What follows belongs to an exercise in optimizing a design on an open flow for small area; a production flow would make more cautious choices.
Where RTL was checked, it was by simulation tests only, not by an equivalence proof against the original.
Some runs may be left out. An edit can pass the tests and still lose a function that they never use.
No functional check of the RTL was part of runs 4 and 7 to 13.
Power figures rest on the tool's default switching activity, not on a simulated workload.

### Routed clock nets over the placement, run 1

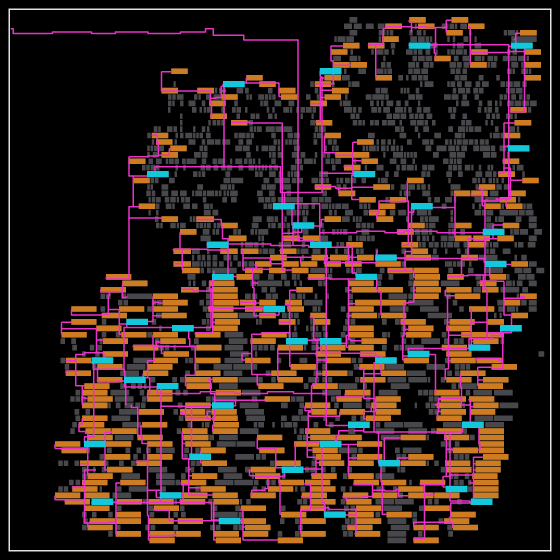
### Congestion heat map, run 1

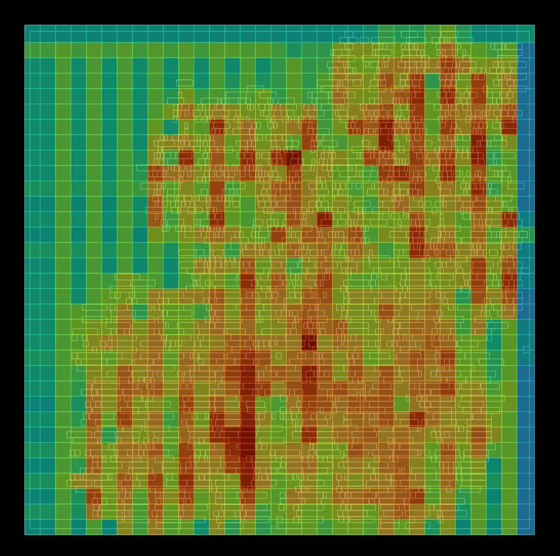
### Routed metal per tile, run 1

Scale bar: 50 um. The die is cut into 23 by 23 equal tiles; white is low, dark blue is high, scaled to the fullest tile. Values are wire area over tile area, all layers added.
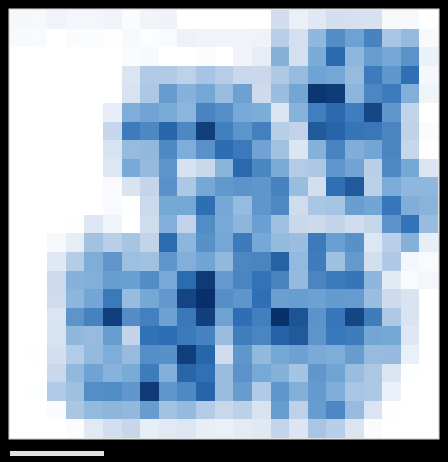
$ cat flow/config.mk
export PLATFORM = sky130hd
export DESIGN_NAME = spi_top
export DESIGN_NICKNAME = spi_top
export VERILOG_FILES = /design/flow/design.v
export SDC_FILE = /design/flow/constraint.sdc
export NUM_CORES = 4
export LEC_CHECK = 0
export CAP_MARGIN = 20
export CORE_MARGIN = 2
export CORE_UTILIZATION = 40
export SLEW_MARGIN = 20
$ cat flow/constraint.sdc
create_clock -name core_clock -period 8.0 [get_ports {clk}]
set_input_delay 1.6000 -clock core_clock [delete_from_list [all_inputs] [get_ports {clk}]]
set_output_delay 1.6000 -clock core_clock [all_outputs]
set_load 0.01 [all_outputs]
$ cat flow/design.v
module spi_master (
input clk,rst,wr,
input ready,op_done,miso,
input [7:0]din,
input [7:0]addr,
output reg mosi,cs,
output [7:0]dout,
output reg done,err
);
typedef enum bit[2:0] {idle=0,load=1,check_op=2,write=3,send_addr=4,check_ready=5,read=6,error=7}state_type;
state_type state;         
reg [16:0]din_reg;
reg [7:0]dout_reg;
integer count;
assign dout = dout_reg;
always @(posedge clk) begin
    if(rst) begin
        state<=idle;
        cs<=1'b1;
        mosi<=1'b0;
        dout_reg<=8'b0;
        done<=1'b0;
        err<=1'b0;
        count<=32'b0;
        din_reg<=17'b0; 
    end
    else begin
        case (state)
        idle: begin
            state<=load;
            cs<=1'b1;
            mosi<=1'b0;
            dout_reg<=8'b0;
            done<=1'b0;
            err<=1'b0;
            count<=32'b0;
            din_reg<=17'b0;  
         end
        load: begin
            din_reg<={din,addr,wr};
            state<=check_op;
        end
        check_op: begin
          if(wr==1'b1 && addr<32) begin
            cs<=1'b0;
            state<=write;
          end
          else if(wr==1'b0 && addr<32) begin
            cs<=1'b0;
            state<=send_addr;
          end
          else  begin
            state<=error;
          end
         end
        write: begin 
            if(count<=16) begin
                mosi<=din_reg[count];
                count<=count+1'b1;
                state<=write;
            end
            else begin
                cs<=1'b1;
                mosi<=1'b0;
                if(op_done) begin
                  done<=1'b1;
                  state<=idle;
                  count<=1'b0;
                end
                else begin
                    state<=write;
                end
            end
        end
        send_addr: begin
          if(count<=8) begin
                mosi<=din_reg[count];
                count<=count+1'b1;
                state<=send_addr;
            end
            else begin
                cs<=1'b1;
                mosi<=1'b0;
                count<=1'b0;
                state<=check_ready;
            end
        end
        check_ready: begin
          if (ready) begin
            state<=read;
          end
          else begin
            state<=check_ready;
          end
        end
        read: begin
          if(count<=7) begin
            dout_reg[count]<=miso;
            count<=count+1'b1;
            state<=read;
          end
          else begin
             count<=0;
             state<=idle;
             done<=1'b1;
          end
        end
          error: begin
            err<=1'b1;
            state<=idle;
            done<=1'b1;
          end
        endcase
    end
end
endmodule
module  spi_memory(
    input miso,cs,
    input clk,rst,
    output reg mosi,ready,op_done
);
  typedef enum bit[2:0]{idle=0,detect=1,receive_data=2,addr=3,send_data=4,start=5}state_type;
state_type state;
reg [7:0]mem[32];
integer count;
integer i;
reg [15:0] data_reg;
reg [7:0]addr_reg;
reg [7:0]data_out;
always @(posedge clk) begin
  if(rst) begin
        state<=idle;
        count<=0;
        mosi<=1'b0;
        ready<=1'b0;
        op_done<=1'b0;
        data_reg<=8'b0;
        addr_reg<=8'b0;
        data_out<=8'b0;
        for(i=0;i<32;i=i+1) begin
            mem[i]<=8'b0;
        end
    end
    else begin
        case(state)
          idle: begin
            count<=1'b0;
            mosi<=1'b1;
            ready<=1'b0;
            op_done<=1'b0;
            data_reg<=8'b0;
            addr_reg<=8'b0;
            data_out<=8'b0;
             if((cs==0)) 
             state<=detect;
            else 
              state<=idle;
          end
        detect: begin
            if(miso & (cs==0)) 
             state<=receive_data;
            else if ((!miso) & (cs==0))
              state<=addr; 
            else 
              state<=detect;
        end
        receive_data: begin
            if(count<=15) begin
                data_reg[count]<=miso;
                count<=count+1'b1;
                state<=receive_data;
            end
            else begin
                count<=1'b0;
                mem[{data_reg[7:0]}]<=data_reg[15:8];
                state<=idle;
                op_done<=1'b1;
            end
        end
       addr:begin
         if(count<=7)begin
            addr_reg[count]<=miso;
            count<=count+1'b1;
            state<=addr;
         end
         else begin
            count<=0;
            state<=send_data;
            ready<=1'b1;
            data_out<=mem[addr_reg];
         end
       end
       send_data: begin
        if(count<=7)begin
            mosi<=data_out[count];
            count<=count+1'b1;
            state<=send_data;
         end
         else begin
            count<=0;
            state<=idle;
            op_done<=1'b1;
         end
       end
       default: 
         state<=idle;
        endcase
    end
end
endmodule
module spi_top(
    input clk,rst,wr,
    input [7:0]din,addr,
    output done,err,
    output [7:0]dout
);
wire cs,mosi,miso,op_done,ready;
spi_master dut1(clk,rst,wr,ready,op_done,miso,din,addr,mosi,cs,dout,done,err);
spi_memory dut2(mosi,cs,clk,rst,miso,ready,op_done);
endmodule
$ cat flow/run.sh
#!/bin/bash
# synth_recipe.tcl (not shown) runs the flow's synth.tcl, then flattens the netlist and writes it again
# the make line also repeats each setting of config.mk as NAME=value (left out here)
make -C /OpenROAD-flow-scripts/flow DESIGN_CONFIG=/design/flow/config.mk WORK_HOME=/design/flow/orfs CLKGATE_MAP_FILE= SYNTH_SCRIPT=/design/flow/synth_recipe.tcl finish
==> run_results.csv, run 1 <==
group,metric,value,unit
flow_run,drv_cap,0,
final_layout,largest_class,"flip-flops and latches",
grt,grt_pass1_vias,13500,
sta,fmax,0.244,GHz
sta,fin_setup_tns,0,ps
power_and_ir_drop,p_sw,1.13,mW
route,drtPass1Iterations,7,
sta,finalCritPeriodShare,51.3,%
sta,timing.slew.headroom,34.1,%
logic_synthesis,syn_area_per_cell,11.0,um^2
sta,worst_pin_slew,988,ps
sta,fin_crit,4110,ps
logic_synthesis,yosys_most_used_dff,"edfxtp_1",
logic_synthesis,synth.mux.area_fraction,11.2,%
final_layout,nFillCells,4583,
final_layout,buf_share,1.55,%
logic_synthesis,yosysWarnings,2,
power_and_ir_drop,p_leak,7.75,nW
power_and_ir_drop,clkPwrFrac,43.8,%
setup_path,slowest_delay,620,ps
setup_path,timing.rr.start,"dut1.count[0]",
final_layout,flops_and_latches,389,
setup_path,r2r-end,"dut1.dout_reg[0]",
worst_hold_path,whs_path_depth,2,
setup_path,worstPathRequired,8490,ps
placed_design,io_buffer_count,28,
clocking,cts_made_buffers,43,
setup_path,r2r_setup_slack,3890,ps
final_layout,antenna_cells,1,
setup_path,timing.critical_path.buf_inv,1,
logic_synthesis,yosys.area_share.xor_xnor,2.47,%
setup_path,worst_path_dominant_cell_family,"simple AND/OR/NAND/NOR gates",
floorplanning,initial_utilization,40.4,%
logic_synthesis,synth.most_common_cell,"and2_1",
placed_design,dp_hpwl,33800,um
clocking,clock_path_buffers,3,
grt,grt.met3_usage,3.29,%
clocking,htreeDepth,2,
floorplanning,die_h,229,um
final_layout,nNonClkBuffers,37,
setup_path,path_depth,10,
setup_path,crit_fanout,18,
final_layout,drive_gt1_share,13.1,%
floorplanning,die-area,0.0523,mm^2
route,dr.max_layer_used,"met4",
power_and_ir_drop,vdd_drop_max,158,uV
logic_synthesis,yosysSeqAreaShare,51.3,%
clocking,holdBufCountCts,0,
sta,whs,467,ps
final_layout,multiInputGateArea,0.00916,mm^2
sta,setup_ws,3890,ps
logic_synthesis,ys_seq_elements,389,
power_and_ir_drop,powerDensity,211,mW/mm^2
power_and_ir_drop,p_seq,2.25,mW
route,wl_met2,24200,um
placed_design,placed_cell_area,0.0208,mm^2
logic_synthesis,async_reset_ff_share,0,%
logic_synthesis,synth_common_cells,"and2_1, edfxtp_1, nor2_1",
route,vias_per_cell,5.72,
clocking,clk_pin_slew,60,ps
worst_hold_path,hold_path_class,"reg2reg",
placed_design,place_congestion,0.863,
clocking,cts_tree,"done",
logic_synthesis,synth_edf_count,256,
clocking,postCtsSetupBuffers,0,
setup_path,crit_slowest_cell,"nor3b_2",
final_layout,nNetsFinal,1792,
setup_path,crit_type,"reg2reg",
floorplanning,io_pins,29,
floorplanning,fp.dieW,229,um
logic_synthesis,synth_top_area_share,38.1,%
grt,grt_pass1_wl,80900,um
route,route.met3.wl,3110,um
power_and_ir_drop,total_power,4.70,mW
placed_design,dpl.cell_count,2396,
sta,final_hold_viol_count,0,
logic_synthesis,synth-simple-area-share,23.2,%
setup_path,reg2reg_depth,10,
final_layout,layout_common_cells,"and2_1, edfxtp_1, nor2_1",
logic_synthesis,synth.largest_area_cell,"edfxtp_1",
worst_hold_path,min-delay-start,"dut1.dout_reg[7]",
floorplanning,num_rows,82,
sta,drv_slew,0,
setup_path,cp.arrival,4600,ps
power_and_ir_drop,power_clock,2.06,mW
logic_synthesis,synth_top_family_by_area,"simple AND/OR/NAND/NOR gates",
final_layout,multi_input_area_share,41.1,%
grt,grt_overflow,0,
clocking,cts.sinks,389,
power_and_ir_drop,p_seq_share,47.8,%
grt,antenna_found_initial,1,
sta,grt_setup_unrepaired,"false",
sta,finClkSkew,25.0,ps
route,drc_errors,0,
placed_design,post-place-ws,3880,ps
final_layout,areaGrowthSynthToFinish,10.4,%
logic_synthesis,synth_area_leaders,"edfxtp_1, dfxtp_1, mux4_2",
logic_synthesis,netlist_instances,1838,
clocking,clock_latency,580,ps
power_and_ir_drop,intPower,3.57,mW
route,met1_length,23700,um
power_and_ir_drop,powerComb,0.395,mW
final_layout,seq_share,46.6,%
logic_synthesis,synthesis.area,0.0202,mm^2
clocking,clock_tree.root_cell,"clkbuf_16",
power_and_ir_drop,maxPowerGroup,"registers",
status,status,"complete, no violations",
final_layout,top_register,"dut2.mem",
grt,grt_max_degree,66,
clocking,cts_resized,0,
final_layout,clkbuf_count,53,
final_layout,largest_registers,"dut2.mem: 256 flops, dut1.count: 32 flops, dut2.count: 32 flops",
power_and_ir_drop,p_comb_share,8.4,%
route,postRouteAntennaNets,0,
final_layout,largest_reg_flops,256,
setup_path,crit_chain,"inv_1, ha_1, nor3b_2, nand3_1, nor4b_1, o21bai_1, a2111oi_0, o2111ai_1, a2111oi_2, mux2i_1",
final_layout,final_cells,2477,
final_layout,multi_input_gates,1275,
floorplanning,taps,672,
floorplanning,coreArea,0.0500,mm^2
logic_synthesis,synth_compound_area_share,8.20,%
grt,grt-busiest-layer,"met2",
final_layout,final_common_cell,"and2_1",
final_layout,clk_share,6.59,%
Back to the opening pictures, 'Routed clock nets over the placement':
[cells driving clock nets] cyan | count: 43
[clock wires] magenta | length: 5050 um
[flip-flops] orange | count: 389
routed clock nets: 44

Back to the opening pictures, 'Congestion heat map':
global-route met2 utilization: 31.7%
routed len/inst: 21.0 um
final core utilization: 44.6%
Overall Global Routing Usage: 19.7%

Back to the opening pictures, 'Routed metal per tile':
mean over tiles: 0.16
tiles over half the peak: 34%
nearly empty tiles: 20%
fullest tile: 0.45
emptiest ninth of the die: top left
total number of vias: 14200
WL final: 52000 um

### Port wiring, run 1

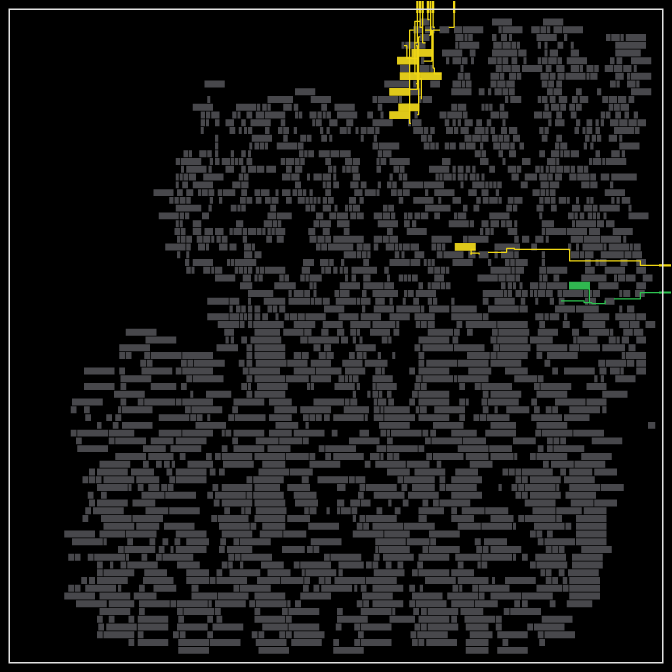

==> run 1 -> run 2 <==
==> flow/design.v (replaced) <==
module spi_top(
    input clk,rst,wr,
    input [7:0]din,addr,
    output done,err,
    output [7:0]dout
);
reg [127:0] ring0;
reg [127:0] ring1;
reg [3:0] ptr;
reg clr;
reg [4:0] cnt;
reg [7:0] cap;
wire ok  = (addr[7:5] == 3'd0);
wire hit = (ptr == addr[3:0]);
wire we  = wr & ok & hit;
wire [7:0] d0 = (we & ~addr[4]) ? din : (clr ? 8'd0 : ring0[127:120]);
wire [7:0] d1 = (we &  addr[4]) ? din : (clr ? 8'd0 : ring1[127:120]);
assign done = ok ? (wr ? (cnt == 5'd23) : (cnt == 5'd24)) : (cnt == 5'd4);
assign err  = ~ok & (cnt == 5'd4);
assign dout = (wr | ~ok) ? 8'd0 : cap;
always @(posedge clk) begin
    ring0 <= {ring0[119:0], d0};
    ring1 <= {ring1[119:0], d1};
    if (hit)
        cap <= addr[4] ? d1 : d0;
    if (rst) begin
        ptr <= 4'd0;
        clr <= 1'b1;
        cnt <= 5'd0;
    end
    else begin
        ptr <= ptr + 4'd1;
        if (ptr == 4'd15)
            clr <= 1'b0;
        cnt <= done ? 5'd1 : cnt + 5'd1;
    end
end
endmodule
--- a/flow/config.mk
+++ b/flow/config.mk
@@ -10,2 +10,5 @@
 export CORE_UTILIZATION = 40
+export CTS_BUF_LIST = sky130_fd_sc_hd__clkbuf_8
+export CTS_CLUSTER_DIAMETER = 60
+export CTS_CLUSTER_SIZE = 20
 export SLEW_MARGIN = 20
### Port wiring, run 2

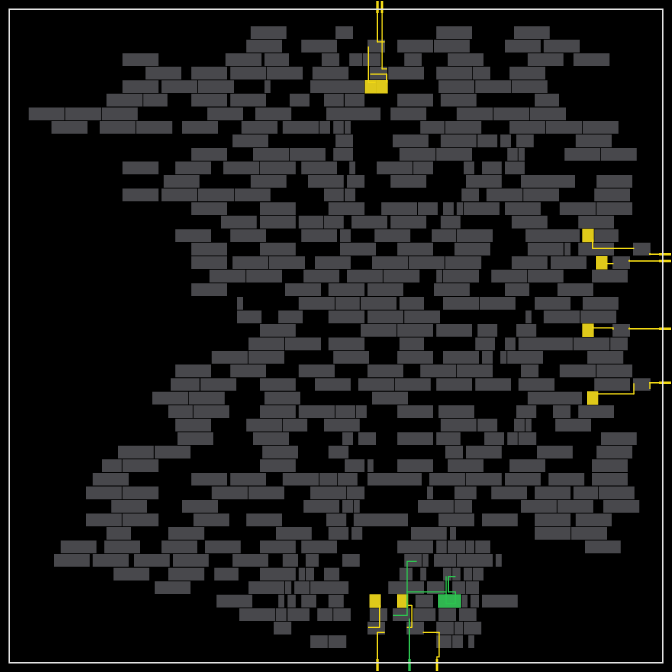
[`dout`] yellow | bits: 8 | direction: output | edge: 4 right, 2 top, 2 bottom | end cells: 8 | buffers: 8 | wire: 107 um
[`done`] green | bits: 1 | direction: output | edge: bottom | end cells: 1 | buffers: 1 | wire: 47.1 um
Port Buffer Count: 28
Boundary Pins: 29

### Routed clock nets over the placement, run 2

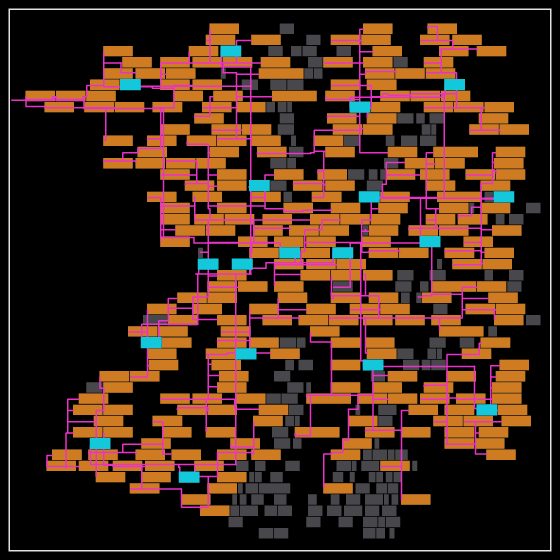
[flip-flops] orange | count: 274
[clock wires] magenta | length: 2350 um
[cells driving clock nets] cyan | count: 18
routed clock nets: 19
flops lie: widely spread

==> run_results.csv, run 2 <==
group,metric,value,unit
final_layout,nNetsFinal,453,
worst_hold_path,whs_path_depth,0,
sta,fmax,0.185,GHz
grt,grt_pass1_vias,2600,
logic_synthesis,synth_common_cells,"dfxtp_1, mux2_2, nor2b_1",
logic_synthesis,synth_area_leaders,"dfxtp_1, mux2_2, edfxtp_1",
final_layout,final_common_cell,"dfxtp_1",
final_layout,nNonClkBuffers,29,
logic_synthesis,synth-simple-area-share,5.27,%
grt,antenna_found_initial,0,
sta,final_hold_viol_count,0,
final_layout,seq_share,76.3,%
power_and_ir_drop,powerDensity,278,mW/mm^2
floorplanning,fp.dieW,131,um
logic_synthesis,async_reset_ff_share,0,%
logic_synthesis,netlist_instances,387,
setup_path,r2r_setup_slack,5420,ps
setup_path,crit_fanout,8,
clocking,cts_made_buffers,18,
final_layout,largest_class,"flip-flops and latches",
setup_path,crit_type,"in2out",
clocking,cts_resized,0,
logic_synthesis,yosys.area_share.xor_xnor,1.09,%
setup_path,path_depth,5,
route,wl_met2,3560,um
grt,grt_overflow,0,
final_layout,drive_gt1_share,11.6,%
logic_synthesis,synth_top_area_share,82.5,%
logic_synthesis,synthesis.area,0.00645,mm^2
grt,grt_max_degree,26,
grt,grt_pass1_wl,13000,um
setup_path,reg2reg_depth,4,
route,vias_per_cell,4.01,
floorplanning,die_h,131,um
clocking,htreeDepth,1,
sta,finalCritPeriodShare,67.5,%
placed_design,placed_cell_area,0.00699,mm^2
sta,drv_slew,0,
route,wl_per_cell,12.3,um
sta,fin_crit,5400,ps
grt,grt.met3_usage,2.89,%
worst_hold_path,hold_path_class,"reg2reg",
setup_path,worst_path_dominant_cell_family,"simple AND/OR/NAND/NOR gates",
final_layout,layout_common_cells,"dfxtp_1, clkdlybuf4s50_1, mux2_2",
grt,grt_usage,9.75,%
final_layout,areaGrowthSynthToFinish,13.1,%
floorplanning,die-area,0.0172,mm^2
setup_path,timing.critical_path.buf_inv,2,
floorplanning,taps,216,
clocking,clock_latency,500,ps
route,drtPass1Iterations,6,
placed_design,place_congestion,0.732,
placed_design,dpl.cell_count,627,
logic_synthesis,synth.mux.area_fraction,5.43,%
setup_path,crit_chain,"clkdlybuf4s50_1, or3_1, nor2_1, and2_1, clkdlybuf4s50_1",
sta,whs,316,ps
power_and_ir_drop,p_seq_share,68.1,%
floorplanning,coreArea,0.0158,mm^2
final_layout,buf_share,3.94,%
logic_synthesis,synth_compound_area_share,0.776,%
worst_hold_path,min-delay-start,"ring0[78]",
route,num_vias,2624,
clocking,clk_pin_slew,100,ps
final_layout,multi_input_area_share,11.6,%
power_and_ir_drop,power_clock,0.615,mW
final_layout,multiInputGateArea,848,um^2
clocking,postCtsSetupBuffers,0,
final_layout,clk_share,4.27,%
clocking,cts_tree,"done",
power_and_ir_drop,clkPwrFrac,30.3,%
logic_synthesis,synth_top_family_by_area,"multiplexers",
clocking,cts.sinks,274,
setup_path,cp.arrival,3800,ps
final_layout,antenna_cells,0,
logic_synthesis,synth_edf_count,8,
route,route.met3.wl,337,um
logic_synthesis,syn_area_per_cell,16.7,um^2
floorplanning,initial_utilization,40.8,%
setup_path,slowest_delay,570,ps
logic_synthesis,synth.largest_area_cell,"dfxtp_1",
power_and_ir_drop,powerComb,0.0321,mW
power_and_ir_drop,maxPowerGroup,"registers",
final_layout,flops_and_latches,274,
placed_design,post-place-ws,2530,ps
clocking,holdBufCountCts,0,
route,drt_wl_total,8030,um
sta,timing.slew.headroom,38.0,%
status,status,"complete, no violations",
final_layout,final_cells,654,
setup_path,worstPathRequired,6400,ps
power_and_ir_drop,p_sw,0.406,mW
sta,grt_setup_unrepaired,"false",
final_layout,multi_input_gates,104,
floorplanning,num_rows,46,
clocking,clock_path_buffers,3,
power_and_ir_drop,p_comb_share,1.6,%
flow_run,drv_cap,0,
final_layout,nFillCells,1385,
logic_synthesis,ys_seq_elements,274,
sta,worst_pin_slew,923,ps
logic_synthesis,synth.most_common_cell,"dfxtp_1",
placed_design,dp_hpwl,4770,um
final_layout,largest_registers,"ring0: 128 flops, ring1: 128 flops, cap: 8 flops",
power_and_ir_drop,intPower,1.62,mW
sta,setup_ws,2600,ps
### Critical path on the layout, run 2

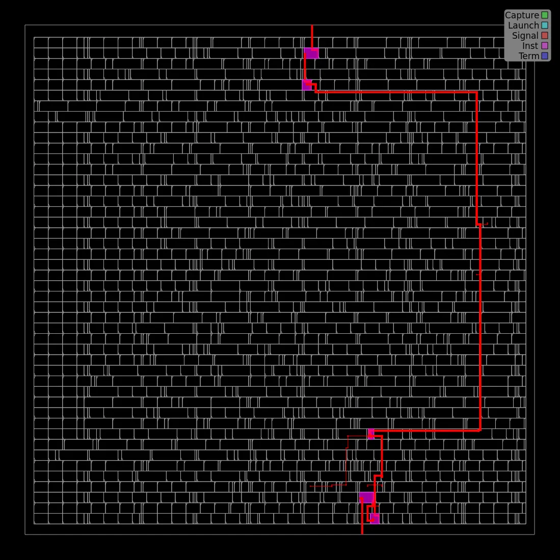

==> run 2 -> run 3 <==
--- a/flow/config.mk
+++ b/flow/config.mk
@@ -9,5 +9,5 @@
 export CORE_MARGIN = 2
-export CORE_UTILIZATION = 40
+export CORE_UTILIZATION = 70
 export CTS_BUF_LIST = sky130_fd_sc_hd__clkbuf_8
-export CTS_CLUSTER_DIAMETER = 60
+export CTS_CLUSTER_DIAMETER = 50
 export CTS_CLUSTER_SIZE = 20
### Critical path on the layout, run 3

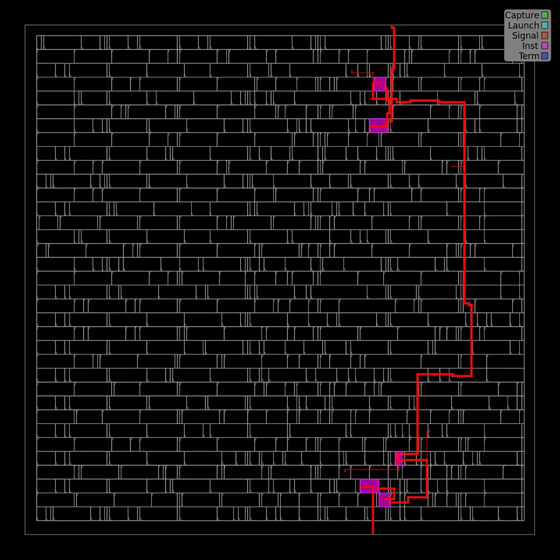
Final Critical Period: 5300 ps
setup_tns: 0 ps

==> run_results.csv, run 3 <==
group,metric,value,unit
worst_hold_path,whs_path_depth,0,
floorplanning,num_rows,35,
setup_path,slowest_delay,550,ps
placed_design,post-place-ws,2670,ps
sta,whs,324,ps
clocking,clock_path_buffers,3,
final_layout,flops_and_latches,274,
route,drc_errors,0,
power_and_ir_drop,total_power,1.98,mW
logic_synthesis,synth.mux.area_fraction,5.43,%
floorplanning,die_h,100,um
final_layout,final_common_cell,"dfxtp_1",
power_and_ir_drop,p_sw,0.386,mW
logic_synthesis,ys_seq_elements,274,
logic_synthesis,synth-simple-area-share,5.27,%
route,dr.max_layer_used,"met4",
route,met1_length,4040,um
logic_synthesis,yosys_most_used_dff,"dfxtp_1",
clocking,clk_pin_slew,120,ps
power_and_ir_drop,p_leak,2.81,nW
grt,grt_pass1_vias,2617,
logic_synthesis,synth_compound_area_share,0.776,%
status,status,"complete, no violations",
flow_run,drv_cap,0,
route,drt_wl_total,8090,um
worst_hold_path,min-delay-start,"ring0[47]",
logic_synthesis,synthesis.area,0.00645,mm^2
sta,finalCritPeriodShare,66.2,%
grt,grt_usage,17.0,%
clocking,cts_tree,"done",
logic_synthesis,async_reset_ff_share,0,%
floorplanning,die-area,0.0100,mm^2
final_layout,multiInputGateArea,848,um^2
final_layout,layout_common_cells,"dfxtp_1, clkdlybuf4s50_1, mux2_2",
grt,antenna_found_initial,0,
power_and_ir_drop,maxPowerGroup,"registers",
setup_path,r2r-end,"ring0[1]",
clocking,htreeDepth,1,
logic_synthesis,synth.most_common_cell,"dfxtp_1",
placed_design,place_congestion,0.708,
clocking,cts.sinks,274,
final_layout,drive_gt1_share,11.1,%
route,wl_per_cell,14.9,um
setup_path,crit_type,"in2out",
final_layout,buf_share,3.94,%
route,postRouteAntennaNets,0,
setup_path,cp.arrival,3700,ps
logic_synthesis,syn_area_per_cell,16.7,um^2
sta,worst_pin_slew,836,ps
floorplanning,taps,111,
placed_design,dp_hpwl,5130,um
final_layout,postLayoutCoreUtil,78.1,%
clocking,postCtsSetupBuffers,0,
setup_path,path_depth,5,
final_layout,clk_share,3.73,%
clocking,cts_resized,0,
grt,grt_pass1_wl,13200,um
final_layout,final_cells,544,
logic_synthesis,netlist_instances,387,
grt,grt_overflow,0,
route,route.met3.wl,259,um
clocking,cts_made_buffers,17,
floorplanning,initial_utilization,70.8,%
power_and_ir_drop,intPower,1.59,mW
final_layout,areaGrowthSynthToFinish,10.2,%
logic_synthesis,synth_top_area_share,82.5,%
floorplanning,coreArea,0.00911,mm^2
sta,final_hold_viol_count,0,
placed_design,placed_cell_area,0.00685,mm^2
power_and_ir_drop,p_comb_share,1.6,%
sta,drv_slew,0,
power_and_ir_drop,p_seq_share,69.8,%
final_layout,multi_input_gates,104,
setup_path,r2r_setup_slack,5600,ps
placed_design,dpl.cell_count,521,
final_layout,clkbuf_count,17,
logic_synthesis,synth_top_family_by_area,"multiplexers",
final_layout,antenna_cells,0,
final_layout,nNetsFinal,451,
setup_path,crit_fanout,8,
final_layout,nFillCells,520,
worst_hold_path,hold_path_class,"reg2reg",
grt,grt.met3_usage,3.62,%
floorplanning,io_pins,29,
setup_path,worstPathRequired,6400,ps
route,num_vias,2575,
grt,use_met2,26.1,%
placed_design,io_buffer_count,28,
setup_path,worst_path_dominant_cell_family,"simple AND/OR/NAND/NOR gates",
sta,timing.slew.headroom,44.2,%
logic_synthesis,yosysWarnings,1,
power_and_ir_drop,powerDensity,278,mW/mm^2
route,wl_met2,3580,um
logic_synthesis,synth_edf_count,8,
logic_synthesis,synth_common_cells,"dfxtp_1, mux2_2, nor2b_1",
### Cells colored by class, run 3

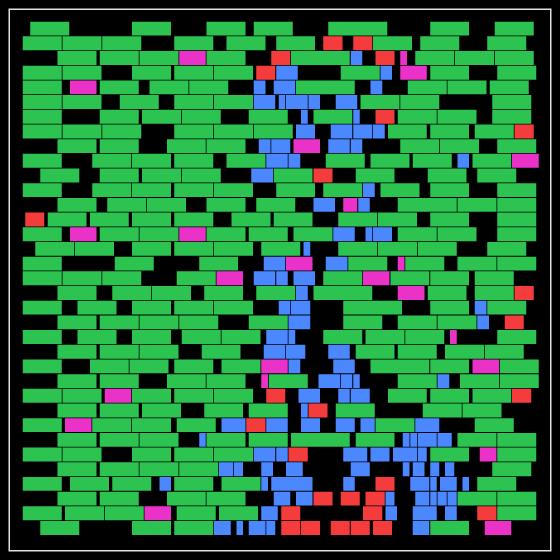
[all other logic] blue | cells: 108
[other buffers and delay cells] red | cells: 28
[clock drivers and dummy loads] magenta | cells: 23
[flip-flops] green | cells: 274

### Routed clock nets over the placement, run 3

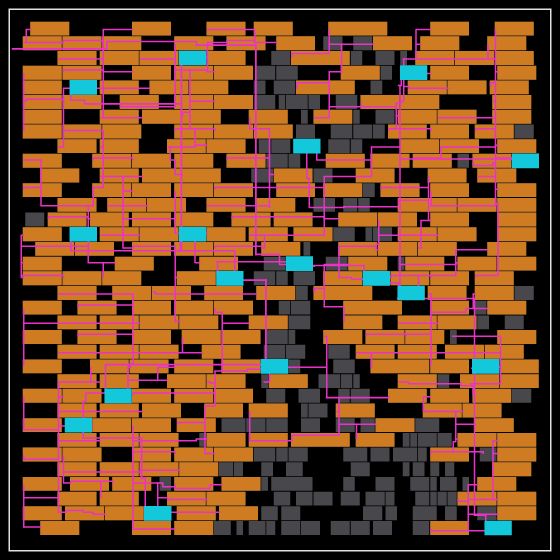

==> run 3 -> run 4 <==
--- a/flow/design.v
+++ b/flow/design.v
@@ -19,3 +19,3 @@
 assign err  = ~ok & (cnt == 5'd4);
-assign dout = (wr | ~ok) ? 8'd0 : cap;
+assign dout = cap;
 always @(posedge clk) begin
@@ -23,4 +23,4 @@
     ring1 <= {ring1[119:0], d1};
-    if (hit)
-        cap <= addr[4] ? d1 : d0;
+    if (hit | ~ok)
+        cap <= (wr | ~ok | clr) ? 8'd0 : (addr[4] ? ring1[127:120] : ring0[127:120]);
     if (rst) begin
### Routed clock nets over the placement, run 4

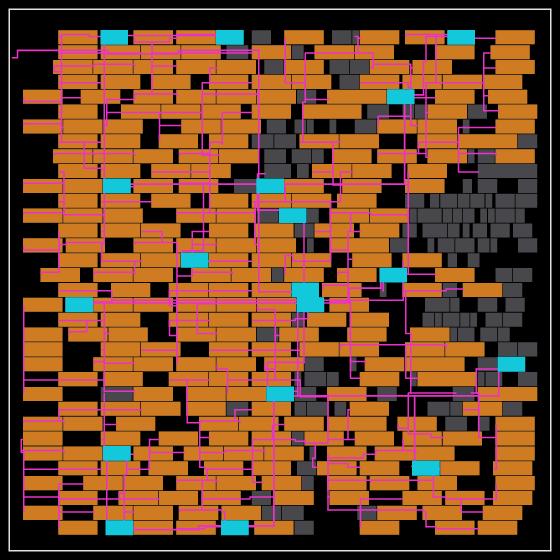
[flip-flops] orange | count: 274
[clock wires] magenta | length: 2310 um
[cells driving clock nets] cyan | count: 18
flops lie: widely spread
routed clock nets: 19
clock latency (worst-skew pair): 510 ps
Power Clock: 0.646 mW

### Routed metal per tile, run 4

Scale bar: 20 um. The die is cut into 20 by 20 equal tiles; white is low, dark blue is high, scaled to the fullest tile. Values are wire area over tile area, all layers added.
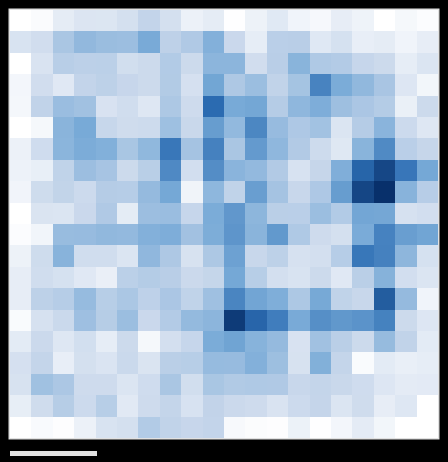
WL final: 8430 um
Overall Global Routing Usage: 17.6%

==> run_results.csv, run 4 <==
group,metric,value,unit
status,status,"complete, no violations",
grt,grt_pass1_vias,2577,
sta,fin_crit,5510,ps
logic_synthesis,yosys.area_share.xor_xnor,1.11,%
logic_synthesis,netlist_instances,373,
grt,use_met2,26.4,%
setup_path,cp.arrival,3910,ps
route,wl_per_cell,15.9,um
grt,grt_overflow,0,
power_and_ir_drop,total_power,2.06,mW
worst_hold_path,min-delay-start,"ring1[58]",
clocking,clock_tree.root_cell,"clkbuf_8",
setup_path,crit_slowest_cell,"clkdlybuf4s50_1",
grt,grt_pass1_wl,13100,um
route,num_vias,2499,
route,drtPass1Iterations,4,
route,wl_met2,3670,um
sta,timing.slew.headroom,42.4,%
sta,grt_setup_unrepaired,"false",
floorplanning,fp.dieW,98.8,um
logic_synthesis,yosys_most_used_dff,"dfxtp_1",
logic_synthesis,yosysSeqAreaShare,88.4,%
final_layout,clkbuf_count,19,
power_and_ir_drop,intPower,1.65,mW
clocking,cts_made_buffers,18,
placed_design,post-place-ws,2550,ps
final_layout,final_common_cell,"dfxtp_1",
floorplanning,initial_utilization,72.2,%
final_layout,antenna_cells,0,
power_and_ir_drop,powerComb,0.0298,mW
floorplanning,taps,108,
logic_synthesis,ys_seq_elements,274,
placed_design,dpl.cell_count,504,
power_and_ir_drop,p_sw,0.404,mW
power_and_ir_drop,powerDensity,293,mW/mm^2
floorplanning,die-area,0.00977,mm^2
clocking,cts_tree,"done",
worst_hold_path,hold_path_class,"reg2reg",
logic_synthesis,synth_area_leaders,"dfxtp_1, edfxtp_1, mux2_2",
sta,fin_setup_tns,0,ps
setup_path,crit_chain,"clkdlybuf4s50_1, nor4_1, o2bb2a_1, o31ai_1, clkdlybuf4s50_1",
logic_synthesis,synth_compound_area_share,0.755,%
clocking,htreeDepth,1,
setup_path,r2r_setup_slack,5990,ps
clocking,holdBufCountCts,0,
route,postRouteAntennaNets,0,
final_layout,layout_common_cells,"dfxtp_1, clkdlybuf4s50_1, clkbuf_8",
sta,drv_slew,0,
placed_design,io_buffer_count,28,
power_and_ir_drop,p_seq,1.38,mW
setup_path,worst_path_dominant_cell_family,"buffers and inverters",
logic_synthesis,synth.mux.area_fraction,4.13,%
logic_synthesis,synth_common_cells,"dfxtp_1, nor2b_1, mux2_2",
power_and_ir_drop,p_leak,2.76,nW
grt,grt_max_degree,22,
floorplanning,num_rows,34,
setup_path,reg2reg_depth,4,
sta,worst_pin_slew,860,ps
power_and_ir_drop,maxPowerGroup,"registers",
logic_synthesis,synth_edf_count,8,
final_layout,flops_and_latches,274,
final_layout,largest_registers,"ring0: 128 flops, ring1: 128 flops, cap: 8 flops",
placed_design,placed_cell_area,0.00668,mm^2
sta,whs,309,ps
logic_synthesis,synth_top_area_share,84.6,%
final_layout,nFillCells,437,
final_layout,multi_input_gates,90,
floorplanning,die_h,98.8,um
sta,finalCritPeriodShare,68.9,%
logic_synthesis,async_reset_ff_share,0,%
power_and_ir_drop,p_comb_share,1.5,%
route,route.met3.wl,410,um
final_layout,drive_gt1_share,9.98,%
logic_synthesis,synth.most_common_cell,"dfxtp_1",
final_layout,largest_class,"flip-flops and latches",
setup_path,slowest_delay,660,ps
logic_synthesis,yosysWarnings,1,
final_layout,areaGrowthSynthToFinish,11.4,%
final_layout,multi_input_area_share,9.81,%
floorplanning,io_pins,29,
final_layout,clk_share,4.71,%
setup_path,crit_fanout,5,
sta,fmax,0.182,GHz
setup_path,path_depth,5,
final_layout,nNonClkBuffers,28,
final_layout,final_cells,529,
power_and_ir_drop,clkPwrFrac,31.4,%
route,met1_length,4190,um
route,dr.max_layer_used,"met4",
placed_design,place_congestion,0.803,
clocking,clk_pin_slew,110,ps
placed_design,dp_hpwl,4800,um
setup_path,r2r-end,"ring0[6]",
setup_path,crit_type,"in2out",
sta,setup_ws,2490,ps
clocking,postCtsSetupBuffers,0,
power_and_ir_drop,vdd_drop_max,220,uV
clocking,cts_resized,0,
final_layout,nNetsFinal,438,
final_layout,postLayoutCoreUtil,80.4,%
final_layout,multiInputGateArea,688,um^2
flow_run,drv_cap,0,
logic_synthesis,synth_top_family_by_area,"simple AND/OR/NAND/NOR gates",
worst_hold_path,whs_path_depth,0,
final_layout,buf_share,4.00,%
route,vias_per_cell,4.72,
logic_synthesis,synth-simple-area-share,4.33,%
final_layout,seq_share,79.3,%
logic_synthesis,syn_area_per_cell,16.9,um^2
route,drc_errors,0,
grt,grt.met3_usage,4.47,%
logic_synthesis,synth.largest_area_cell,"dfxtp_1",
setup_path,timing.critical_path.buf_inv,2,
floorplanning,coreArea,0.00872,mm^2
grt,grt-busiest-layer,"met2",
setup_path,worstPathRequired,6400,ps
clocking,cts.sinks,274,
sta,finClkSkew,24.6,ps
setup_path,timing.rr.start,"ptr[2]",
power_and_ir_drop,p_seq_share,67.1,%
sta,final_hold_viol_count,0,
clocking,clock_path_buffers,3,
### Cells colored by class, run 4

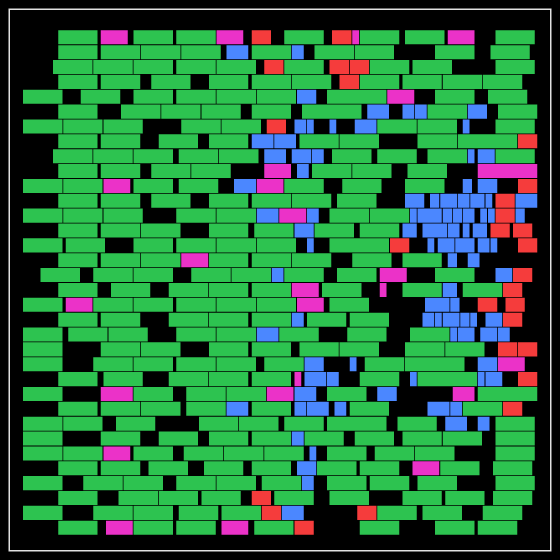

==> run 4 -> run 5 <==
--- a/flow/design.v
+++ b/flow/design.v
@@ -19,3 +19,3 @@
 assign err  = ~ok & (cnt == 5'd4);
-assign dout = cap;
+assign dout = (wr | ~ok) ? 8'd0 : cap;
 always @(posedge clk) begin
@@ -23,4 +23,4 @@
     ring1 <= {ring1[119:0], d1};
-    if (hit | ~ok)
-        cap <= (wr | ~ok | clr) ? 8'd0 : (addr[4] ? ring1[127:120] : ring0[127:120]);
+    if (hit)
+        cap <= addr[4] ? d1 : d0;
     if (rst) begin
--- a/flow/config.mk
+++ b/flow/config.mk
@@ -9,6 +9,3 @@
 export CORE_MARGIN = 2
-export CORE_UTILIZATION = 70
-export CTS_BUF_LIST = sky130_fd_sc_hd__clkbuf_8
-export CTS_CLUSTER_DIAMETER = 50
-export CTS_CLUSTER_SIZE = 20
+export CORE_UTILIZATION = 40
 export SLEW_MARGIN = 20
### Cells colored by class, run 5

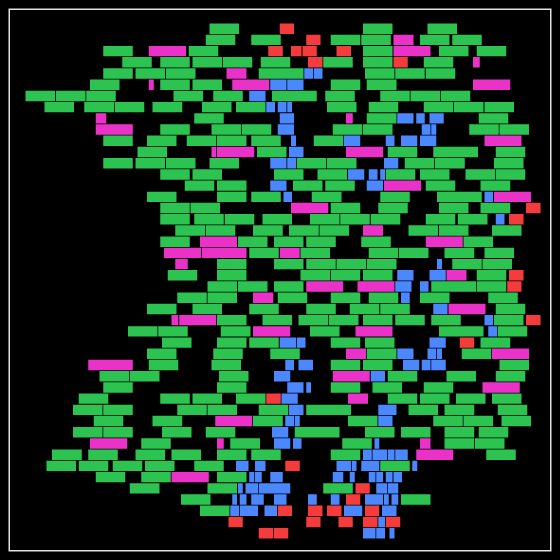
final core utilization: 49.8%
FP Rows: 46
CORE AREA: 0.0158 mm^2
sequential share of cell area: 70.6%
Finished Cell Area: 0.00788 mm^2

==> run_results.csv, run 5 <==
group,metric,value,unit
grt,grt_pass1_vias,2718,
logic_synthesis,synth.mux.area_fraction,5.43,%
clocking,clk_pin_slew,60,ps
setup_path,r2r_setup_slack,5360,ps
power_and_ir_drop,maxPowerGroup,"registers",
route,drtPass1Iterations,4,
final_layout,final_common_cell,"dfxtp_1",
power_and_ir_drop,p_sw,0.486,mW
logic_synthesis,ys_seq_elements,274,
route,drt_wl_total,8310,um
final_layout,multi_input_gates,104,
setup_path,crit_slowest_cell,"nor2_1",
logic_synthesis,netlist_instances,387,
clocking,clock_tree.root_cell,"clkbuf_16",
sta,fin_setup_tns,0,ps
power_and_ir_drop,powerDensity,334,mW/mm^2
worst_hold_path,holdPathEnd,"ring0[76]",
power_and_ir_drop,sw_frac_of_total,18.5,%
power_and_ir_drop,total_power,2.63,mW
status,status,"complete, no violations",
sta,timing.slew.headroom,34.9,%
clocking,postCtsSetupBuffers,0,
route,route.met3.wl,400,um
final_layout,nFillCells,1342,
route,vias_per_cell,4.03,
sta,fin_crit,5400,ps
route,drt_iter0_drc,86,
grt,grt_overflow,0,
final_layout,multi_input_area_share,10.8,%
final_layout,buf_share,3.65,%
power_and_ir_drop,clkPwrFrac,46.3,%
power_and_ir_drop,power_clock,1.22,mW
placed_design,io_buffer_count,28,
sta,finClkSkew,18.0,ps
clocking,cts_made_buffers,25,
logic_synthesis,synth.largest_area_cell,"dfxtp_1",
floorplanning,die_h,131,um
setup_path,r2r-end,"ring0[1]",
setup_path,cp.arrival,3800,ps
clocking,cts_resized,0,
final_layout,flops_and_latches,274,
floorplanning,taps,216,
sta,fmax,0.185,GHz
route,wl_met2,3810,um
logic_synthesis,synth_area_leaders,"dfxtp_1, mux2_2, edfxtp_1",
sta,setup_ws,2600,ps
placed_design,placed_cell_area,0.00699,mm^2
power_and_ir_drop,p_seq_share,52.5,%
logic_synthesis,yosysSeqAreaShare,86.3,%
final_layout,layout_common_cells,"dfxtp_1, clkdlybuf4s50_1, clkbuf_16",
power_and_ir_drop,intPower,2.15,mW
clocking,clock_latency,510,ps
sta,grt_setup_unrepaired,"false",
logic_synthesis,synthesis.area,0.00645,mm^2
route,met1_length,3910,um
setup_path,crit_fanout,8,
clocking,holdBufCountCts,0,
floorplanning,fp.dieW,131,um
logic_synthesis,syn_area_per_cell,16.7,um^2
logic_synthesis,synth_common_cells,"dfxtp_1, mux2_2, nor2b_1",
power_and_ir_drop,p_seq,1.38,mW
grt,grt-busiest-layer,"met2",
flow_run,drv_cap,0,
setup_path,slowest_delay,570,ps
power_and_ir_drop,powerComb,0.0323,mW
logic_synthesis,yosys_most_used_dff,"dfxtp_1",
clocking,cts_tree,"done",
setup_path,timing.rr.start,"ptr[0]",
placed_design,place_congestion,0.732,
worst_hold_path,min-delay-start,"ring0[68]",
setup_path,timing.critical_path.buf_inv,2,
logic_synthesis,synth_compound_area_share,0.776,%
final_layout,drive_gt1_share,16.2,%
sta,final_hold_viol_count,0,
logic_synthesis,yosys.area_share.xor_xnor,1.09,%
logic_synthesis,synth.most_common_cell,"dfxtp_1",
grt,antenna_found_initial,0,
route,dr.max_layer_used,"met4",
logic_synthesis,yosysWarnings,1,
clocking,cts.sinks,274,
setup_path,path_depth,5,
logic_synthesis,synth-simple-area-share,5.27,%
floorplanning,io_pins,29,
final_layout,clkbuf_count,37,
setup_path,crit_type,"in2out",
final_layout,nNetsFinal,460,
floorplanning,die-area,0.0172,mm^2
route,drc_errors,0,
power_and_ir_drop,p_comb_share,1.2,%
route,postRouteAntennaNets,0,
final_layout,clk_share,11.4,%
logic_synthesis,synth_top_family_by_area,"multiplexers",
worst_hold_path,hold_path_class,"reg2reg",
logic_synthesis,async_reset_ff_share,0,%
grt,grt_pass1_wl,13600,um
setup_path,worst_path_dominant_cell_family,"simple AND/OR/NAND/NOR gates",
final_layout,antenna_cells,0,
setup_path,reg2reg_depth,4,
placed_design,post-place-ws,2530,ps
logic_synthesis,synth_top_area_share,82.5,%
route,num_vias,2714,
final_layout,multiInputGateArea,848,um^2
floorplanning,initial_utilization,40.8,%
final_layout,largest_registers,"ring0: 128 flops, ring1: 128 flops, cap: 8 flops",
sta,whs,309,ps
sta,finalCritPeriodShare,67.5,%
final_layout,nNonClkBuffers,29,
final_layout,areaGrowthSynthToFinish,22.2,%
route,wl_per_cell,12.4,um
power_and_ir_drop,vdd_drop_max,157,uV
clocking,clock_path_buffers,3,
setup_path,worstPathRequired,6400,ps
grt,grt.met3_usage,3.34,%
grt,grt_max_degree,26,
sta,drv_slew,0,
sta,worst_pin_slew,970,ps
placed_design,dp_hpwl,4770,um
final_layout,final_cells,673,
power_and_ir_drop,p_leak,3.11,nW
clocking,htreeDepth,1,
setup_path,crit_chain,"clkdlybuf4s50_1, or3_1, nor2_1, and2_1, clkdlybuf4s50_1",
logic_synthesis,synth_edf_count,8,
### Congestion heat map, run 5

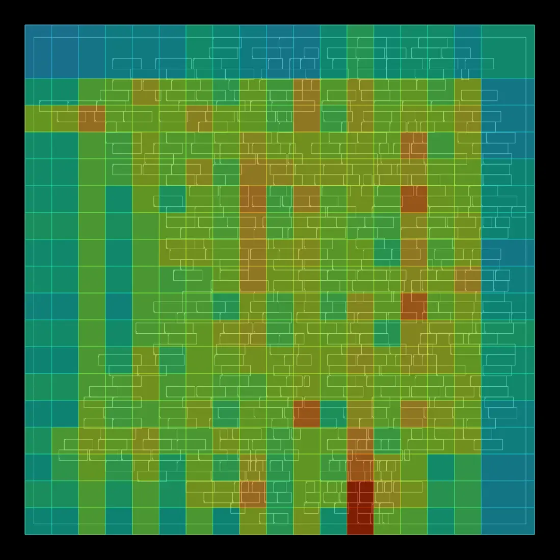
global-route met2 utilization: 15.6%
Overall Global Routing Usage: 10.3%

### Routed clock nets over the placement, run 5

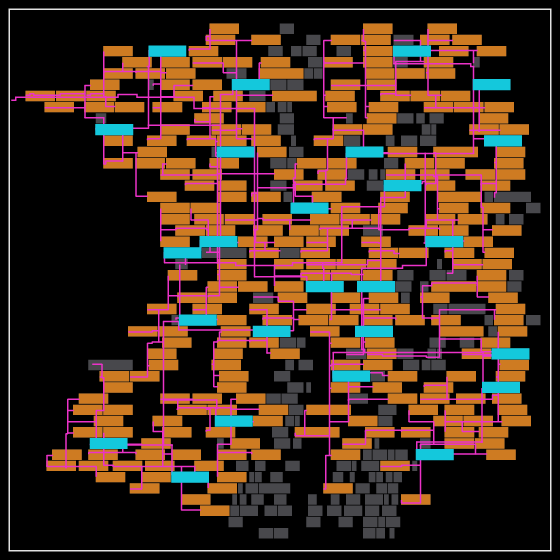

==> run 5 -> run 6 <==
--- a/flow/config.mk
+++ b/flow/config.mk
@@ -10,2 +10,5 @@
 export CORE_UTILIZATION = 40
+export CTS_BUF_LIST = sky130_fd_sc_hd__clkbuf_16
+export CTS_CLUSTER_DIAMETER = 100
+export CTS_CLUSTER_SIZE = 30
 export SLEW_MARGIN = 20
### Routed clock nets over the placement, run 6

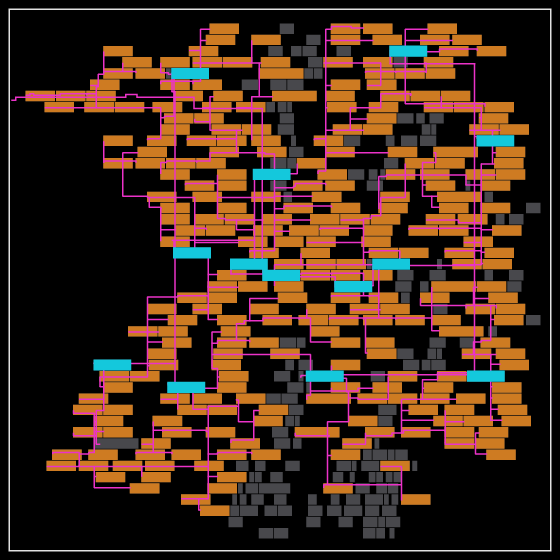
[flip-flops] orange | count: 274
[clock wires] magenta | length: 2350 um
[cells driving clock nets] cyan | count: 13
routed clock nets: 14
clock latency (worst-skew pair): 460 ps
clock network power share: 33.0%
Power Clock: 0.697 mW

### Cells colored by class, run 6

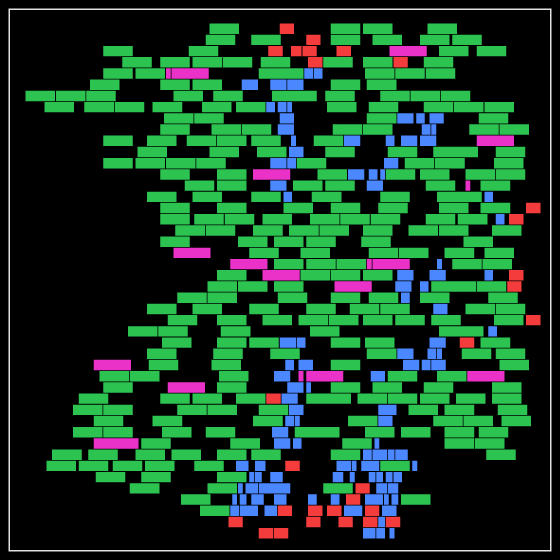
final core utilization: 46.5%
Finished Cell Area: 0.00736 mm^2
sequential share of cell area: 75.6%

==> run_results.csv, run 6 <==
group,metric,value,unit
logic_synthesis,synth_top_family_by_area,"multiplexers",
logic_synthesis,synth_top_area_share,82.5,%
final_layout,inverters,4,
grt,grt.met3_usage,2.12,%
grt,grtUsageMet1,13.7,%
final_layout,areaGrowthSynthToFinish,14.0,%
logic_synthesis,netlist_instances,387,
logic_synthesis,yosysWarnings,1,
power_and_ir_drop,p_comb_share,1.5,%
final_layout,clkbuf_count,13,
final_layout,clk_share,5.03,%
floorplanning,taps,216,
sta,fin_setup_tns,0,ps
power_and_ir_drop,vdd_drop_max,135,uV
setup_path,cp-startpoint,"addr[6]",
logic_synthesis,ys_seq_elements,274,
route,drt_iter0_drc,123,
power_and_ir_drop,maxPowerGroup,"registers",
sta,fmax,0.185,GHz
power_and_ir_drop,p_leak,2.86,nW
floorplanning,coreArea,0.0158,mm^2
power_and_ir_drop,intPower,1.70,mW
sta,fin_crit,5410,ps
setup_path,worst_path_dominant_cell_family,"simple AND/OR/NAND/NOR gates",
setup_path,crit_top_cell,"clkdlybuf4s50_1",
floorplanning,num_rows,46,
clocking,htreeDepth,1,
placed_design,post-place-ws,2530,ps
grt,antenna_found_initial,0,
logic_synthesis,synth_compound_area_share,0.776,%
grt,grt_pass1_wl,12900,um
worst_hold_path,hold_path_class,"reg2reg",
grt,grt_pass1_vias,2534,
placed_design,placed_cell_area,0.00699,mm^2
logic_synthesis,synth_common_cells,"dfxtp_1, mux2_2, nor2b_1",
route,drc_errors,0,
setup_path,crit_fanout,8,
power_and_ir_drop,p_seq,1.38,mW
power_and_ir_drop,sw_frac_of_total,19.5,%
final_layout,layout_common_cells,"dfxtp_1, clkdlybuf4s50_1, mux2_2",
logic_synthesis,synthesis.area,0.00645,mm^2
setup_path,end_kind,"primary output",
floorplanning,initial_utilization,40.8,%
logic_synthesis,synth_area_leaders,"dfxtp_1, mux2_2, edfxtp_1",
grt,grt_max_degree,32,
grt,use_met2,14.8,%
logic_synthesis,synth.mux.area_fraction,5.43,%
setup_path,crit_type,"in2out",
final_layout,final_cells,645,
flow_run,drv_cap,0,
final_layout,antenna_cells,0,
route,met1_length,4070,um
setup_path,path_depth,5,
sta,timing.slew.headroom,38.3,%
logic_synthesis,syn-num-nets,409,
placed_design,place_congestion,0.732,
power_and_ir_drop,p_sw,0.411,mW
sta,worst_pin_slew,919,ps
final_layout,buf_share,3.91,%
placed_design,dpl.cell_count,627,
clocking,cts_tree,"done",
setup_path,timing.rr.start,"ptr[0]",
clocking,postCtsSetupBuffers,0,
logic_synthesis,synth_edf_count,8,
sta,setup_viol,0,
setup_path,crit_slowest_cell,"nor2_1",
sta,grt_setup_unrepaired,"false",
route,drt_wl_total,8070,um
floorplanning,fp.dieW,131,um
sta,setup_ws,2590,ps
worst_hold_path,whs_path_depth,0,
grt,grt_usage,9.69,%
setup_path,crit_chain,"clkdlybuf4s50_1, or3_1, nor2_1, and2_1, clkdlybuf4s50_1",
final_layout,multiInputGateArea,848,um^2
final_layout,nFillCells,1378,
clocking,clock_tree.root_cell,"clkbuf_16",
route,num_vias,2584,
logic_synthesis,synthAdderAreaFrac,0.582,%
power_and_ir_drop,powerComb,0.0321,mW
setup_path,r2r-end,"ring0[1]",
final_layout,largest_registers,"ring0: 128 flops, ring1: 128 flops, cap: 8 flops",
logic_synthesis,yosysSeqAreaShare,86.3,%
sta,finClkSkew,25.9,ps
worst_hold_path,holdPathEnd,"ring1[26]",
final_layout,multi_input_area_share,11.5,%
setup_path,cp.arrival,3810,ps
floorplanning,die_h,131,um
clocking,cts.sinks,274,
final_layout,final_common_cell,"dfxtp_1",
clocking,holdBufCountCts,0,
grt,grt-busiest-layer,"met2",
clocking,clk_pin_slew,100,ps
floorplanning,io_pins,29,
final_layout,flops_and_latches,274,
logic_synthesis,synth-simple-area-share,5.27,%
final_layout,nNonClkBuffers,29,
clocking,cts_made_buffers,13,
route,vias_per_cell,4.01,
setup_path,timing.critical_path.buf_inv,2,
route,route.met3.wl,245,um
logic_synthesis,synth.most_common_cell,"dfxtp_1",
sta,finalCritPeriodShare,67.6,%
power_and_ir_drop,powerDensity,287,mW/mm^2
final_layout,multi_input_gates,104,
floorplanning,die-area,0.0172,mm^2
logic_synthesis,syn_area_per_cell,16.7,um^2
logic_synthesis,synth_cell_types,32,
clocking,clock_path_buffers,3,
final_layout,drive_gt1_share,10.3,%
route,wl_met2,3520,um
final_layout,largest_class,"flip-flops and latches",
worst_hold_path,min-delay-start,"ring1[18]",
placed_design,io_buffer_count,28,
route,wl_per_cell,12.5,um
setup_path,cp-endpoint,"dout[1]",
route,drtPass1Iterations,4,
clocking,cts_resized,0,
setup_path,reg2reg_depth,4,
setup_path,cp-start-kind,"primary input",
logic_synthesis,synth.largest_area_cell,"dfxtp_1",
power_and_ir_drop,p_seq_share,65.4,%
final_layout,nNetsFinal,448,
power_and_ir_drop,total_power,2.11,mW
grt,grt_overflow,0,
sta,final_hold_viol_count,0,
placed_design,dp_hpwl,4770,um
logic_synthesis,yosys.area_share.xor_xnor,1.09,%
final_layout,regArea,0.00557,mm^2
setup_path,r2r_setup_slack,5400,ps
logic_synthesis,async_reset_ff_share,0,%
route,dr.max_layer_used,"met4",
sta,drv_slew,0,
setup_path,worstPathRequired,6400,ps
logic_synthesis,yosys_most_used_dff,"dfxtp_1",
route,postRouteAntennaNets,0,
status,status,"complete, no violations",
sta,whs,304,ps
setup_path,slowest_delay,580,ps
### Port wiring, run 6

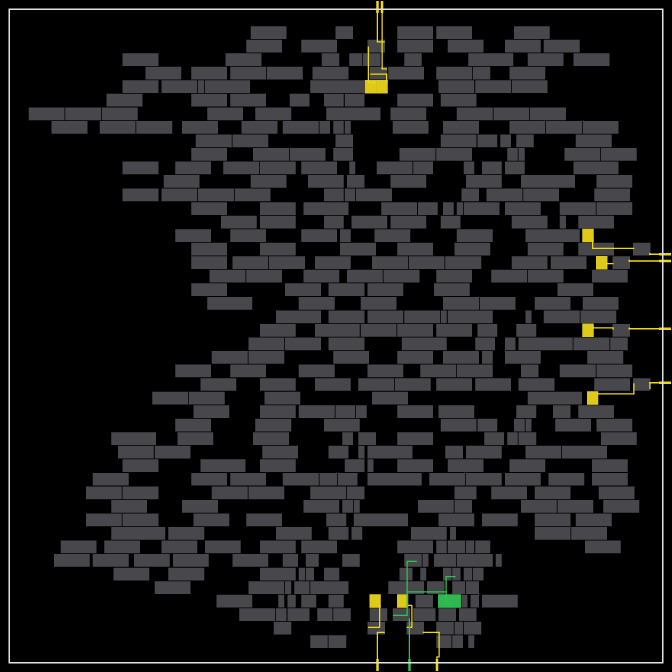

==> run 6 -> run 7 <==
--- a/flow/design.v
+++ b/flow/design.v
@@ -19,3 +19,3 @@
 assign err  = ~ok & (cnt == 5'd4);
-assign dout = (wr | ~ok) ? 8'd0 : cap;
+assign dout = cap;
 always @(posedge clk) begin
@@ -23,4 +23,4 @@
     ring1 <= {ring1[119:0], d1};
-    if (hit)
-        cap <= addr[4] ? d1 : d0;
+    if (hit | ~ok)
+        cap <= (wr | ~ok | clr) ? 8'd0 : (addr[4] ? ring1[127:120] : ring0[127:120]);
     if (rst) begin
==> flow/flow/run.sh (new file) <==
#!/bin/bash
set -euo pipefail
bash standard.sh \
  BUFFER_PORTS_ARGS="-buffer_cell sky130_fd_sc_hd__buf_1" \
  CTS_ARGS="-sink_clustering_enable -repair_clock_nets -sink_clustering_size 12 -sink_clustering_max_diameter 30 -buf_list sky130_fd_sc_hd__clkbuf_4 -dont_use_dummy_load " \
  finish > standard.log 2>&1
==> flow/standard.sh (new file) <==
#!/bin/bash
# synth_recipe.tcl (not shown) runs the flow's synth.tcl, then flattens the netlist and writes it again
# the make line also repeats each setting of config.mk as NAME=value (left out here)
make -C /OpenROAD-flow-scripts/flow DESIGN_CONFIG=/design/flow/config.mk WORK_HOME=/design/flow/orfs CLKGATE_MAP_FILE= SYNTH_SCRIPT=/design/flow/synth_recipe.tcl "${@:-finish}"
--- a/flow/config.mk
+++ b/flow/config.mk
@@ -9,6 +9,3 @@
 export CORE_MARGIN = 2
-export CORE_UTILIZATION = 40
-export CTS_BUF_LIST = sky130_fd_sc_hd__clkbuf_16
-export CTS_CLUSTER_DIAMETER = 100
-export CTS_CLUSTER_SIZE = 30
+export CORE_UTILIZATION = 70
 export SLEW_MARGIN = 20
removed: flow/run.sh
### Port wiring, run 7

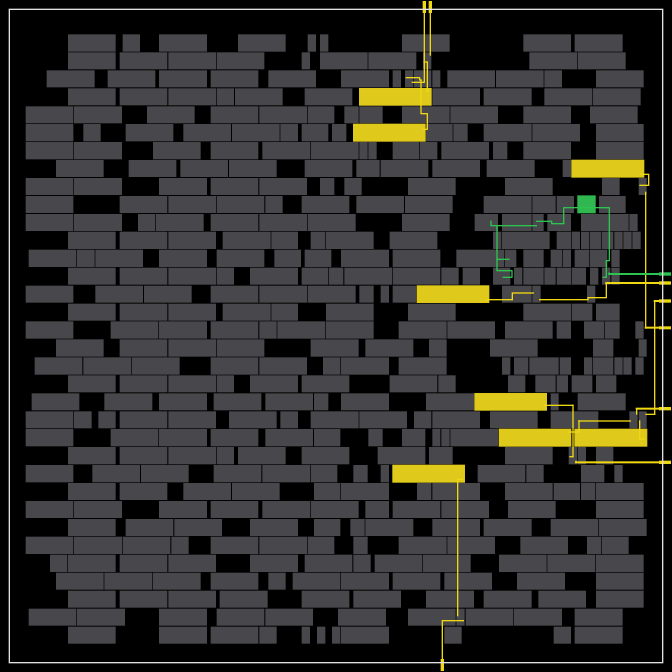
[`dout`] yellow | bits: 8 | direction: output | edge: 5 right, 2 top, 1 bottom | end cells: 8 | buffers: 8 | wire: 186 um
[`done`] green | bits: 1 | direction: output | edge: right | end cells: 1 | buffers: 1 | wire: 53.8 um

==> run_results.csv, run 7 <==
group,metric,value,unit
status,status,"complete, no violations",
setup_path,cp-endpoint,"done",
logic_synthesis,synth-simple-area-share,4.33,%
setup_path,slowest_delay,570,ps
sta,grt_setup_unrepaired,"false",
power_and_ir_drop,power_clock,0.565,mW
setup_path,crit_type,"in2out",
clocking,htreeDepth,2,
final_layout,postLayoutCoreUtil,77.6,%
final_layout,final_cells,539,
logic_synthesis,synth.mux.area_fraction,4.13,%
route,vias_per_cell,4.74,
grt,grtUsageMet1,23.5,%
grt,use_met2,25.3,%
setup_path,r2r_setup_slack,6000,ps
logic_synthesis,synth_cell_types,30,
grt,grt_pass1_vias,2733,
clocking,cts_tree,"done",
logic_synthesis,yosys_most_used_dff,"dfxtp_1",
power_and_ir_drop,clkPwrFrac,28.7,%
logic_synthesis,synth_compound_area_share,0.755,%
route,drc_errors,0,
setup_path,timing.critical_path.buf_inv,2,
floorplanning,die-area,0.00977,mm^2
grt,grt_overflow,0,
clocking,cts_made_buffers,35,
worst_hold_path,whs_path_depth,0,
sta,finClkSkew,37.3,ps
final_layout,drive_gt1_share,12.8,%
worst_hold_path,min-delay-start,"ring0[51]",
grt,grt-busiest-layer,"met2",
route,met1_length,3830,um
floorplanning,io_pins,29,
floorplanning,coreArea,0.00872,mm^2
grt,grt_max_degree,19,
worst_hold_path,holdPathEnd,"ring0[59]",
setup_path,worst_path_dominant_cell_family,"compound AO/OA/AOI/OAI gates",
final_layout,nNonClkBuffers,28,
sta,whs,291,ps
logic_synthesis,yosys.area_share.xor_xnor,1.11,%
route,dr.max_layer_used,"met4",
sta,setup_viol,0,
placed_design,placed_cell_area,0.00651,mm^2
final_layout,multi_input_area_share,10.2,%
setup_path,r2r-end,"ring0[7]",
clocking,cts_resized,0,
setup_path,cp-startpoint,"wr",
setup_path,timing.rr.start,"ptr[2]",
sta,fin_setup_tns,0,ps
logic_synthesis,ys_seq_elements,274,
logic_synthesis,synthAdderAreaFrac,0.596,%
worst_hold_path,hold_path_class,"reg2reg",
route,drt_wl_total,7750,um
final_layout,nFillCells,491,
setup_path,worstPathRequired,6400,ps
clocking,clock_latency,540,ps
sta,fmax,0.212,GHz
final_layout,regArea,0.00557,mm^2
logic_synthesis,yosysWarnings,1,
floorplanning,num_rows,34,
logic_synthesis,yosysSeqAreaShare,88.4,%
final_layout,largest_registers,"ring0: 128 flops, ring1: 128 flops, cap: 8 flops",
logic_synthesis,syn-num-nets,395,
final_layout,flops_and_latches,274,
placed_design,io_buffer_count,28,
power_and_ir_drop,powerDensity,290,mW/mm^2
sta,fin_crit,4730,ps
logic_synthesis,synth.most_common_cell,"dfxtp_1",
route,drtPass1Iterations,4,
logic_synthesis,netlist_instances,373,
placed_design,dpl.cell_count,504,
final_layout,multi_input_gates,90,
setup_path,cp-start-kind,"primary input",
placed_design,post-place-ws,3310,ps
final_layout,nNetsFinal,455,
clocking,clock_path_buffers,3,
power_and_ir_drop,p_comb_share,1.1,%
power_and_ir_drop,intPower,1.59,mW
route,route.met3.wl,342,um
setup_path,crit_top_cell,"buf_1",
### Routed metal per tile, run 7

Scale bar: 20 um. The die is cut into 20 by 20 equal tiles; white is low, dark blue is high, scaled to the fullest tile. Values are wire area over tile area, all layers added.
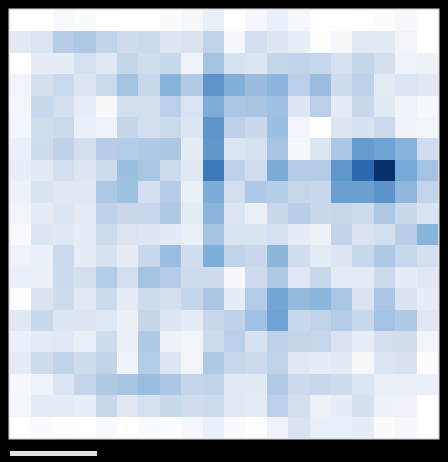
mean over tiles: 0.12
densest ninth of the die: right middle
tiles over half the peak: 3.7%
fullest tile: 0.61
nearly empty tiles: 6.2%
total number of vias: 2555
Overall Global Routing Usage: 17.0%

### Critical path on the layout, run 7

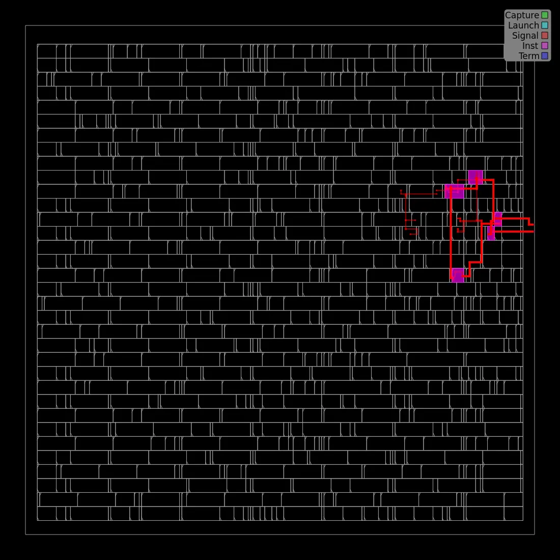

==> run 7 -> run 8 <==
==> flow/flow/run.sh (replaced) <==
#!/bin/bash
set -euo pipefail
bash standard.sh \
  BUFFER_PORTS_ARGS="-buffer_cell sky130_fd_sc_hd__buf_1" \
  CTS_ARGS="-sink_clustering_enable -repair_clock_nets -sink_clustering_size 36 -sink_clustering_max_diameter 60 -buf_list sky130_fd_sc_hd__clkbuf_16 -dont_use_dummy_load " \
  finish > standard.log 2>&1
### Critical path on the layout, run 8

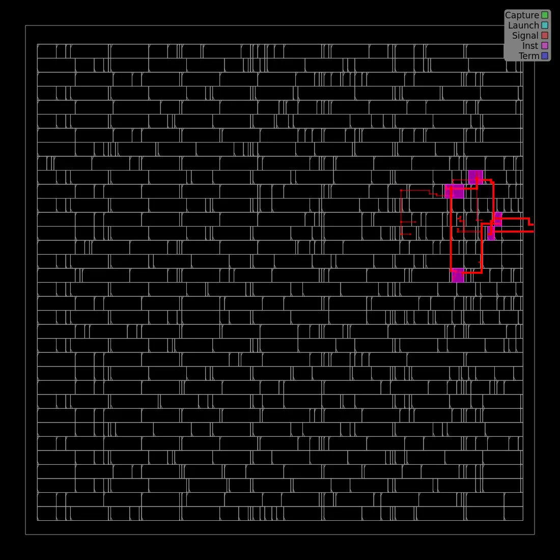
fin worst setup slack: 3280 ps
Non-Filler Instances: 516

### Routed clock nets over the placement, run 8

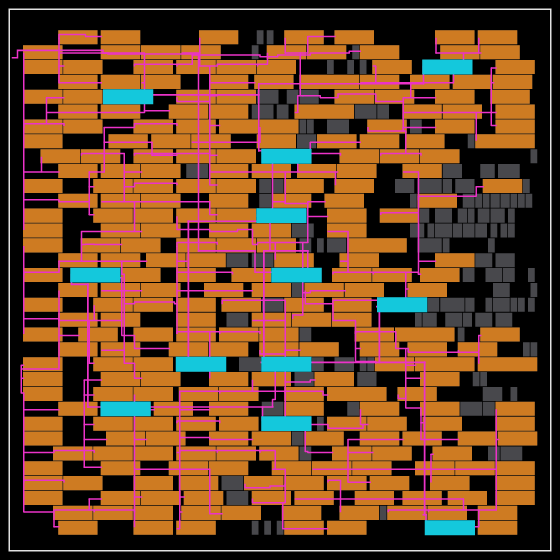
[cells driving clock nets] cyan | count: 12
[clock wires] magenta | length: 2100 um
[flip-flops] orange | count: 274
routed clock nets: 13
clock network power share: 31.1%
clock latency (worst-skew pair): 470 ps

==> run_results.csv, run 8 <==
group,metric,value,unit
final_layout,clk_share,4.41,%
floorplanning,coreArea,0.00872,mm^2
flow_run,drv_cap,0,
logic_synthesis,netlist_instances,373,
grt,grtUsageMet1,26.9,%
power_and_ir_drop,p_comb_share,1.1,%
placed_design,dp_hpwl,4650,um
setup_path,timing.critical_path.buf_inv,2,
power_and_ir_drop,p_leak,2.66,nW
final_layout,final_area,0.00681,mm^2
worst_hold_path,hold_path_class,"reg2reg",
final_layout,flops_and_latches,274,
setup_path,cp.arrival,3120,ps
route,met1_length,4240,um
clocking,htreeDepth,1,
grt,grt_pass1_vias,2675,
setup_path,crit_top_cell,"buf_1",
logic_synthesis,synth_area_leaders,"dfxtp_1, edfxtp_1, mux2_2",
setup_path,slowest_delay,570,ps
setup_path,crit_fanout,5,
floorplanning,taps,108,
logic_synthesis,syn-num-nets,395,
setup_path,r2r_setup_slack,5920,ps
sta,final_hold_viol_count,0,
placed_design,place_congestion,0.790,
final_layout,clkbuf_count,12,
sta,fin_crit,4720,ps
placed_design,io_buffer_count,28,
floorplanning,initial_utilization,72.2,%
power_and_ir_drop,vdd_drop_max,201,uV
clocking,clk_pin_slew,110,ps
route,drt_iter0_drc,112,
setup_path,r2r-end,"ring0[4]",
final_layout,final_common_cell,"dfxtp_1",
route,drt_wl_total,8740,um
final_layout,multi_input_gates,90,
logic_synthesis,synth_cell_types,30,
logic_synthesis,synth_common_cells,"dfxtp_1, nor2b_1, mux2_2",
setup_path,path_depth,5,
worst_hold_path,min-delay-start,"ring0[32]",
final_layout,drive_gt1_share,7.84,%
setup_path,crit_type,"in2out",
sta,whs,267,ps
sta,worst_pin_slew,978,ps
route,wl_met2,4030,um
setup_path,cp-start-kind,"primary input",
worst_hold_path,whs_path_depth,0,
power_and_ir_drop,maxPowerGroup,"registers",
grt,grt.met3_usage,3.19,%
final_layout,layout_common_cells,"dfxtp_1, buf_1, nor2b_1",
floorplanning,num_rows,34,
clocking,postCtsSetupBuffers,0,
sta,drv_slew,0,
route,num_vias,2500,
final_layout,nFillCells,463,
logic_synthesis,synth.most_common_cell,"dfxtp_1",
placed_design,placed_cell_area,0.00651,mm^2
setup_path,cp-endpoint,"done",
logic_synthesis,yosys.area_share.xor_xnor,1.11,%
logic_synthesis,yosysSeqAreaShare,88.4,%
floorplanning,die-area,0.00977,mm^2
final_layout,postLayoutCoreUtil,78.1,%
logic_synthesis,syn_area_per_cell,16.9,um^2
power_and_ir_drop,p_sw,0.377,mW
grt,grt_max_degree,37,
route,drtPass1Iterations,4,
sta,fmax,0.212,GHz
setup_path,reg2reg_depth,4,
logic_synthesis,synthesis.area,0.00630,mm^2
logic_synthesis,synth_top_family_by_area,"simple AND/OR/NAND/NOR gates",
logic_synthesis,yosys_most_used_dff,"dfxtp_1",
logic_synthesis,ys_seq_elements,274,
grt,grt_pass1_wl,14000,um
final_layout,regArea,0.00557,mm^2
setup_path,cp-startpoint,"wr",
worst_hold_path,holdPathEnd,"ring0[40]",
floorplanning,die_h,98.8,um
route,wl_per_cell,16.9,um
clocking,holdBufCountCts,0,
placed_design,post-place-ws,3310,ps
sta,timing.slew.headroom,34.4,%
clocking,clock_path_buffers,3,
setup_path,worst_path_dominant_cell_family,"compound AO/OA/AOI/OAI gates",
grt,grt_usage,18.8,%
status,status,"complete, no violations",
final_layout,inverters,4,
setup_path,crit_chain,"buf_1, nor4_1, o2bb2a_1, o31ai_1, buf_1",
final_layout,areaGrowthSynthToFinish,8.15,%
final_layout,seq_share,81.7,%
logic_synthesis,synth_compound_area_share,0.755,%
clocking,cts_tree,"done",
route,drc_errors,0,
setup_path,end_kind,"primary output",
final_layout,buf_share,1.54,%
logic_synthesis,synth.largest_area_cell,"dfxtp_1",
final_layout,antenna_cells,0,
route,route.met3.wl,318,um
route,dr.max_layer_used,"met4",
final_layout,multiInputGateArea,688,um^2
floorplanning,fp.dieW,98.8,um
logic_synthesis,synthAdderAreaFrac,0.596,%
logic_synthesis,synth_top_area_share,84.6,%
logic_synthesis,async_reset_ff_share,0,%
logic_synthesis,synth_edf_count,8,
power_and_ir_drop,powerComb,0.0217,mW
sta,finClkSkew,50.4,ps
logic_synthesis,yosysWarnings,1,
final_layout,largest_registers,"ring0: 128 flops, ring1: 128 flops, cap: 8 flops",
logic_synthesis,synth.mux.area_fraction,4.13,%
floorplanning,io_pins,29,
power_and_ir_drop,powerDensity,299,mW/mm^2
route,postRouteAntennaNets,0,
power_and_ir_drop,sw_frac_of_total,18.5,%
clocking,clock_tree.root_cell,"clkbuf_16",
final_layout,nNonClkBuffers,28,
clocking,cts_made_buffers,12,
sta,setup_viol,0,
sta,finalCritPeriodShare,59.0,%
power_and_ir_drop,p_seq_share,67.8,%
clocking,cts.sinks,274,
power_and_ir_drop,intPower,1.66,mW
power_and_ir_drop,p_seq,1.38,mW
route,vias_per_cell,4.84,
setup_path,crit_slowest_cell,"o31ai_1",
setup_path,timing.rr.start,"ptr[2]",
grt,antenna_found_initial,0,
==> run 8 -> run 9 <==
==> flow/flow/run.sh (replaced) <==
#!/bin/bash
set -euo pipefail
bash standard.sh \
  BUFFER_PORTS_ARGS="-buffer_cell sky130_fd_sc_hd__buf_1" \
  CTS_ARGS="-sink_clustering_enable -repair_clock_nets -sink_clustering_size 24 -sink_clustering_max_diameter 50 -buf_list sky130_fd_sc_hd__clkbuf_8 sky130_fd_sc_hd__clkbuf_16 -dont_use_dummy_load " \
  finish > standard.log 2>&1
==> run_results.csv, run 9 <==
group,metric,value,unit
status,status,"stopped before the end",
status,stop_stage,"clock tree synthesis",
status,error_line,"[ERROR STA-0564] clock_tree_synthesis positional arguments not supported.",
placed_design,place_congestion,0.790,
floorplanning,initial_utilization,72.2,%
logic_synthesis,synthAdderAreaFrac,0.596,%
logic_synthesis,yosys_most_used_dff,"dfxtp_1",
logic_synthesis,synth.largest_area_cell,"dfxtp_1",
logic_synthesis,synth.most_common_cell,"dfxtp_1",
logic_synthesis,netlist_instances,373,
logic_synthesis,ys_seq_elements,274,
logic_synthesis,yosysSeqAreaShare,88.4,%
floorplanning,io_pins,29,
floorplanning,fp.dieW,98.8,um
logic_synthesis,synth_top_area_share,84.6,%
logic_synthesis,syn_area_per_cell,16.9,um^2
placed_design,post-place-ws,3310,ps
logic_synthesis,yosys.area_share.xor_xnor,1.11,%
logic_synthesis,synth_compound_area_share,0.755,%
logic_synthesis,synth.mux.area_fraction,4.13,%
logic_synthesis,synth_edf_count,8,
logic_synthesis,async_reset_ff_share,0,%
floorplanning,die_h,98.8,um
logic_synthesis,synth_top_family_by_area,"simple AND/OR/NAND/NOR gates",
logic_synthesis,synth_common_cells,"dfxtp_1, nor2b_1, mux2_2",
logic_synthesis,synth_cell_types,30,
placed_design,dpl.cell_count,504,
placed_design,dp_hpwl,4650,um
placed_design,placed_cell_area,0.00651,mm^2
placed_design,io_buffer_count,28,
logic_synthesis,synthesis.area,0.00630,mm^2
logic_synthesis,syn-num-nets,395,
logic_synthesis,yosysWarnings,1,
floorplanning,num_rows,34,
logic_synthesis,synth_area_leaders,"dfxtp_1, edfxtp_1, mux2_2",
logic_synthesis,synth-simple-area-share,4.33,%
==> run 9 -> run 10 <==
==> flow/flow/run.sh (replaced) <==
#!/bin/bash
set -euo pipefail
bash standard.sh \
  BUFFER_PORTS_ARGS="-buffer_cell sky130_fd_sc_hd__buf_1" \
  CTS_ARGS="-sink_clustering_enable -repair_clock_nets -sink_clustering_size 28 -sink_clustering_max_diameter 40 -buf_list sky130_fd_sc_hd__clkbuf_8 -dont_use_dummy_load " \
  finish > standard.log 2>&1
--- a/flow/config.mk
+++ b/flow/config.mk
@@ -9,3 +9,3 @@
 export CORE_MARGIN = 2
-export CORE_UTILIZATION = 70
+export CORE_UTILIZATION = 85
 export SLEW_MARGIN = 20
==> run_results.csv, run 10 <==
group,metric,value,unit
status,status,"stopped before the end",
status,stop_stage,"detailed placement",
status,error_line,"[ERROR DPL-0033] detailed placement checks failed during check placement.",
logic_synthesis,synth_top_area_share,84.6,%
logic_synthesis,synth_top_family_by_area,"simple AND/OR/NAND/NOR gates",
logic_synthesis,syn_area_per_cell,16.9,um^2
logic_synthesis,yosysWarnings,1,
placed_design,place_congestion,0.873,
placed_design,io_buffer_count,28,
floorplanning,die_h,90.1,um
logic_synthesis,synthAdderAreaFrac,0.596,%
logic_synthesis,synth.largest_area_cell,"dfxtp_1",
logic_synthesis,synth_edf_count,8,
logic_synthesis,synthesis.area,0.00630,mm^2
logic_synthesis,synth_compound_area_share,0.755,%
logic_synthesis,yosys_most_used_dff,"dfxtp_1",
logic_synthesis,synth_cell_types,30,
logic_synthesis,syn-num-nets,395,
logic_synthesis,yosys.area_share.xor_xnor,1.11,%
floorplanning,io_pins,29,
logic_synthesis,synth-simple-area-share,4.33,%
floorplanning,fp.dieW,90.1,um
floorplanning,initial_utilization,87.3,%
logic_synthesis,synth.most_common_cell,"dfxtp_1",
logic_synthesis,synth_area_leaders,"dfxtp_1, edfxtp_1, mux2_2",
logic_synthesis,async_reset_ff_share,0,%
placed_design,dp_hpwl,8700,um
logic_synthesis,netlist_instances,373,
logic_synthesis,yosysSeqAreaShare,88.4,%
logic_synthesis,ys_seq_elements,274,
logic_synthesis,synth_common_cells,"dfxtp_1, nor2b_1, mux2_2",
floorplanning,num_rows,31,
logic_synthesis,synth.mux.area_fraction,4.13,%
==> run 10 -> run 11 <==
==> flow/flow/run.sh (replaced) <==
#!/bin/bash
set -euo pipefail
bash standard.sh \
  BUFFER_PORTS_ARGS="-buffer_cell sky130_fd_sc_hd__buf_1" \
  CTS_ARGS="-sink_clustering_enable -repair_clock_nets -sink_clustering_size 22 -sink_clustering_max_diameter 40 -buf_list sky130_fd_sc_hd__clkbuf_8 -dont_use_dummy_load " \
  finish > standard.log 2>&1
--- a/flow/config.mk
+++ b/flow/config.mk
@@ -9,3 +9,3 @@
 export CORE_MARGIN = 2
-export CORE_UTILIZATION = 85
+export CORE_UTILIZATION = 80
 export SLEW_MARGIN = 20
### Cells colored by class, run 11

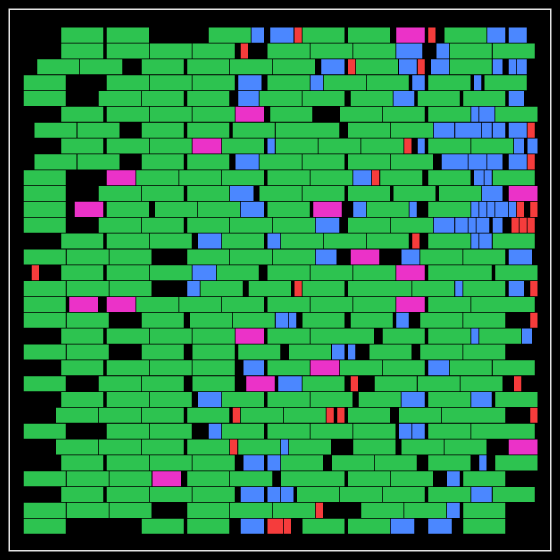
final core utilization: 87.7%
CORE AREA: 0.00769 mm^2

==> run_results.csv, run 11 <==
group,metric,value,unit
power_and_ir_drop,p_seq,1.38,mW
final_layout,drive_gt1_share,9.18,%
floorplanning,die_h,92.7,um
route,route.met3.wl,386,um
clocking,clock_latency,510,ps
setup_path,slowest_delay,530,ps
sta,finClkSkew,38.8,ps
floorplanning,fp.dieW,92.7,um
flow_run,drv_cap,0,
worst_hold_path,hold_path_class,"reg2reg",
clocking,htreeDepth,1,
power_and_ir_drop,maxPowerGroup,"registers",
worst_hold_path,min-delay-start,"ring1[5]",
sta,whs,300,ps
power_and_ir_drop,vdd_drop_max,316,uV
logic_synthesis,syn_area_per_cell,16.9,um^2
logic_synthesis,synth_edf_count,8,
setup_path,crit_type,"in2out",
final_layout,clk_share,3.47,%
setup_path,timing.rr.start,"ptr[3]",
grt,grt_pass1_vias,2816,
sta,setup_ws,3260,ps
final_layout,largest_registers,"ring0: 128 flops, ring1: 128 flops, cap: 8 flops",
final_layout,nNonClkBuffers,29,
sta,timing.slew.headroom,38.7,%
final_layout,multi_input_area_share,10.2,%
power_and_ir_drop,intPower,1.58,mW
logic_synthesis,synth.largest_area_cell,"dfxtp_1",
logic_synthesis,synth_top_area_share,84.6,%
setup_path,crit_fanout,5,
setup_path,end_kind,"primary output",
final_layout,clkbuf_count,17,
power_and_ir_drop,p_sw,0.387,mW
setup_path,cp-endpoint,"done",
route,dr.max_layer_used,"met4",
power_and_ir_drop,p_leak,2.64,nW
placed_design,io_buffer_count,28,
grt,grt_max_degree,23,
logic_synthesis,syn-num-nets,395,
logic_synthesis,yosysWarnings,1,
sta,grt_setup_unrepaired,"false",
logic_synthesis,synth_top_family_by_area,"simple AND/OR/NAND/NOR gates",
final_layout,areaGrowthSynthToFinish,7.09,%
sta,fmax,0.211,GHz
placed_design,placed_cell_area,0.00651,mm^2
power_and_ir_drop,powerComb,0.0237,mW
sta,finalCritPeriodShare,59.2,%
grt,antenna_found_initial,0,
power_and_ir_drop,sw_frac_of_total,19.7,%
status,status,"complete, no violations",
setup_path,cp-start-kind,"primary input",
power_and_ir_drop,p_comb_share,1.2,%
final_layout,final_cells,516,
floorplanning,initial_utilization,81.9,%
route,vias_per_cell,5.03,
grt,grt_pass1_wl,15800,um
clocking,cts_tree,"done",
logic_synthesis,ys_seq_elements,274,
grt,grt_overflow,0,
grt,grt_usage,25.5,%
final_layout,antenna_cells,0,
final_layout,final_common_cell,"dfxtp_1",
power_and_ir_drop,total_power,1.97,mW
worst_hold_path,whs_path_depth,0,
final_layout,seq_share,82.5,%
route,postRouteAntennaNets,0,
floorplanning,io_pins,29,
logic_synthesis,synth_cell_types,30,
final_layout,final_area,0.00674,mm^2
clocking,clock_tree.root_cell,"clkbuf_8",
placed_design,place_congestion,0.723,
logic_synthesis,yosys.area_share.xor_xnor,1.11,%
final_layout,layout_common_cells,"dfxtp_1, buf_1, nor2b_1, clkbuf_8, mux2_2",
setup_path,r2r_setup_slack,5820,ps
clocking,cts_made_buffers,17,
logic_synthesis,synth.mux.area_fraction,4.13,%
sta,setup_viol,0,
floorplanning,taps,102,
sta,final_hold_viol_count,0,
floorplanning,die-area,0.00860,mm^2
route,met1_length,4500,um
clocking,clock_path_buffers,3,
final_layout,multi_input_gates,90,
setup_path,crit_slowest_cell,"o31ai_1",
logic_synthesis,synth_common_cells,"dfxtp_1, nor2b_1, mux2_2",
power_and_ir_drop,powerDensity,292,mW/mm^2
logic_synthesis,synth-simple-area-share,4.33,%
placed_design,post-place-ws,3340,ps
clocking,cts_resized,0,
setup_path,path_depth,5,
placed_design,dp_hpwl,5900,um
sta,worst_pin_slew,915,ps
logic_synthesis,netlist_instances,373,
setup_path,cp-startpoint,"wr",
power_and_ir_drop,power_clock,0.562,mW
setup_path,worstPathRequired,6400,ps
grt,grt.met3_usage,3.50,%
final_layout,largest_class,"flip-flops and latches",
route,drtPass1Iterations,4,
route,wl_met2,5290,um
logic_synthesis,synth_area_leaders,"dfxtp_1, edfxtp_1, mux2_2",
logic_synthesis,synth.most_common_cell,"dfxtp_1",
final_layout,inverters,4,
final_layout,multiInputGateArea,688,um^2
logic_synthesis,synthAdderAreaFrac,0.596,%
setup_path,crit_chain,"buf_1, nor4_1, o2bb2a_1, o31ai_1, buf_1",
final_layout,nFillCells,250,
final_layout,buf_share,1.67,%
logic_synthesis,yosys_most_used_dff,"dfxtp_1",
final_layout,nNetsFinal,438,
final_layout,regArea,0.00557,mm^2
setup_path,reg2reg_depth,4,
setup_path,crit_top_cell,"buf_1",
setup_path,r2r-end,"ring0[0]",
clocking,holdBufCountCts,0,
route,drt_iter0_drc,97,
logic_synthesis,async_reset_ff_share,0,%
logic_synthesis,synth_compound_area_share,0.755,%
floorplanning,num_rows,32,
logic_synthesis,synthesis.area,0.00630,mm^2
sta,drv_slew,0,
sta,fin_crit,4740,ps
setup_path,timing.critical_path.buf_inv,2,
route,drc_errors,0,
clocking,postCtsSetupBuffers,0,
logic_synthesis,yosysSeqAreaShare,88.4,%
clocking,clk_pin_slew,120,ps
setup_path,worst_path_dominant_cell_family,"compound AO/OA/AOI/OAI gates",
final_layout,flops_and_latches,274,
grt,grt-busiest-layer,"met2",
placed_design,dpl.cell_count,499,
clocking,cts.sinks,274,
power_and_ir_drop,clkPwrFrac,28.6,%
power_and_ir_drop,p_seq_share,70.2,%
sta,fin_setup_tns,0,ps
grt,use_met2,44.8,%
grt,grtUsageMet1,32.7,%
route,wl_per_cell,20.3,um
worst_hold_path,holdPathEnd,"ring1[13]",
setup_path,cp.arrival,3140,ps
### Routed metal per tile, run 11

Scale bar: 20 um. The die is cut into 19 by 19 equal tiles; white is low, dark blue is high, scaled to the fullest tile. Values are wire area over tile area, all layers added.
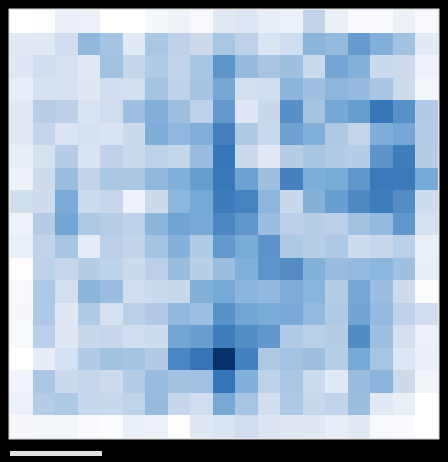
mean over tiles: 0.19
tiles over half the peak: 16%
densest ninth of the die: middle
nearly empty tiles: 2.5%
fullest tile: 0.60
total number of vias: 2596
WL final: 10500 um

==> run 11 -> run 12 <==
==> flow/flow/run.sh (replaced) <==
#!/bin/bash
set -euo pipefail
bash standard.sh \
  BUFFER_PORTS_ARGS="-buffer_cell sky130_fd_sc_hd__buf_1" \
  CTS_ARGS="-sink_clustering_enable -repair_clock_nets -sink_clustering_size 8 -sink_clustering_max_diameter 25 -buf_list sky130_fd_sc_hd__clkbuf_2 -dont_use_dummy_load " \
  finish > standard.log 2>&1
==> run_results.csv, run 12 <==
group,metric,value,unit
logic_synthesis,synth_common_cells,"dfxtp_1, nor2b_1, mux2_2",
floorplanning,num_rows,32,
placed_design,dp_hpwl,5900,um
placed_design,post-place-ws,3340,ps
status,status,"stopped before the end",
logic_synthesis,synth_top_area_share,84.6,%
logic_synthesis,yosys.area_share.xor_xnor,1.11,%
logic_synthesis,synth_area_leaders,"dfxtp_1, edfxtp_1, mux2_2",
floorplanning,io_pins,29,
logic_synthesis,synth_cell_types,30,
logic_synthesis,yosys_most_used_dff,"dfxtp_1",
logic_synthesis,netlist_instances,373,
logic_synthesis,synthAdderAreaFrac,0.596,%
logic_synthesis,yosysSeqAreaShare,88.4,%
clocking,clock_tree.root_cell,"clkbuf_2",
clocking,htreeDepth,2,
placed_design,dpl.cell_count,499,
logic_synthesis,syn-num-nets,395,
floorplanning,fp.dieW,92.7,um
logic_synthesis,synth_compound_area_share,0.755,%
floorplanning,die_h,92.7,um
clocking,holdBufCountCts,0,
logic_synthesis,synth-simple-area-share,4.33,%
logic_synthesis,async_reset_ff_share,0,%
logic_synthesis,synth_top_family_by_area,"simple AND/OR/NAND/NOR gates",
clocking,cts_resized,0,
status,stop_stage,"clock tree synthesis",
logic_synthesis,synth_edf_count,8,
placed_design,io_buffer_count,28,
logic_synthesis,synth.most_common_cell,"dfxtp_1",
logic_synthesis,synth.mux.area_fraction,4.13,%
placed_design,placed_cell_area,0.00651,mm^2
status,error_line,"[ERROR DPL-0033] detailed placement checks failed during check placement.",
placed_design,place_congestion,0.723,
clocking,cts_made_buffers,42,
logic_synthesis,yosysWarnings,1,
logic_synthesis,synth.largest_area_cell,"dfxtp_1",
clocking,postCtsSetupBuffers,0,
floorplanning,initial_utilization,81.9,%
logic_synthesis,synthesis.area,0.00630,mm^2
clocking,clock_path_buffers,3,
clocking,cts.sinks,274,
logic_synthesis,ys_seq_elements,274,
logic_synthesis,syn_area_per_cell,16.9,um^2
==> run 12 -> run 13 <==
==> flow/flow/run.sh (replaced) <==
#!/bin/bash
# Standard layout, with two changes: the port buffers are the smallest
# buffer (buf_1), and clock tree synthesis inserts no dummy loads.
set -euo pipefail
bash standard.sh \
  BUFFER_PORTS_ARGS="-buffer_cell sky130_fd_sc_hd__buf_1" \
  CTS_ARGS="-sink_clustering_enable -repair_clock_nets -sink_clustering_size 20 -sink_clustering_max_diameter 50 -buf_list sky130_fd_sc_hd__clkbuf_8 -dont_use_dummy_load" \
  finish > standard.log 2>&1
--- a/flow/config.mk
+++ b/flow/config.mk
@@ -9,3 +9,6 @@
 export CORE_MARGIN = 2
-export CORE_UTILIZATION = 80
+export CORE_UTILIZATION = 70
+export CTS_BUF_LIST = sky130_fd_sc_hd__clkbuf_8
+export CTS_CLUSTER_DIAMETER = 50
+export CTS_CLUSTER_SIZE = 20
 export SLEW_MARGIN = 20
### Routed metal per tile, run 13

Scale bar: 20 um. The die is cut into 20 by 20 equal tiles; white is low, dark blue is high, scaled to the fullest tile. Values are wire area over tile area, all layers added.
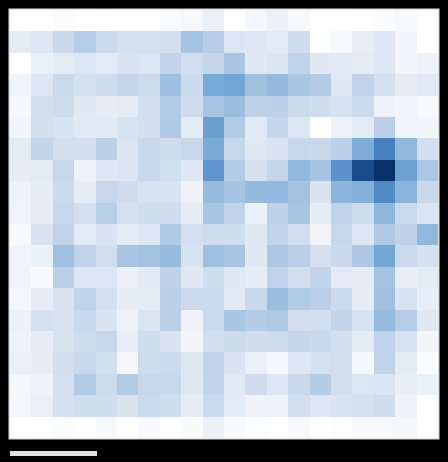
fullest tile: 0.64
tiles over half the peak: 2.5%
mean over tiles: 0.13
densest ninth of the die: right middle
nearly empty tiles: 7.2%
routed len/inst: 14.8 um
WL final: 7700 um
total number of vias: 2490
Overall Global Routing Usage: 16.6%

==> run_results.csv, run 13 <==
group,metric,value,unit
route,drt_iter0_drc,48,
floorplanning,taps,108,
logic_synthesis,synth_common_cells,"dfxtp_1, nor2b_1, mux2_2",
logic_synthesis,syn-num-nets,395,
final_layout,largest_registers,"ring0: 128 flops, ring1: 128 flops, cap: 8 flops",
grt,grt_max_degree,21,
final_layout,final_area,0.00676,mm^2
setup_path,crit_top_cell,"buf_1",
logic_synthesis,async_reset_ff_share,0,%
clocking,cts_tree,"done",
power_and_ir_drop,p_seq,1.38,mW
final_layout,inverters,4,
route,vias_per_cell,4.77,
clocking,cts_made_buffers,18,
logic_synthesis,synth_top_family_by_area,"simple AND/OR/NAND/NOR gates",
setup_path,cp.arrival,3110,ps
sta,whs,275,ps
clocking,clock_tree.root_cell,"clkbuf_8",
power_and_ir_drop,powerComb,0.0215,mW
clocking,holdBufCountCts,0,
clocking,cts_resized,0,
final_layout,clk_share,3.67,%
floorplanning,num_rows,34,
placed_design,dpl.cell_count,504,
logic_synthesis,synthesis.area,0.00630,mm^2
setup_path,timing.rr.start,"ptr[2]",
setup_path,worst_path_dominant_cell_family,"compound AO/OA/AOI/OAI gates",
sta,grt_setup_unrepaired,"false",
route,drtPass1Iterations,4,
power_and_ir_drop,p_seq_share,70.3,%
setup_path,worstPathRequired,6400,ps
logic_synthesis,synth.mux.area_fraction,4.13,%
floorplanning,coreArea,0.00872,mm^2
logic_synthesis,synth_compound_area_share,0.755,%
final_layout,buf_share,1.56,%
power_and_ir_drop,intPower,1.59,mW
sta,drv_slew,0,
setup_path,slowest_delay,560,ps
power_and_ir_drop,p_comb_share,1.1,%
route,drc_errors,0,
logic_synthesis,netlist_instances,373,
status,status,"complete, no violations",
setup_path,reg2reg_depth,4,
setup_path,timing.critical_path.buf_inv,2,
sta,fmax,0.212,GHz
logic_synthesis,synth_edf_count,8,
power_and_ir_drop,maxPowerGroup,"registers",
logic_synthesis,yosysWarnings,1,
worst_hold_path,hold_path_class,"reg2reg",
final_layout,drive_gt1_share,9.18,%
floorplanning,initial_utilization,72.2,%
logic_synthesis,synth_area_leaders,"dfxtp_1, edfxtp_1, mux2_2",
logic_synthesis,synth.largest_area_cell,"dfxtp_1",
sta,final_hold_viol_count,0,
grt,grt_overflow,0,
setup_path,crit_chain,"buf_1, nor4_1, o2bb2a_1, o31ai_1, buf_1",
power_and_ir_drop,power_clock,0.562,mW
grt,grt_pass1_vias,2554,
logic_synthesis,yosysSeqAreaShare,88.4,%
final_layout,seq_share,82.4,%
sta,finClkSkew,66.5,ps
logic_synthesis,synth_cell_types,30,
worst_hold_path,min-delay-start,"ring1[66]",
clocking,clock_path_buffers,3,
logic_synthesis,synthAdderAreaFrac,0.596,%
logic_synthesis,synth_top_area_share,84.6,%
sta,timing.slew.headroom,39.5,%
final_layout,clkbuf_count,18,
worst_hold_path,holdPathEnd,"ring1[74]",
sta,fin_setup_tns,0,ps
setup_path,r2r_setup_slack,6010,ps
floorplanning,fp.dieW,98.8,um
logic_synthesis,synth.most_common_cell,"dfxtp_1",
logic_synthesis,ys_seq_elements,274,
floorplanning,die_h,98.8,um
final_layout,layout_common_cells,"dfxtp_1, buf_1, clkbuf_8",
final_layout,largest_class,"flip-flops and latches",
setup_path,path_depth,5,
grt,antenna_found_initial,0,
setup_path,end_kind,"primary output",
placed_design,io_buffer_count,28,
route,postRouteAntennaNets,0,
clocking,clock_latency,510,ps
setup_path,crit_slowest_cell,"o31ai_1",
final_layout,multi_input_gates,90,
route,dr.max_layer_used,"met4",
final_layout,nNonClkBuffers,28,
sta,setup_ws,3290,ps
floorplanning,io_pins,29,
setup_path,cp-startpoint,"wr",
power_and_ir_drop,clkPwrFrac,28.6,%
clocking,postCtsSetupBuffers,0,
logic_synthesis,yosys_most_used_dff,"dfxtp_1",
final_layout,regArea,0.00557,mm^2
grt,grt_pass1_wl,12500,um
power_and_ir_drop,powerDensity,291,mW/mm^2
route,met1_length,3790,um
clocking,cts.sinks,274,
setup_path,cp-endpoint,"done",
sta,finalCritPeriodShare,58.8,%
placed_design,place_congestion,0.790,
route,wl_met2,3290,um
final_layout,final_common_cell,"dfxtp_1",
### Congestion heat map, run 13

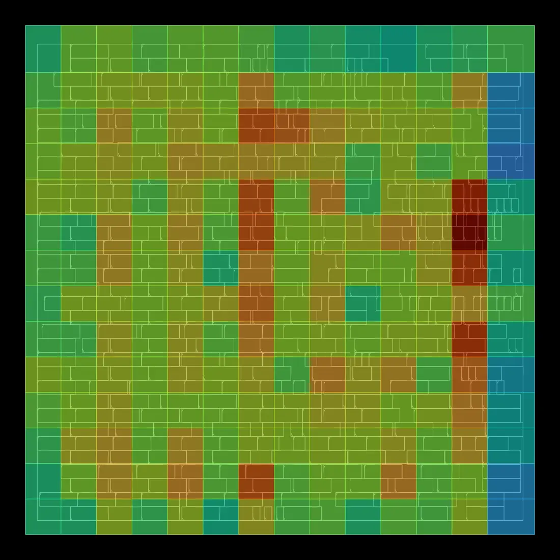
Most Crowded Layer GR: met2
final core utilization: 77.5%
met3 Track Usage GR: 3.33%
global-route met2 utilization: 24.6%
M1 GR Usage: 24.1%

### Critical path on the layout, run 13

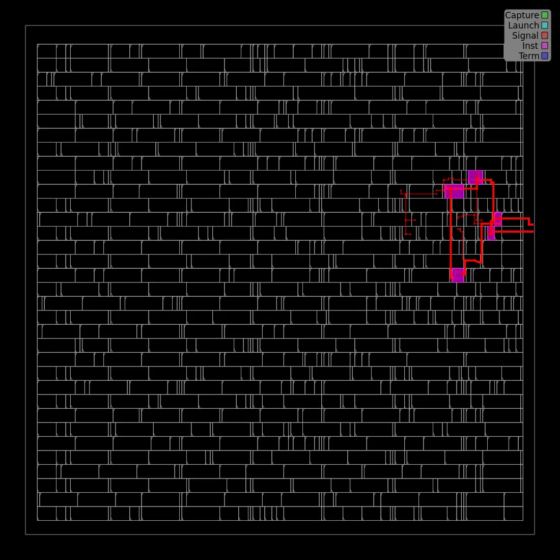

==> run 13 -> run 14 <==
--- a/flow/design.v
+++ b/flow/design.v
@@ -17,4 +17,5 @@
 wire [7:0] d1 = (we &  addr[4]) ? din : (clr ? 8'd0 : ring1[127:120]);
-assign done = ok ? (wr ? (cnt == 5'd23) : (cnt == 5'd24)) : (cnt == 5'd4);
-assign err  = ~ok & (cnt == 5'd4);
+reg done_r, err_r;
+assign done = done_r;
+assign err  = err_r;
 assign dout = cap;
@@ -29,2 +30,4 @@
         cnt <= 5'd0;
+        done_r <= 1'b0;
+        err_r <= 1'b0;
     end
@@ -34,3 +37,5 @@
             clr <= 1'b0;
-        cnt <= done ? 5'd1 : cnt + 5'd1;
+        cnt <= done_r ? 5'd1 : cnt + 5'd1;
+        done_r <= ok ? (wr ? (cnt == 5'd22) : (cnt == 5'd23)) : (cnt == 5'd3);
+        err_r <= ~ok & (cnt == 5'd3);
     end
### Critical path on the layout, run 14

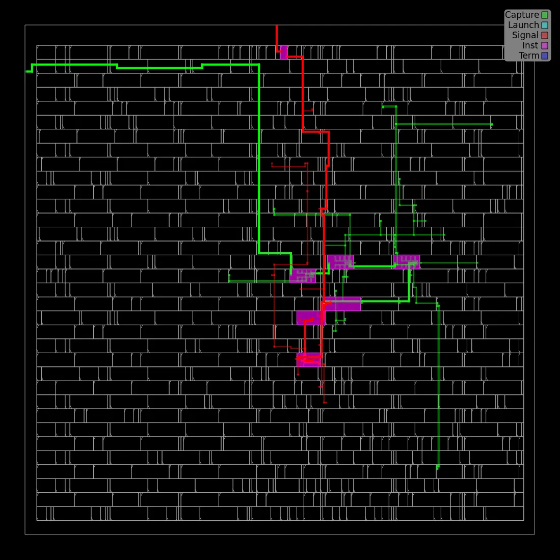
Final Critical Period: 2810 ps
fin worst setup slack: 5190 ps
final core utilization: 77.5%
Non-Filler Instances: 518

### Routed clock nets over the placement, run 14

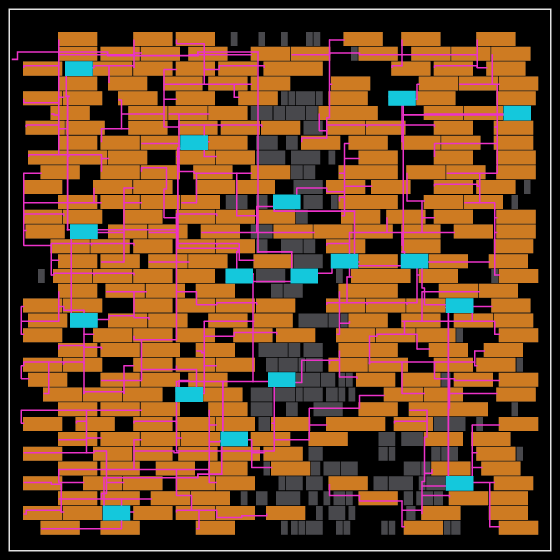
Clock Skews: 49.2 ps
clock latency (worst-skew pair): 500 ps
clock network power share: 27.9%
Power Clock: 0.546 mW

==> run_results.csv, run 14 <==
group,metric,value,unit
setup_path,cp-start-kind,"primary input",
power_and_ir_drop,maxPowerGroup,"registers",
status,status,"complete, no violations",
clocking,htreeDepth,1,
final_layout,seq_share,82.6,%
logic_synthesis,synthAdderAreaFrac,0.395,%
power_and_ir_drop,p_seq,1.39,mW
grt,grt_usage,16.0,%
logic_synthesis,synth_edf_count,8,
worst_hold_path,whs_path_depth,0,
final_layout,multi_input_gates,87,
setup_path,worstPathRequired,8360,ps
placed_design,io_buffer_count,28,
final_layout,clkbuf_count,17,
final_layout,buf_share,1.55,%
final_layout,inverters,2,
sta,finalCritPeriodShare,35.2,%
grt,grt_pass1_vias,2480,
floorplanning,num_rows,34,
route,drc_errors,0,
route,drt_wl_total,7450,um
final_layout,multiInputGateArea,703,um^2
logic_synthesis,synthesis.area,0.00634,mm^2
floorplanning,die_h,99.2,um
setup_path,timing.rr.start,"ptr[2]",
power_and_ir_drop,powerDensity,288,mW/mm^2
logic_synthesis,syn-num-nets,390,
power_and_ir_drop,p_seq_share,71.1,%
route,drt_iter0_drc,93,
logic_synthesis,ys_seq_elements,276,
power_and_ir_drop,intPower,1.59,mW
worst_hold_path,min-delay-start,"ring0[108]",
logic_synthesis,synth_area_leaders,"dfxtp_1, edfxtp_1, mux2_4",
setup_path,cp-startpoint,"addr[4]",
route,wl_per_cell,14.4,um
logic_synthesis,synth-simple-area-share,4.36,%
final_layout,largest_registers,"ring0: 128 flops, ring1: 128 flops, cap: 8 flops",
logic_synthesis,yosys.area_share.xor_xnor,1.38,%
placed_design,dpl.cell_count,501,
logic_synthesis,synth.most_common_cell,"dfxtp_1",
logic_synthesis,netlist_instances,369,
final_layout,nFillCells,489,
final_layout,drive_gt1_share,9.27,%
grt,grt-busiest-layer,"met2",
floorplanning,fp.dieW,99.2,um
route,route.met3.wl,259,um
power_and_ir_drop,vdd_drop_max,210,uV
sta,grt_setup_unrepaired,"false",
final_layout,multi_input_area_share,10.4,%
final_layout,clk_share,3.45,%
logic_synthesis,synth_compound_area_share,0.375,%
logic_synthesis,yosysWarnings,1,
sta,timing.slew.headroom,54.3,%
setup_path,worst_path_dominant_cell_family,"simple AND/OR/NAND/NOR gates",
setup_path,cp.arrival,3170,ps
final_layout,nNetsFinal,433,
sta,fmax,0.355,GHz
grt,antenna_found_initial,0,
sta,whs,317,ps
logic_synthesis,synth_common_cells,"dfxtp_1, nor2b_1, nor2_1",
setup_path,r2r_setup_slack,6130,ps
power_and_ir_drop,p_comb_share,1.0,%
power_and_ir_drop,p_sw,0.368,mW
clocking,postCtsSetupBuffers,0,
floorplanning,taps,108,
setup_path,crit_chain,"buf_1, inv_1, or3b_1, mux2_4",
logic_synthesis,syn_area_per_cell,17.2,um^2
floorplanning,initial_utilization,72.3,%
route,vias_per_cell,4.73,
clocking,cts.sinks,276,
sta,worst_pin_slew,686,ps
clocking,cts_tree,"done",
logic_synthesis,yosys_most_used_dff,"dfxtp_1",
final_layout,regArea,0.00561,mm^2
route,drtPass1Iterations,4,
final_layout,largest_class,"flip-flops and latches",
final_layout,final_common_cell,"dfxtp_1",
placed_design,place_congestion,0.766,
clocking,clock_tree.root_cell,"clkbuf_8",
grt,grt.met3_usage,3.51,%
logic_synthesis,synth.mux.area_fraction,4.58,%
sta,final_hold_viol_count,0,
route,num_vias,2450,
floorplanning,die-area,0.00983,mm^2
power_and_ir_drop,p_leak,2.67,nW
route,wl_met2,3230,um
flow_run,drv_cap,0,
sta,fin_setup_tns,0,ps
grt,use_met2,24.3,%
floorplanning,coreArea,0.00876,mm^2
clocking,clk_pin_slew,110,ps
sta,setup_viol,0,
logic_synthesis,synth.largest_area_cell,"dfxtp_1",
power_and_ir_drop,powerComb,0.0197,mW
setup_path,crit_fanout,10,
setup_path,crit_slowest_cell,"or3b_1",
floorplanning,io_pins,29,
power_and_ir_drop,sw_frac_of_total,18.8,%
logic_synthesis,yosysSeqAreaShare,88.4,%
route,postRouteAntennaNets,0,
clocking,holdBufCountCts,0,
worst_hold_path,hold_path_class,"reg2reg",
grt,grtUsageMet1,23.4,%
placed_design,dp_hpwl,4680,um
setup_path,end_kind,"register",
setup_path,cp-endpoint,"ring1[6]",
final_layout,nNonClkBuffers,28,
clocking,cts_made_buffers,17,
grt,grt_overflow,0,
setup_path,crit_type,"in2reg",
logic_synthesis,synth_cell_types,27,
final_layout,flops_and_latches,276,
### Congestion heat map, run 14

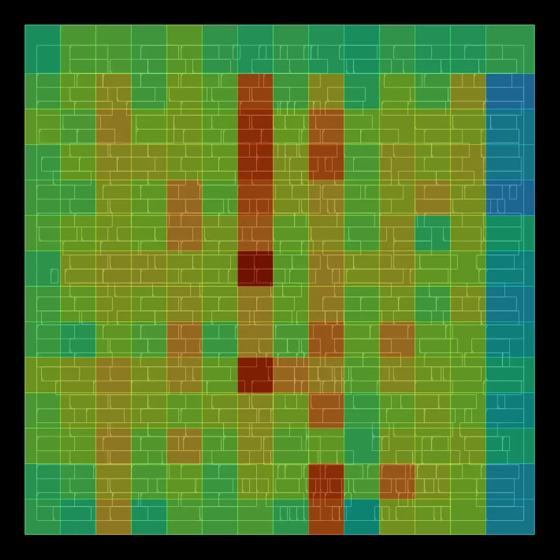

==> run 14 -> run 15 <==
==> flow/flow/run.sh (replaced) <==
#!/bin/bash
set -euo pipefail
bash standard.sh \
  BUFFER_PORTS_ARGS="-buffer_cell sky130_fd_sc_hd__buf_1" \
  PRE_DETAIL_PLACE_TCL="$PWD/flow/recover.tcl" \
  CTS_ARGS="-sink_clustering_enable -repair_clock_nets -dont_use_dummy_load -sink_clustering_size 20 -sink_clustering_max_diameter 50 -buf_list sky130_fd_sc_hd__clkbuf_8 -root_buf sky130_fd_sc_hd__clkbuf_16" \
  finish > standard.log 2>&1
==> flow/flow/recover.tcl (new file) <==
# Downsize cells on paths with timing slack to spare (ORFS hook, sourced
# before detailed placement).
estimate_parasitics -placement
repair_timing -recover_power 100
--- a/flow/config.mk
+++ b/flow/config.mk
@@ -10,5 +10,2 @@
 export CORE_UTILIZATION = 70
-export CTS_BUF_LIST = sky130_fd_sc_hd__clkbuf_8
-export CTS_CLUSTER_DIAMETER = 50
-export CTS_CLUSTER_SIZE = 20
 export SLEW_MARGIN = 20
### Congestion heat map, run 15

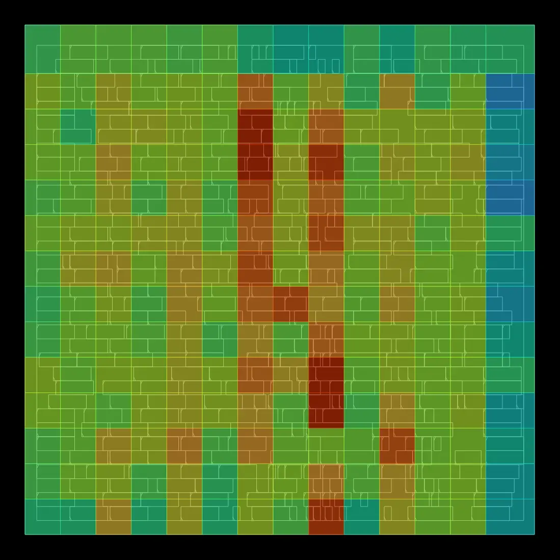
final core utilization: 77.4%
met3 Track Usage GR: 3.87%

==> run_results.csv, run 15 <==
group,metric,value,unit
placed_design,dp_hpwl,4630,um
setup_path,r2r-end,"ring0[0]",
route,drt_iter0_drc,46,
route,drt_wl_total,7520,um
clocking,clock_tree.root_cell,"clkbuf_16",
sta,drv_slew,0,
final_layout,areaGrowthSynthToFinish,6.99,%
power_and_ir_drop,intPower,1.62,mW
clocking,cts_resized,0,
final_layout,nNetsFinal,433,
power_and_ir_drop,p_sw,0.374,mW
final_layout,layout_common_cells,"dfxtp_1, buf_1, nor2b_1",
route,drc_errors,0,
setup_path,timing.rr.start,"ptr[2]",
clocking,cts_tree,"done",
sta,grt_setup_unrepaired,"false",
clocking,clock_latency,470,ps
route,route.met3.wl,328,um
final_layout,nNonClkBuffers,28,
final_layout,largest_class,"flip-flops and latches",
logic_synthesis,synth.largest_area_cell,"dfxtp_1",
final_layout,flops_and_latches,276,
power_and_ir_drop,p_comb_share,1.0,%
final_layout,largest_registers,"ring0: 128 flops, ring1: 128 flops, cap: 8 flops",
logic_synthesis,syn_area_per_cell,17.2,um^2
power_and_ir_drop,p_seq_share,69.7,%
floorplanning,fp.dieW,99.2,um
sta,worst_pin_slew,716,ps
logic_synthesis,synth-simple-area-share,4.36,%
setup_path,cp.arrival,3380,ps
status,status,"complete, no violations",
logic_synthesis,yosys_most_used_dff,"dfxtp_1",
worst_hold_path,min-delay-start,"ring0[117]",
logic_synthesis,netlist_instances,369,
logic_synthesis,synth.mux.area_fraction,4.58,%
logic_synthesis,synth_edf_count,8,
logic_synthesis,synthesis.area,0.00634,mm^2
floorplanning,io_pins,29,
grt,grt-busiest-layer,"met2",
setup_path,r2r_setup_slack,6100,ps
route,wl_met2,3190,um
sta,final_hold_viol_count,0,
clocking,htreeDepth,1,
final_layout,nFillCells,505,
logic_synthesis,synth_compound_area_share,0.375,%
logic_synthesis,syn-num-nets,390,
floorplanning,initial_utilization,72.3,%
sta,timing.slew.headroom,52.3,%
final_layout,final_area,0.00678,mm^2
power_and_ir_drop,powerDensity,294,mW/mm^2
logic_synthesis,yosysSeqAreaShare,88.4,%
setup_path,worstPathRequired,8340,ps
final_layout,clkbuf_count,17,
worst_hold_path,holdPathEnd,"ring0[125]",
setup_path,crit_fanout,8,
route,wl_per_cell,14.5,um
grt,grt_pass1_wl,12500,um
sta,finClkSkew,33.5,ps
final_layout,drive_gt1_share,7.07,%
final_layout,multi_input_gates,87,
clocking,cts_made_buffers,17,
worst_hold_path,hold_path_class,"reg2reg",
power_and_ir_drop,p_leak,2.66,nW
power_and_ir_drop,maxPowerGroup,"registers",
floorplanning,taps,108,
setup_path,crit_slowest_cell,"nor3b_2",
setup_path,cp-start-kind,"primary input",
setup_path,cp-endpoint,"ring0[0]",
logic_synthesis,yosys.area_share.xor_xnor,1.38,%
setup_path,crit_chain,"buf_1, nor3_1, and2_2, nor3b_2, mux2_2",
final_layout,buf_share,1.55,%
sta,whs,322,ps
logic_synthesis,yosysWarnings,1,
logic_synthesis,ys_seq_elements,276,
final_layout,final_common_cell,"dfxtp_1",
logic_synthesis,synth_top_area_share,84.6,%
grt,antenna_found_initial,0,
setup_path,worst_path_dominant_cell_family,"simple AND/OR/NAND/NOR gates",
placed_design,post-place-ws,4060,ps
final_layout,seq_share,82.6,%
clocking,clk_pin_slew,110,ps
setup_path,end_kind,"register",
setup_path,path_depth,5,
grt,grt_max_degree,21,
setup_path,crit_type,"in2reg",
sta,setup_viol,0,
power_and_ir_drop,sw_frac_of_total,18.7,%
logic_synthesis,synth_top_family_by_area,"multiplexers",
route,vias_per_cell,4.71,
route,postRouteAntennaNets,0,
setup_path,slowest_delay,580,ps
placed_design,place_congestion,0.766,
power_and_ir_drop,powerComb,0.0190,mW
flow_run,drv_cap,0,
logic_synthesis,synthAdderAreaFrac,0.395,%
route,met1_length,3820,um
power_and_ir_drop,vdd_drop_max,217,uV
floorplanning,die-area,0.00983,mm^2
route,dr.max_layer_used,"met4",
grt,grt_pass1_vias,2536,
clocking,postCtsSetupBuffers,0,
grt,grt_overflow,0,
power_and_ir_drop,p_seq,1.39,mW
sta,fin_setup_tns,0,ps
final_layout,regArea,0.00561,mm^2
final_layout,clk_share,3.95,%
route,num_vias,2441,
logic_synthesis,synth_cell_types,27,
final_layout,multiInputGateArea,662,um^2
floorplanning,die_h,99.2,um
setup_path,cp-startpoint,"addr[6]",
sta,finalCritPeriodShare,38.0,%
grt,grtUsageMet1,23.6,%
placed_design,placed_cell_area,0.00651,mm^2
grt,grt_usage,16.3,%
setup_path,timing.critical_path.buf_inv,1,
sta,fmax,0.329,GHz
floorplanning,num_rows,34,
logic_synthesis,synth_area_leaders,"dfxtp_1, edfxtp_1, mux2_4",
clocking,cts.sinks,276,
setup_path,reg2reg_depth,4,
route,drtPass1Iterations,4,
power_and_ir_drop,power_clock,0.586,mW
placed_design,io_buffer_count,28,
placed_design,dpl.cell_count,501,
grt,use_met2,24.7,%
final_layout,multi_input_area_share,9.76,%
final_layout,inverters,2,
clocking,holdBufCountCts,0,
final_layout,final_cells,518,
final_layout,antenna_cells,0,
floorplanning,coreArea,0.00876,mm^2
logic_synthesis,synth_common_cells,"dfxtp_1, nor2b_1, nor2_1",
logic_synthesis,synth.most_common_cell,"dfxtp_1",
power_and_ir_drop,total_power,2.00,mW
logic_synthesis,async_reset_ff_share,0,%
clocking,clock_path_buffers,3,
power_and_ir_drop,clkPwrFrac,29.4,%
worst_hold_path,whs_path_depth,0,
### Critical path on the layout, run 15

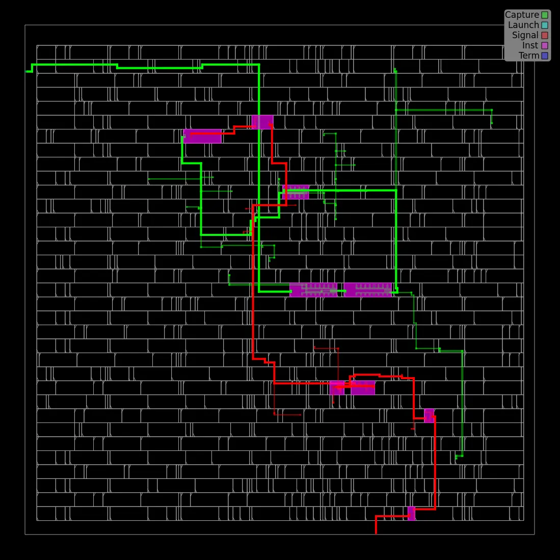
Final Critical Period: 3040 ps
fin worst setup slack: 4960 ps

### Routed clock nets over the placement, run 15

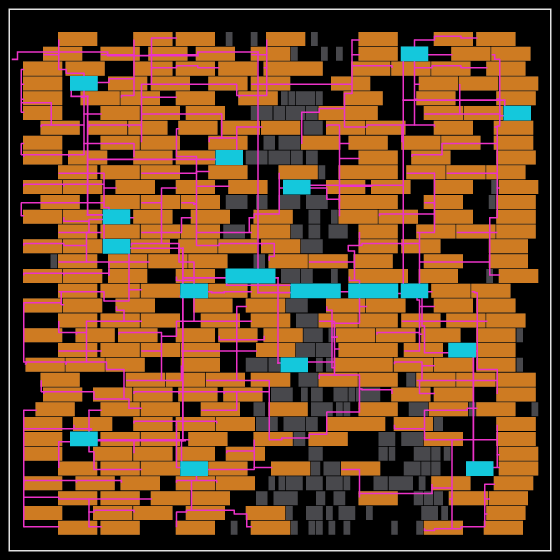

==> run 15 -> run 16 <==
==> flow/flow/run.sh (replaced) <==
#!/bin/bash
set -euo pipefail
bash standard.sh \
  BUFFER_PORTS_ARGS="-buffer_cell sky130_fd_sc_hd__buf_1" \
  PRE_DETAIL_PLACE_TCL="$PWD/flow/recover.tcl" \
  CTS_ARGS="-sink_clustering_enable -repair_clock_nets -dont_use_dummy_load -sink_clustering_size 21 -sink_clustering_max_diameter 45 -buf_list sky130_fd_sc_hd__clkbuf_8" \
  finish > standard.log 2>&1
--- a/flow/config.mk
+++ b/flow/config.mk
@@ -9,3 +9,3 @@
 export CORE_MARGIN = 2
-export CORE_UTILIZATION = 70
+export CORE_UTILIZATION = 75
 export SLEW_MARGIN = 20
### Routed clock nets over the placement, run 16

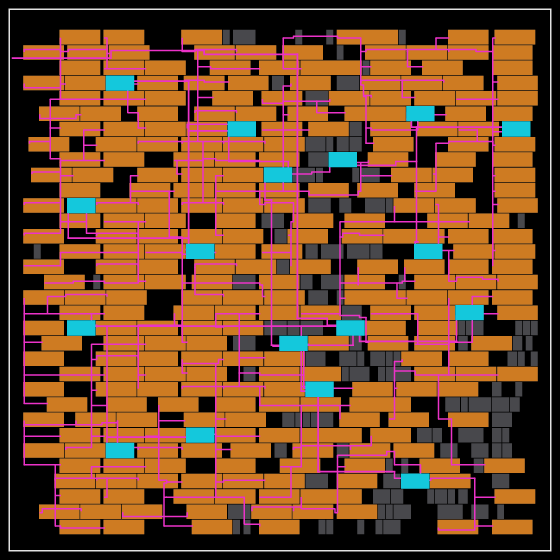
[clock wires] magenta | length: 2150 um
[flip-flops] orange | count: 276
[cells driving clock nets] cyan | count: 17
routed clock nets: 18

### Routed metal per tile, run 16

Scale bar: 20 um. The die is cut into 19 by 19 equal tiles; white is low, dark blue is high, scaled to the fullest tile. Values are wire area over tile area, all layers added.
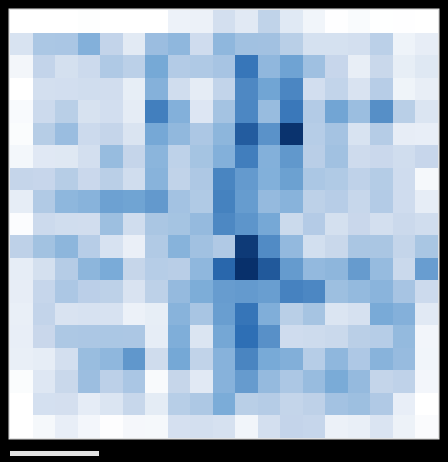
tiles over half the peak: 14%
mean over tiles: 0.14
fullest tile: 0.45

==> run_results.csv, run 16 <==
group,metric,value,unit
power_and_ir_drop,sw_frac_of_total,18.9,%
worst_hold_path,hold_path_class,"reg2reg",
final_layout,drive_gt1_share,7.07,%
grt,grt_max_degree,22,
sta,setup_ws,4910,ps
final_layout,areaGrowthSynthToFinish,6.39,%
floorplanning,num_rows,33,
route,drt_wl_total,8120,um
sta,timing.slew.headroom,45.4,%
logic_synthesis,yosysSeqAreaShare,88.4,%
status,status,"complete, no violations",
sta,fin_crit,3090,ps
sta,whs,298,ps
logic_synthesis,yosysWarnings,1,
floorplanning,coreArea,0.00822,mm^2
logic_synthesis,synthesis.area,0.00634,mm^2
power_and_ir_drop,clkPwrFrac,28.0,%
final_layout,nNonClkBuffers,28,
worst_hold_path,holdPathEnd,"ring1[85]",
setup_path,timing.rr.start,"ptr[2]",
route,drt_iter0_drc,52,
route,drc_errors,0,
floorplanning,taps,105,
clocking,clock_tree.root_cell,"clkbuf_8",
power_and_ir_drop,p_comb_share,1.0,%
floorplanning,die-area,0.00920,mm^2
final_layout,seq_share,83.1,%
grt,grt_pass1_vias,2539,
logic_synthesis,synth_compound_area_share,0.375,%
power_and_ir_drop,p_seq_share,71.0,%
logic_synthesis,synth.most_common_cell,"dfxtp_1",
final_layout,clkbuf_count,17,
logic_synthesis,synth.mux.area_fraction,4.58,%
logic_synthesis,async_reset_ff_share,0,%
grt,antenna_found_initial,0,
setup_path,slowest_delay,670,ps
clocking,postCtsSetupBuffers,0,
sta,final_hold_viol_count,0,
power_and_ir_drop,intPower,1.59,mW
logic_synthesis,yosys.area_share.xor_xnor,1.38,%
logic_synthesis,synth-simple-area-share,4.36,%
clocking,clk_pin_slew,120,ps
setup_path,crit_chain,"buf_1, nor3_1, and2_2, nor3b_2, mux2_2",
final_layout,final_area,0.00675,mm^2
final_layout,postLayoutCoreUtil,82.1,%
route,route.met3.wl,335,um
final_layout,largest_registers,"ring0: 128 flops, ring1: 128 flops, cap: 8 flops",
logic_synthesis,synth_cell_types,27,
logic_synthesis,yosys_most_used_dff,"dfxtp_1",
power_and_ir_drop,maxPowerGroup,"registers",
final_layout,largest_class,"flip-flops and latches",
setup_path,reg2reg_depth,4,
setup_path,crit_fanout,8,
setup_path,timing.critical_path.buf_inv,1,
placed_design,placed_cell_area,0.00651,mm^2
clocking,clock_latency,500,ps
floorplanning,fp.dieW,95.9,um
sta,drv_slew,0,
power_and_ir_drop,total_power,1.96,mW
grt,grt_pass1_wl,12600,um
placed_design,dp_hpwl,5200,um
grt,grtUsageMet1,24.9,%
sta,worst_pin_slew,816,ps
clocking,cts_made_buffers,17,
power_and_ir_drop,vdd_drop_max,227,uV
placed_design,place_congestion,0.702,
grt,use_met2,29.9,%
clocking,htreeDepth,1,
clocking,cts_resized,0,
final_layout,clk_share,3.47,%
power_and_ir_drop,p_leak,2.65,nW
sta,setup_viol,0,
worst_hold_path,whs_path_depth,0,
grt,grt_overflow,0,
power_and_ir_drop,p_seq,1.39,mW
sta,fmax,0.324,GHz
logic_synthesis,synth_edf_count,8,
placed_design,io_buffer_count,28,
logic_synthesis,synth.largest_area_cell,"dfxtp_1",
final_layout,layout_common_cells,"dfxtp_1, buf_1, nor2b_1, clkbuf_8, nor2_1",
grt,grt_usage,18.6,%
logic_synthesis,syn_area_per_cell,17.2,um^2
power_and_ir_drop,powerDensity,290,mW/mm^2
sta,fin_setup_tns,0,ps
route,postRouteAntennaNets,0,
setup_path,crit_slowest_cell,"nor3b_2",
logic_synthesis,synth_top_area_share,84.6,%
route,drtPass1Iterations,4,
setup_path,path_depth,5,
placed_design,dpl.cell_count,498,
final_layout,antenna_cells,0,
sta,finClkSkew,47.9,ps
setup_path,worst_path_dominant_cell_family,"simple AND/OR/NAND/NOR gates",
logic_synthesis,synth_area_leaders,"dfxtp_1, edfxtp_1, mux2_4",
grt,grt.met3_usage,5.01,%
flow_run,drv_cap,0,
final_layout,final_common_cell,"dfxtp_1",
route,met1_length,3940,um
route,vias_per_cell,4.78,
setup_path,cp-endpoint,"ring0[2]",
final_layout,regArea,0.00561,mm^2
floorplanning,initial_utilization,77.2,%
final_layout,nFillCells,385,
logic_synthesis,netlist_instances,369,
setup_path,crit_type,"in2reg",
setup_path,r2r_setup_slack,6030,ps
logic_synthesis,synth_top_family_by_area,"multiplexers",
logic_synthesis,synth_common_cells,"dfxtp_1, nor2b_1, nor2_1",
worst_hold_path,min-delay-start,"ring1[77]",
route,wl_met2,3670,um
setup_path,worstPathRequired,8380,ps
final_layout,final_cells,515,
clocking,clock_path_buffers,3,
setup_path,cp.arrival,3470,ps
final_layout,nNetsFinal,433,
grt,grt-busiest-layer,"met2",
placed_design,post-place-ws,3820,ps
sta,finalCritPeriodShare,38.6,%
power_and_ir_drop,p_sw,0.370,mW
final_layout,flops_and_latches,276,
clocking,holdBufCountCts,0,
setup_path,end_kind,"register",
### Critical path on the layout, run 16

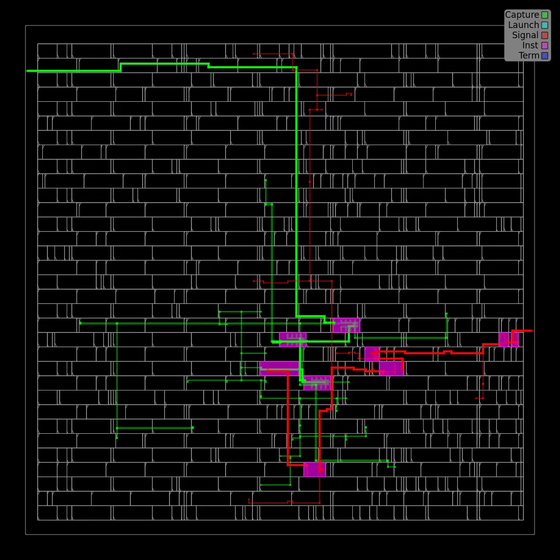

==> run 16 -> run 17 <==
==> flow/flow/run.sh (replaced) <==
#!/bin/bash
set -euo pipefail
bash standard.sh \
  BUFFER_PORTS_ARGS="-buffer_cell sky130_fd_sc_hd__buf_1" \
  PRE_DETAIL_PLACE_TCL="$PWD/flow/recover.tcl" \
  CTS_ARGS="-sink_clustering_enable -repair_clock_nets -dont_use_dummy_load -sink_clustering_size 12 -sink_clustering_max_diameter 30 -buf_list sky130_fd_sc_hd__clkbuf_4" \
  finish > standard.log 2>&1
--- a/flow/config.mk
+++ b/flow/config.mk
@@ -9,3 +9,3 @@
 export CORE_MARGIN = 2
-export CORE_UTILIZATION = 75
+export CORE_UTILIZATION = 70
 export SLEW_MARGIN = 20
### Critical path on the layout, run 17

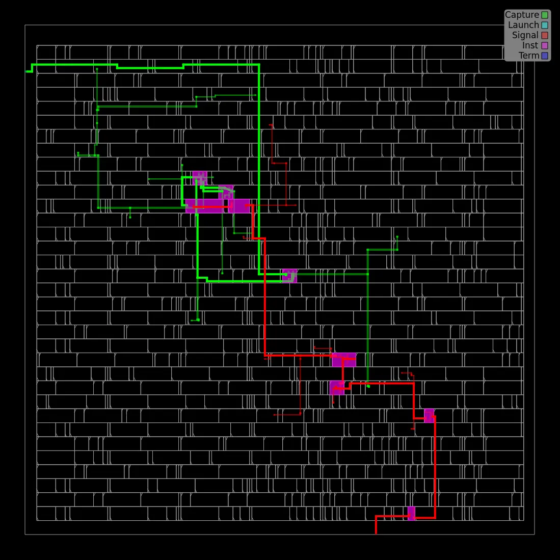
Final Critical Period: 2950 ps
Non-Filler Instances: 536

### Port wiring, run 17

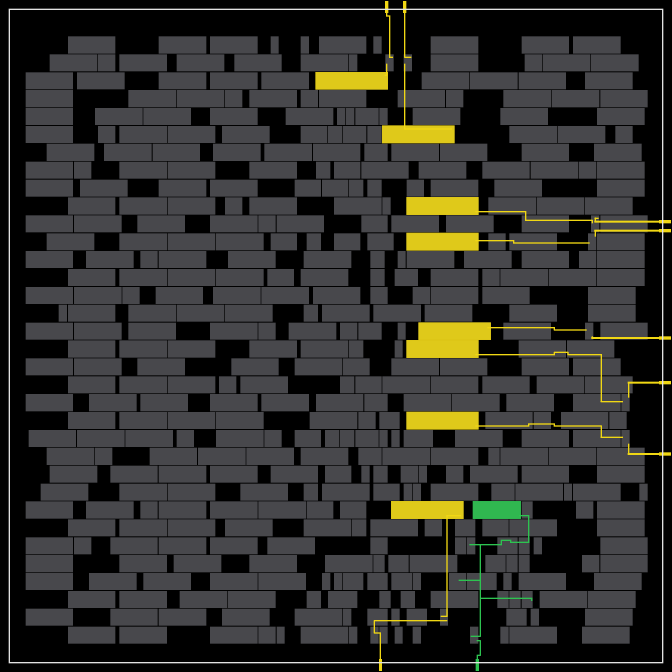
[`done`] green | bits: 1 | direction: output | edge: bottom | end cells: 1 | buffers: 1 | wire: 45.9 um
[`dout`] yellow | bits: 8 | direction: output | edge: 5 right, 2 top, 1 bottom | end cells: 8 | buffers: 8 | wire: 224 um

==> run_results.csv, run 17 <==
group,metric,value,unit
status,status,"complete, no violations",
worst_hold_path,hold_path_class,"reg2reg",
floorplanning,die_h,99.2,um
final_layout,multiInputGateArea,662,um^2
grt,use_met2,24.4,%
power_and_ir_drop,maxPowerGroup,"registers",
final_layout,antenna_cells,0,
final_layout,nFillCells,521,
clocking,cts_resized,0,
worst_hold_path,holdPathEnd,"ring0[50]",
grt,antenna_found_initial,0,
route,wl_per_cell,13.9,um
grt,grtUsageMet1,22.6,%
floorplanning,num_rows,34,
setup_path,timing.critical_path.buf_inv,1,
final_layout,nNonClkBuffers,28,
logic_synthesis,ys_seq_elements,276,
setup_path,r2r-end,"ring0[4]",
logic_synthesis,synthesis.area,0.00634,mm^2
setup_path,timing.rr.start,"ptr[2]",
logic_synthesis,netlist_instances,369,
route,route.met3.wl,300,um
setup_path,crit_chain,"buf_1, nor3_1, and2_2, nor3b_2, mux2_2",
route,vias_per_cell,4.68,
setup_path,worst_path_dominant_cell_family,"simple AND/OR/NAND/NOR gates",
route,drt_wl_total,7460,um
final_layout,final_area,0.00678,mm^2
logic_synthesis,synth_cell_types,27,
clocking,clock_latency,550,ps
final_layout,final_common_cell,"dfxtp_1",
logic_synthesis,yosysWarnings,1,
floorplanning,fp.dieW,99.2,um
grt,grt.met3_usage,5.20,%
final_layout,clk_share,3.88,%
logic_synthesis,syn_area_per_cell,17.2,um^2
power_and_ir_drop,p_comb_share,1.0,%
power_and_ir_drop,clkPwrFrac,28.6,%
logic_synthesis,synth.most_common_cell,"dfxtp_1",
final_layout,multi_input_gates,87,
power_and_ir_drop,sw_frac_of_total,19.1,%
final_layout,largest_registers,"ring0: 128 flops, ring1: 128 flops, cap: 8 flops",
worst_hold_path,min-delay-start,"ring0[42]",
logic_synthesis,async_reset_ff_share,0,%
route,dr.max_layer_used,"met4",
clocking,clock_tree.root_cell,"clkbuf_4",
setup_path,crit_fanout,8,
floorplanning,die-area,0.00983,mm^2
final_layout,flops_and_latches,276,
final_layout,buf_share,1.55,%
sta,drv_slew,0,
final_layout,seq_share,82.7,%
placed_design,placed_cell_area,0.00651,mm^2
sta,grt_setup_unrepaired,"false",
setup_path,crit_slowest_cell,"nor3b_2",
route,met1_length,3740,um
flow_run,drv_cap,0,
clocking,cts.sinks,276,
clocking,clock_path_buffers,3,
floorplanning,coreArea,0.00876,mm^2
clocking,cts_tree,"done",
placed_design,post-place-ws,4060,ps
setup_path,cp-startpoint,"addr[6]",
logic_synthesis,synth.mux.area_fraction,4.58,%
clocking,htreeDepth,2,
power_and_ir_drop,total_power,1.97,mW
logic_synthesis,synth.largest_area_cell,"dfxtp_1",
power_and_ir_drop,p_seq,1.39,mW
setup_path,slowest_delay,580,ps
grt,grt_pass1_wl,12600,um
setup_path,reg2reg_depth,4,
logic_synthesis,synth-simple-area-share,4.36,%
power_and_ir_drop,powerComb,0.0189,mW
logic_synthesis,yosysSeqAreaShare,88.4,%
setup_path,crit_type,"in2reg",
setup_path,cp-endpoint,"ring0[4]",
setup_path,r2r_setup_slack,6110,ps
placed_design,dp_hpwl,4630,um
sta,setup_ws,5050,ps
route,postRouteAntennaNets,0,
route,drc_errors,0,
floorplanning,initial_utilization,72.3,%
worst_hold_path,whs_path_depth,0,
setup_path,cp-start-kind,"primary input",
floorplanning,taps,108,
route,drt_iter0_drc,43,
logic_synthesis,synth_compound_area_share,0.375,%
sta,timing.slew.headroom,53.8,%
final_layout,inverters,2,
final_layout,nNetsFinal,451,
setup_path,worstPathRequired,8410,ps

==> port drivers added, routing unchanged <==
The flow's constraints put no driver on any port. The routed layouts listed below were extracted and timed again, unchanged, in two steps. Step 1: set_driving_cell puts a clkbuf_16 on clk and a buf_2 on each other input, an assumption about the parent block. Step 2, shift: input delay + t, output delay - t, t = (earliest + latest rising clock arrival at the registers) / 2. This alone moves slack from input paths to output paths. Slacks: ideal ports / drivers / drivers and shift; pairs: ideal ports / drivers.
| run | t, ns | slack for setup (ns) | worst register clock-pin slew, ns |
|---|---|---|---|
| run 1 | 0.625 | 3.894 / 3.894 / 3.855 | 0.06 / 0.06 |
| run 2 | 0.522 | 2.600 / 2.575 / 2.575 | 0.11 / 0.11 |
| run 3 | 0.524 | 2.703 / 2.678 / 2.678 | 0.12 / 0.12 |
| run 4 | 0.530 | 2.492 / 2.466 / 2.466 | 0.11 / 0.11 |
| run 5 | 0.542 | 2.597 / 2.571 / 2.571 | 0.06 / 0.06 |
| run 6 | 0.490 | 2.591 / 2.566 / 2.566 | 0.11 / 0.11 |
| run 7 | 0.542 | 3.273 / 3.251 / 3.251 | 0.11 / 0.11 |
| run 8 | 0.486 | 3.283 / 3.261 / 3.261 | 0.12 / 0.12 |
| run 11 | 0.518 | 3.261 / 3.239 / 3.239 | 0.12 / 0.12 |
| run 13 | 0.509 | 3.293 / 3.271 / 3.271 | 0.11 / 0.11 |
| run 14 | 0.508 | 5.185 / 5.194 / 4.686 | 0.12 / 0.12 |
| run 15 | 0.487 | 4.963 / 4.979 / 4.492 | 0.12 / 0.12 |
| run 16 | 0.511 | 4.913 / 4.929 / 4.418 | 0.12 / 0.12 |
| run 17 | 0.568 | 5.048 / 5.056 / 4.489 | 0.11 / 0.11 |
After both steps setup and hold are still met in every run listed. For run 17, which loses most, drivers alone change the setup slack by +0.008 ns; drivers and shift together by -0.559 ns.
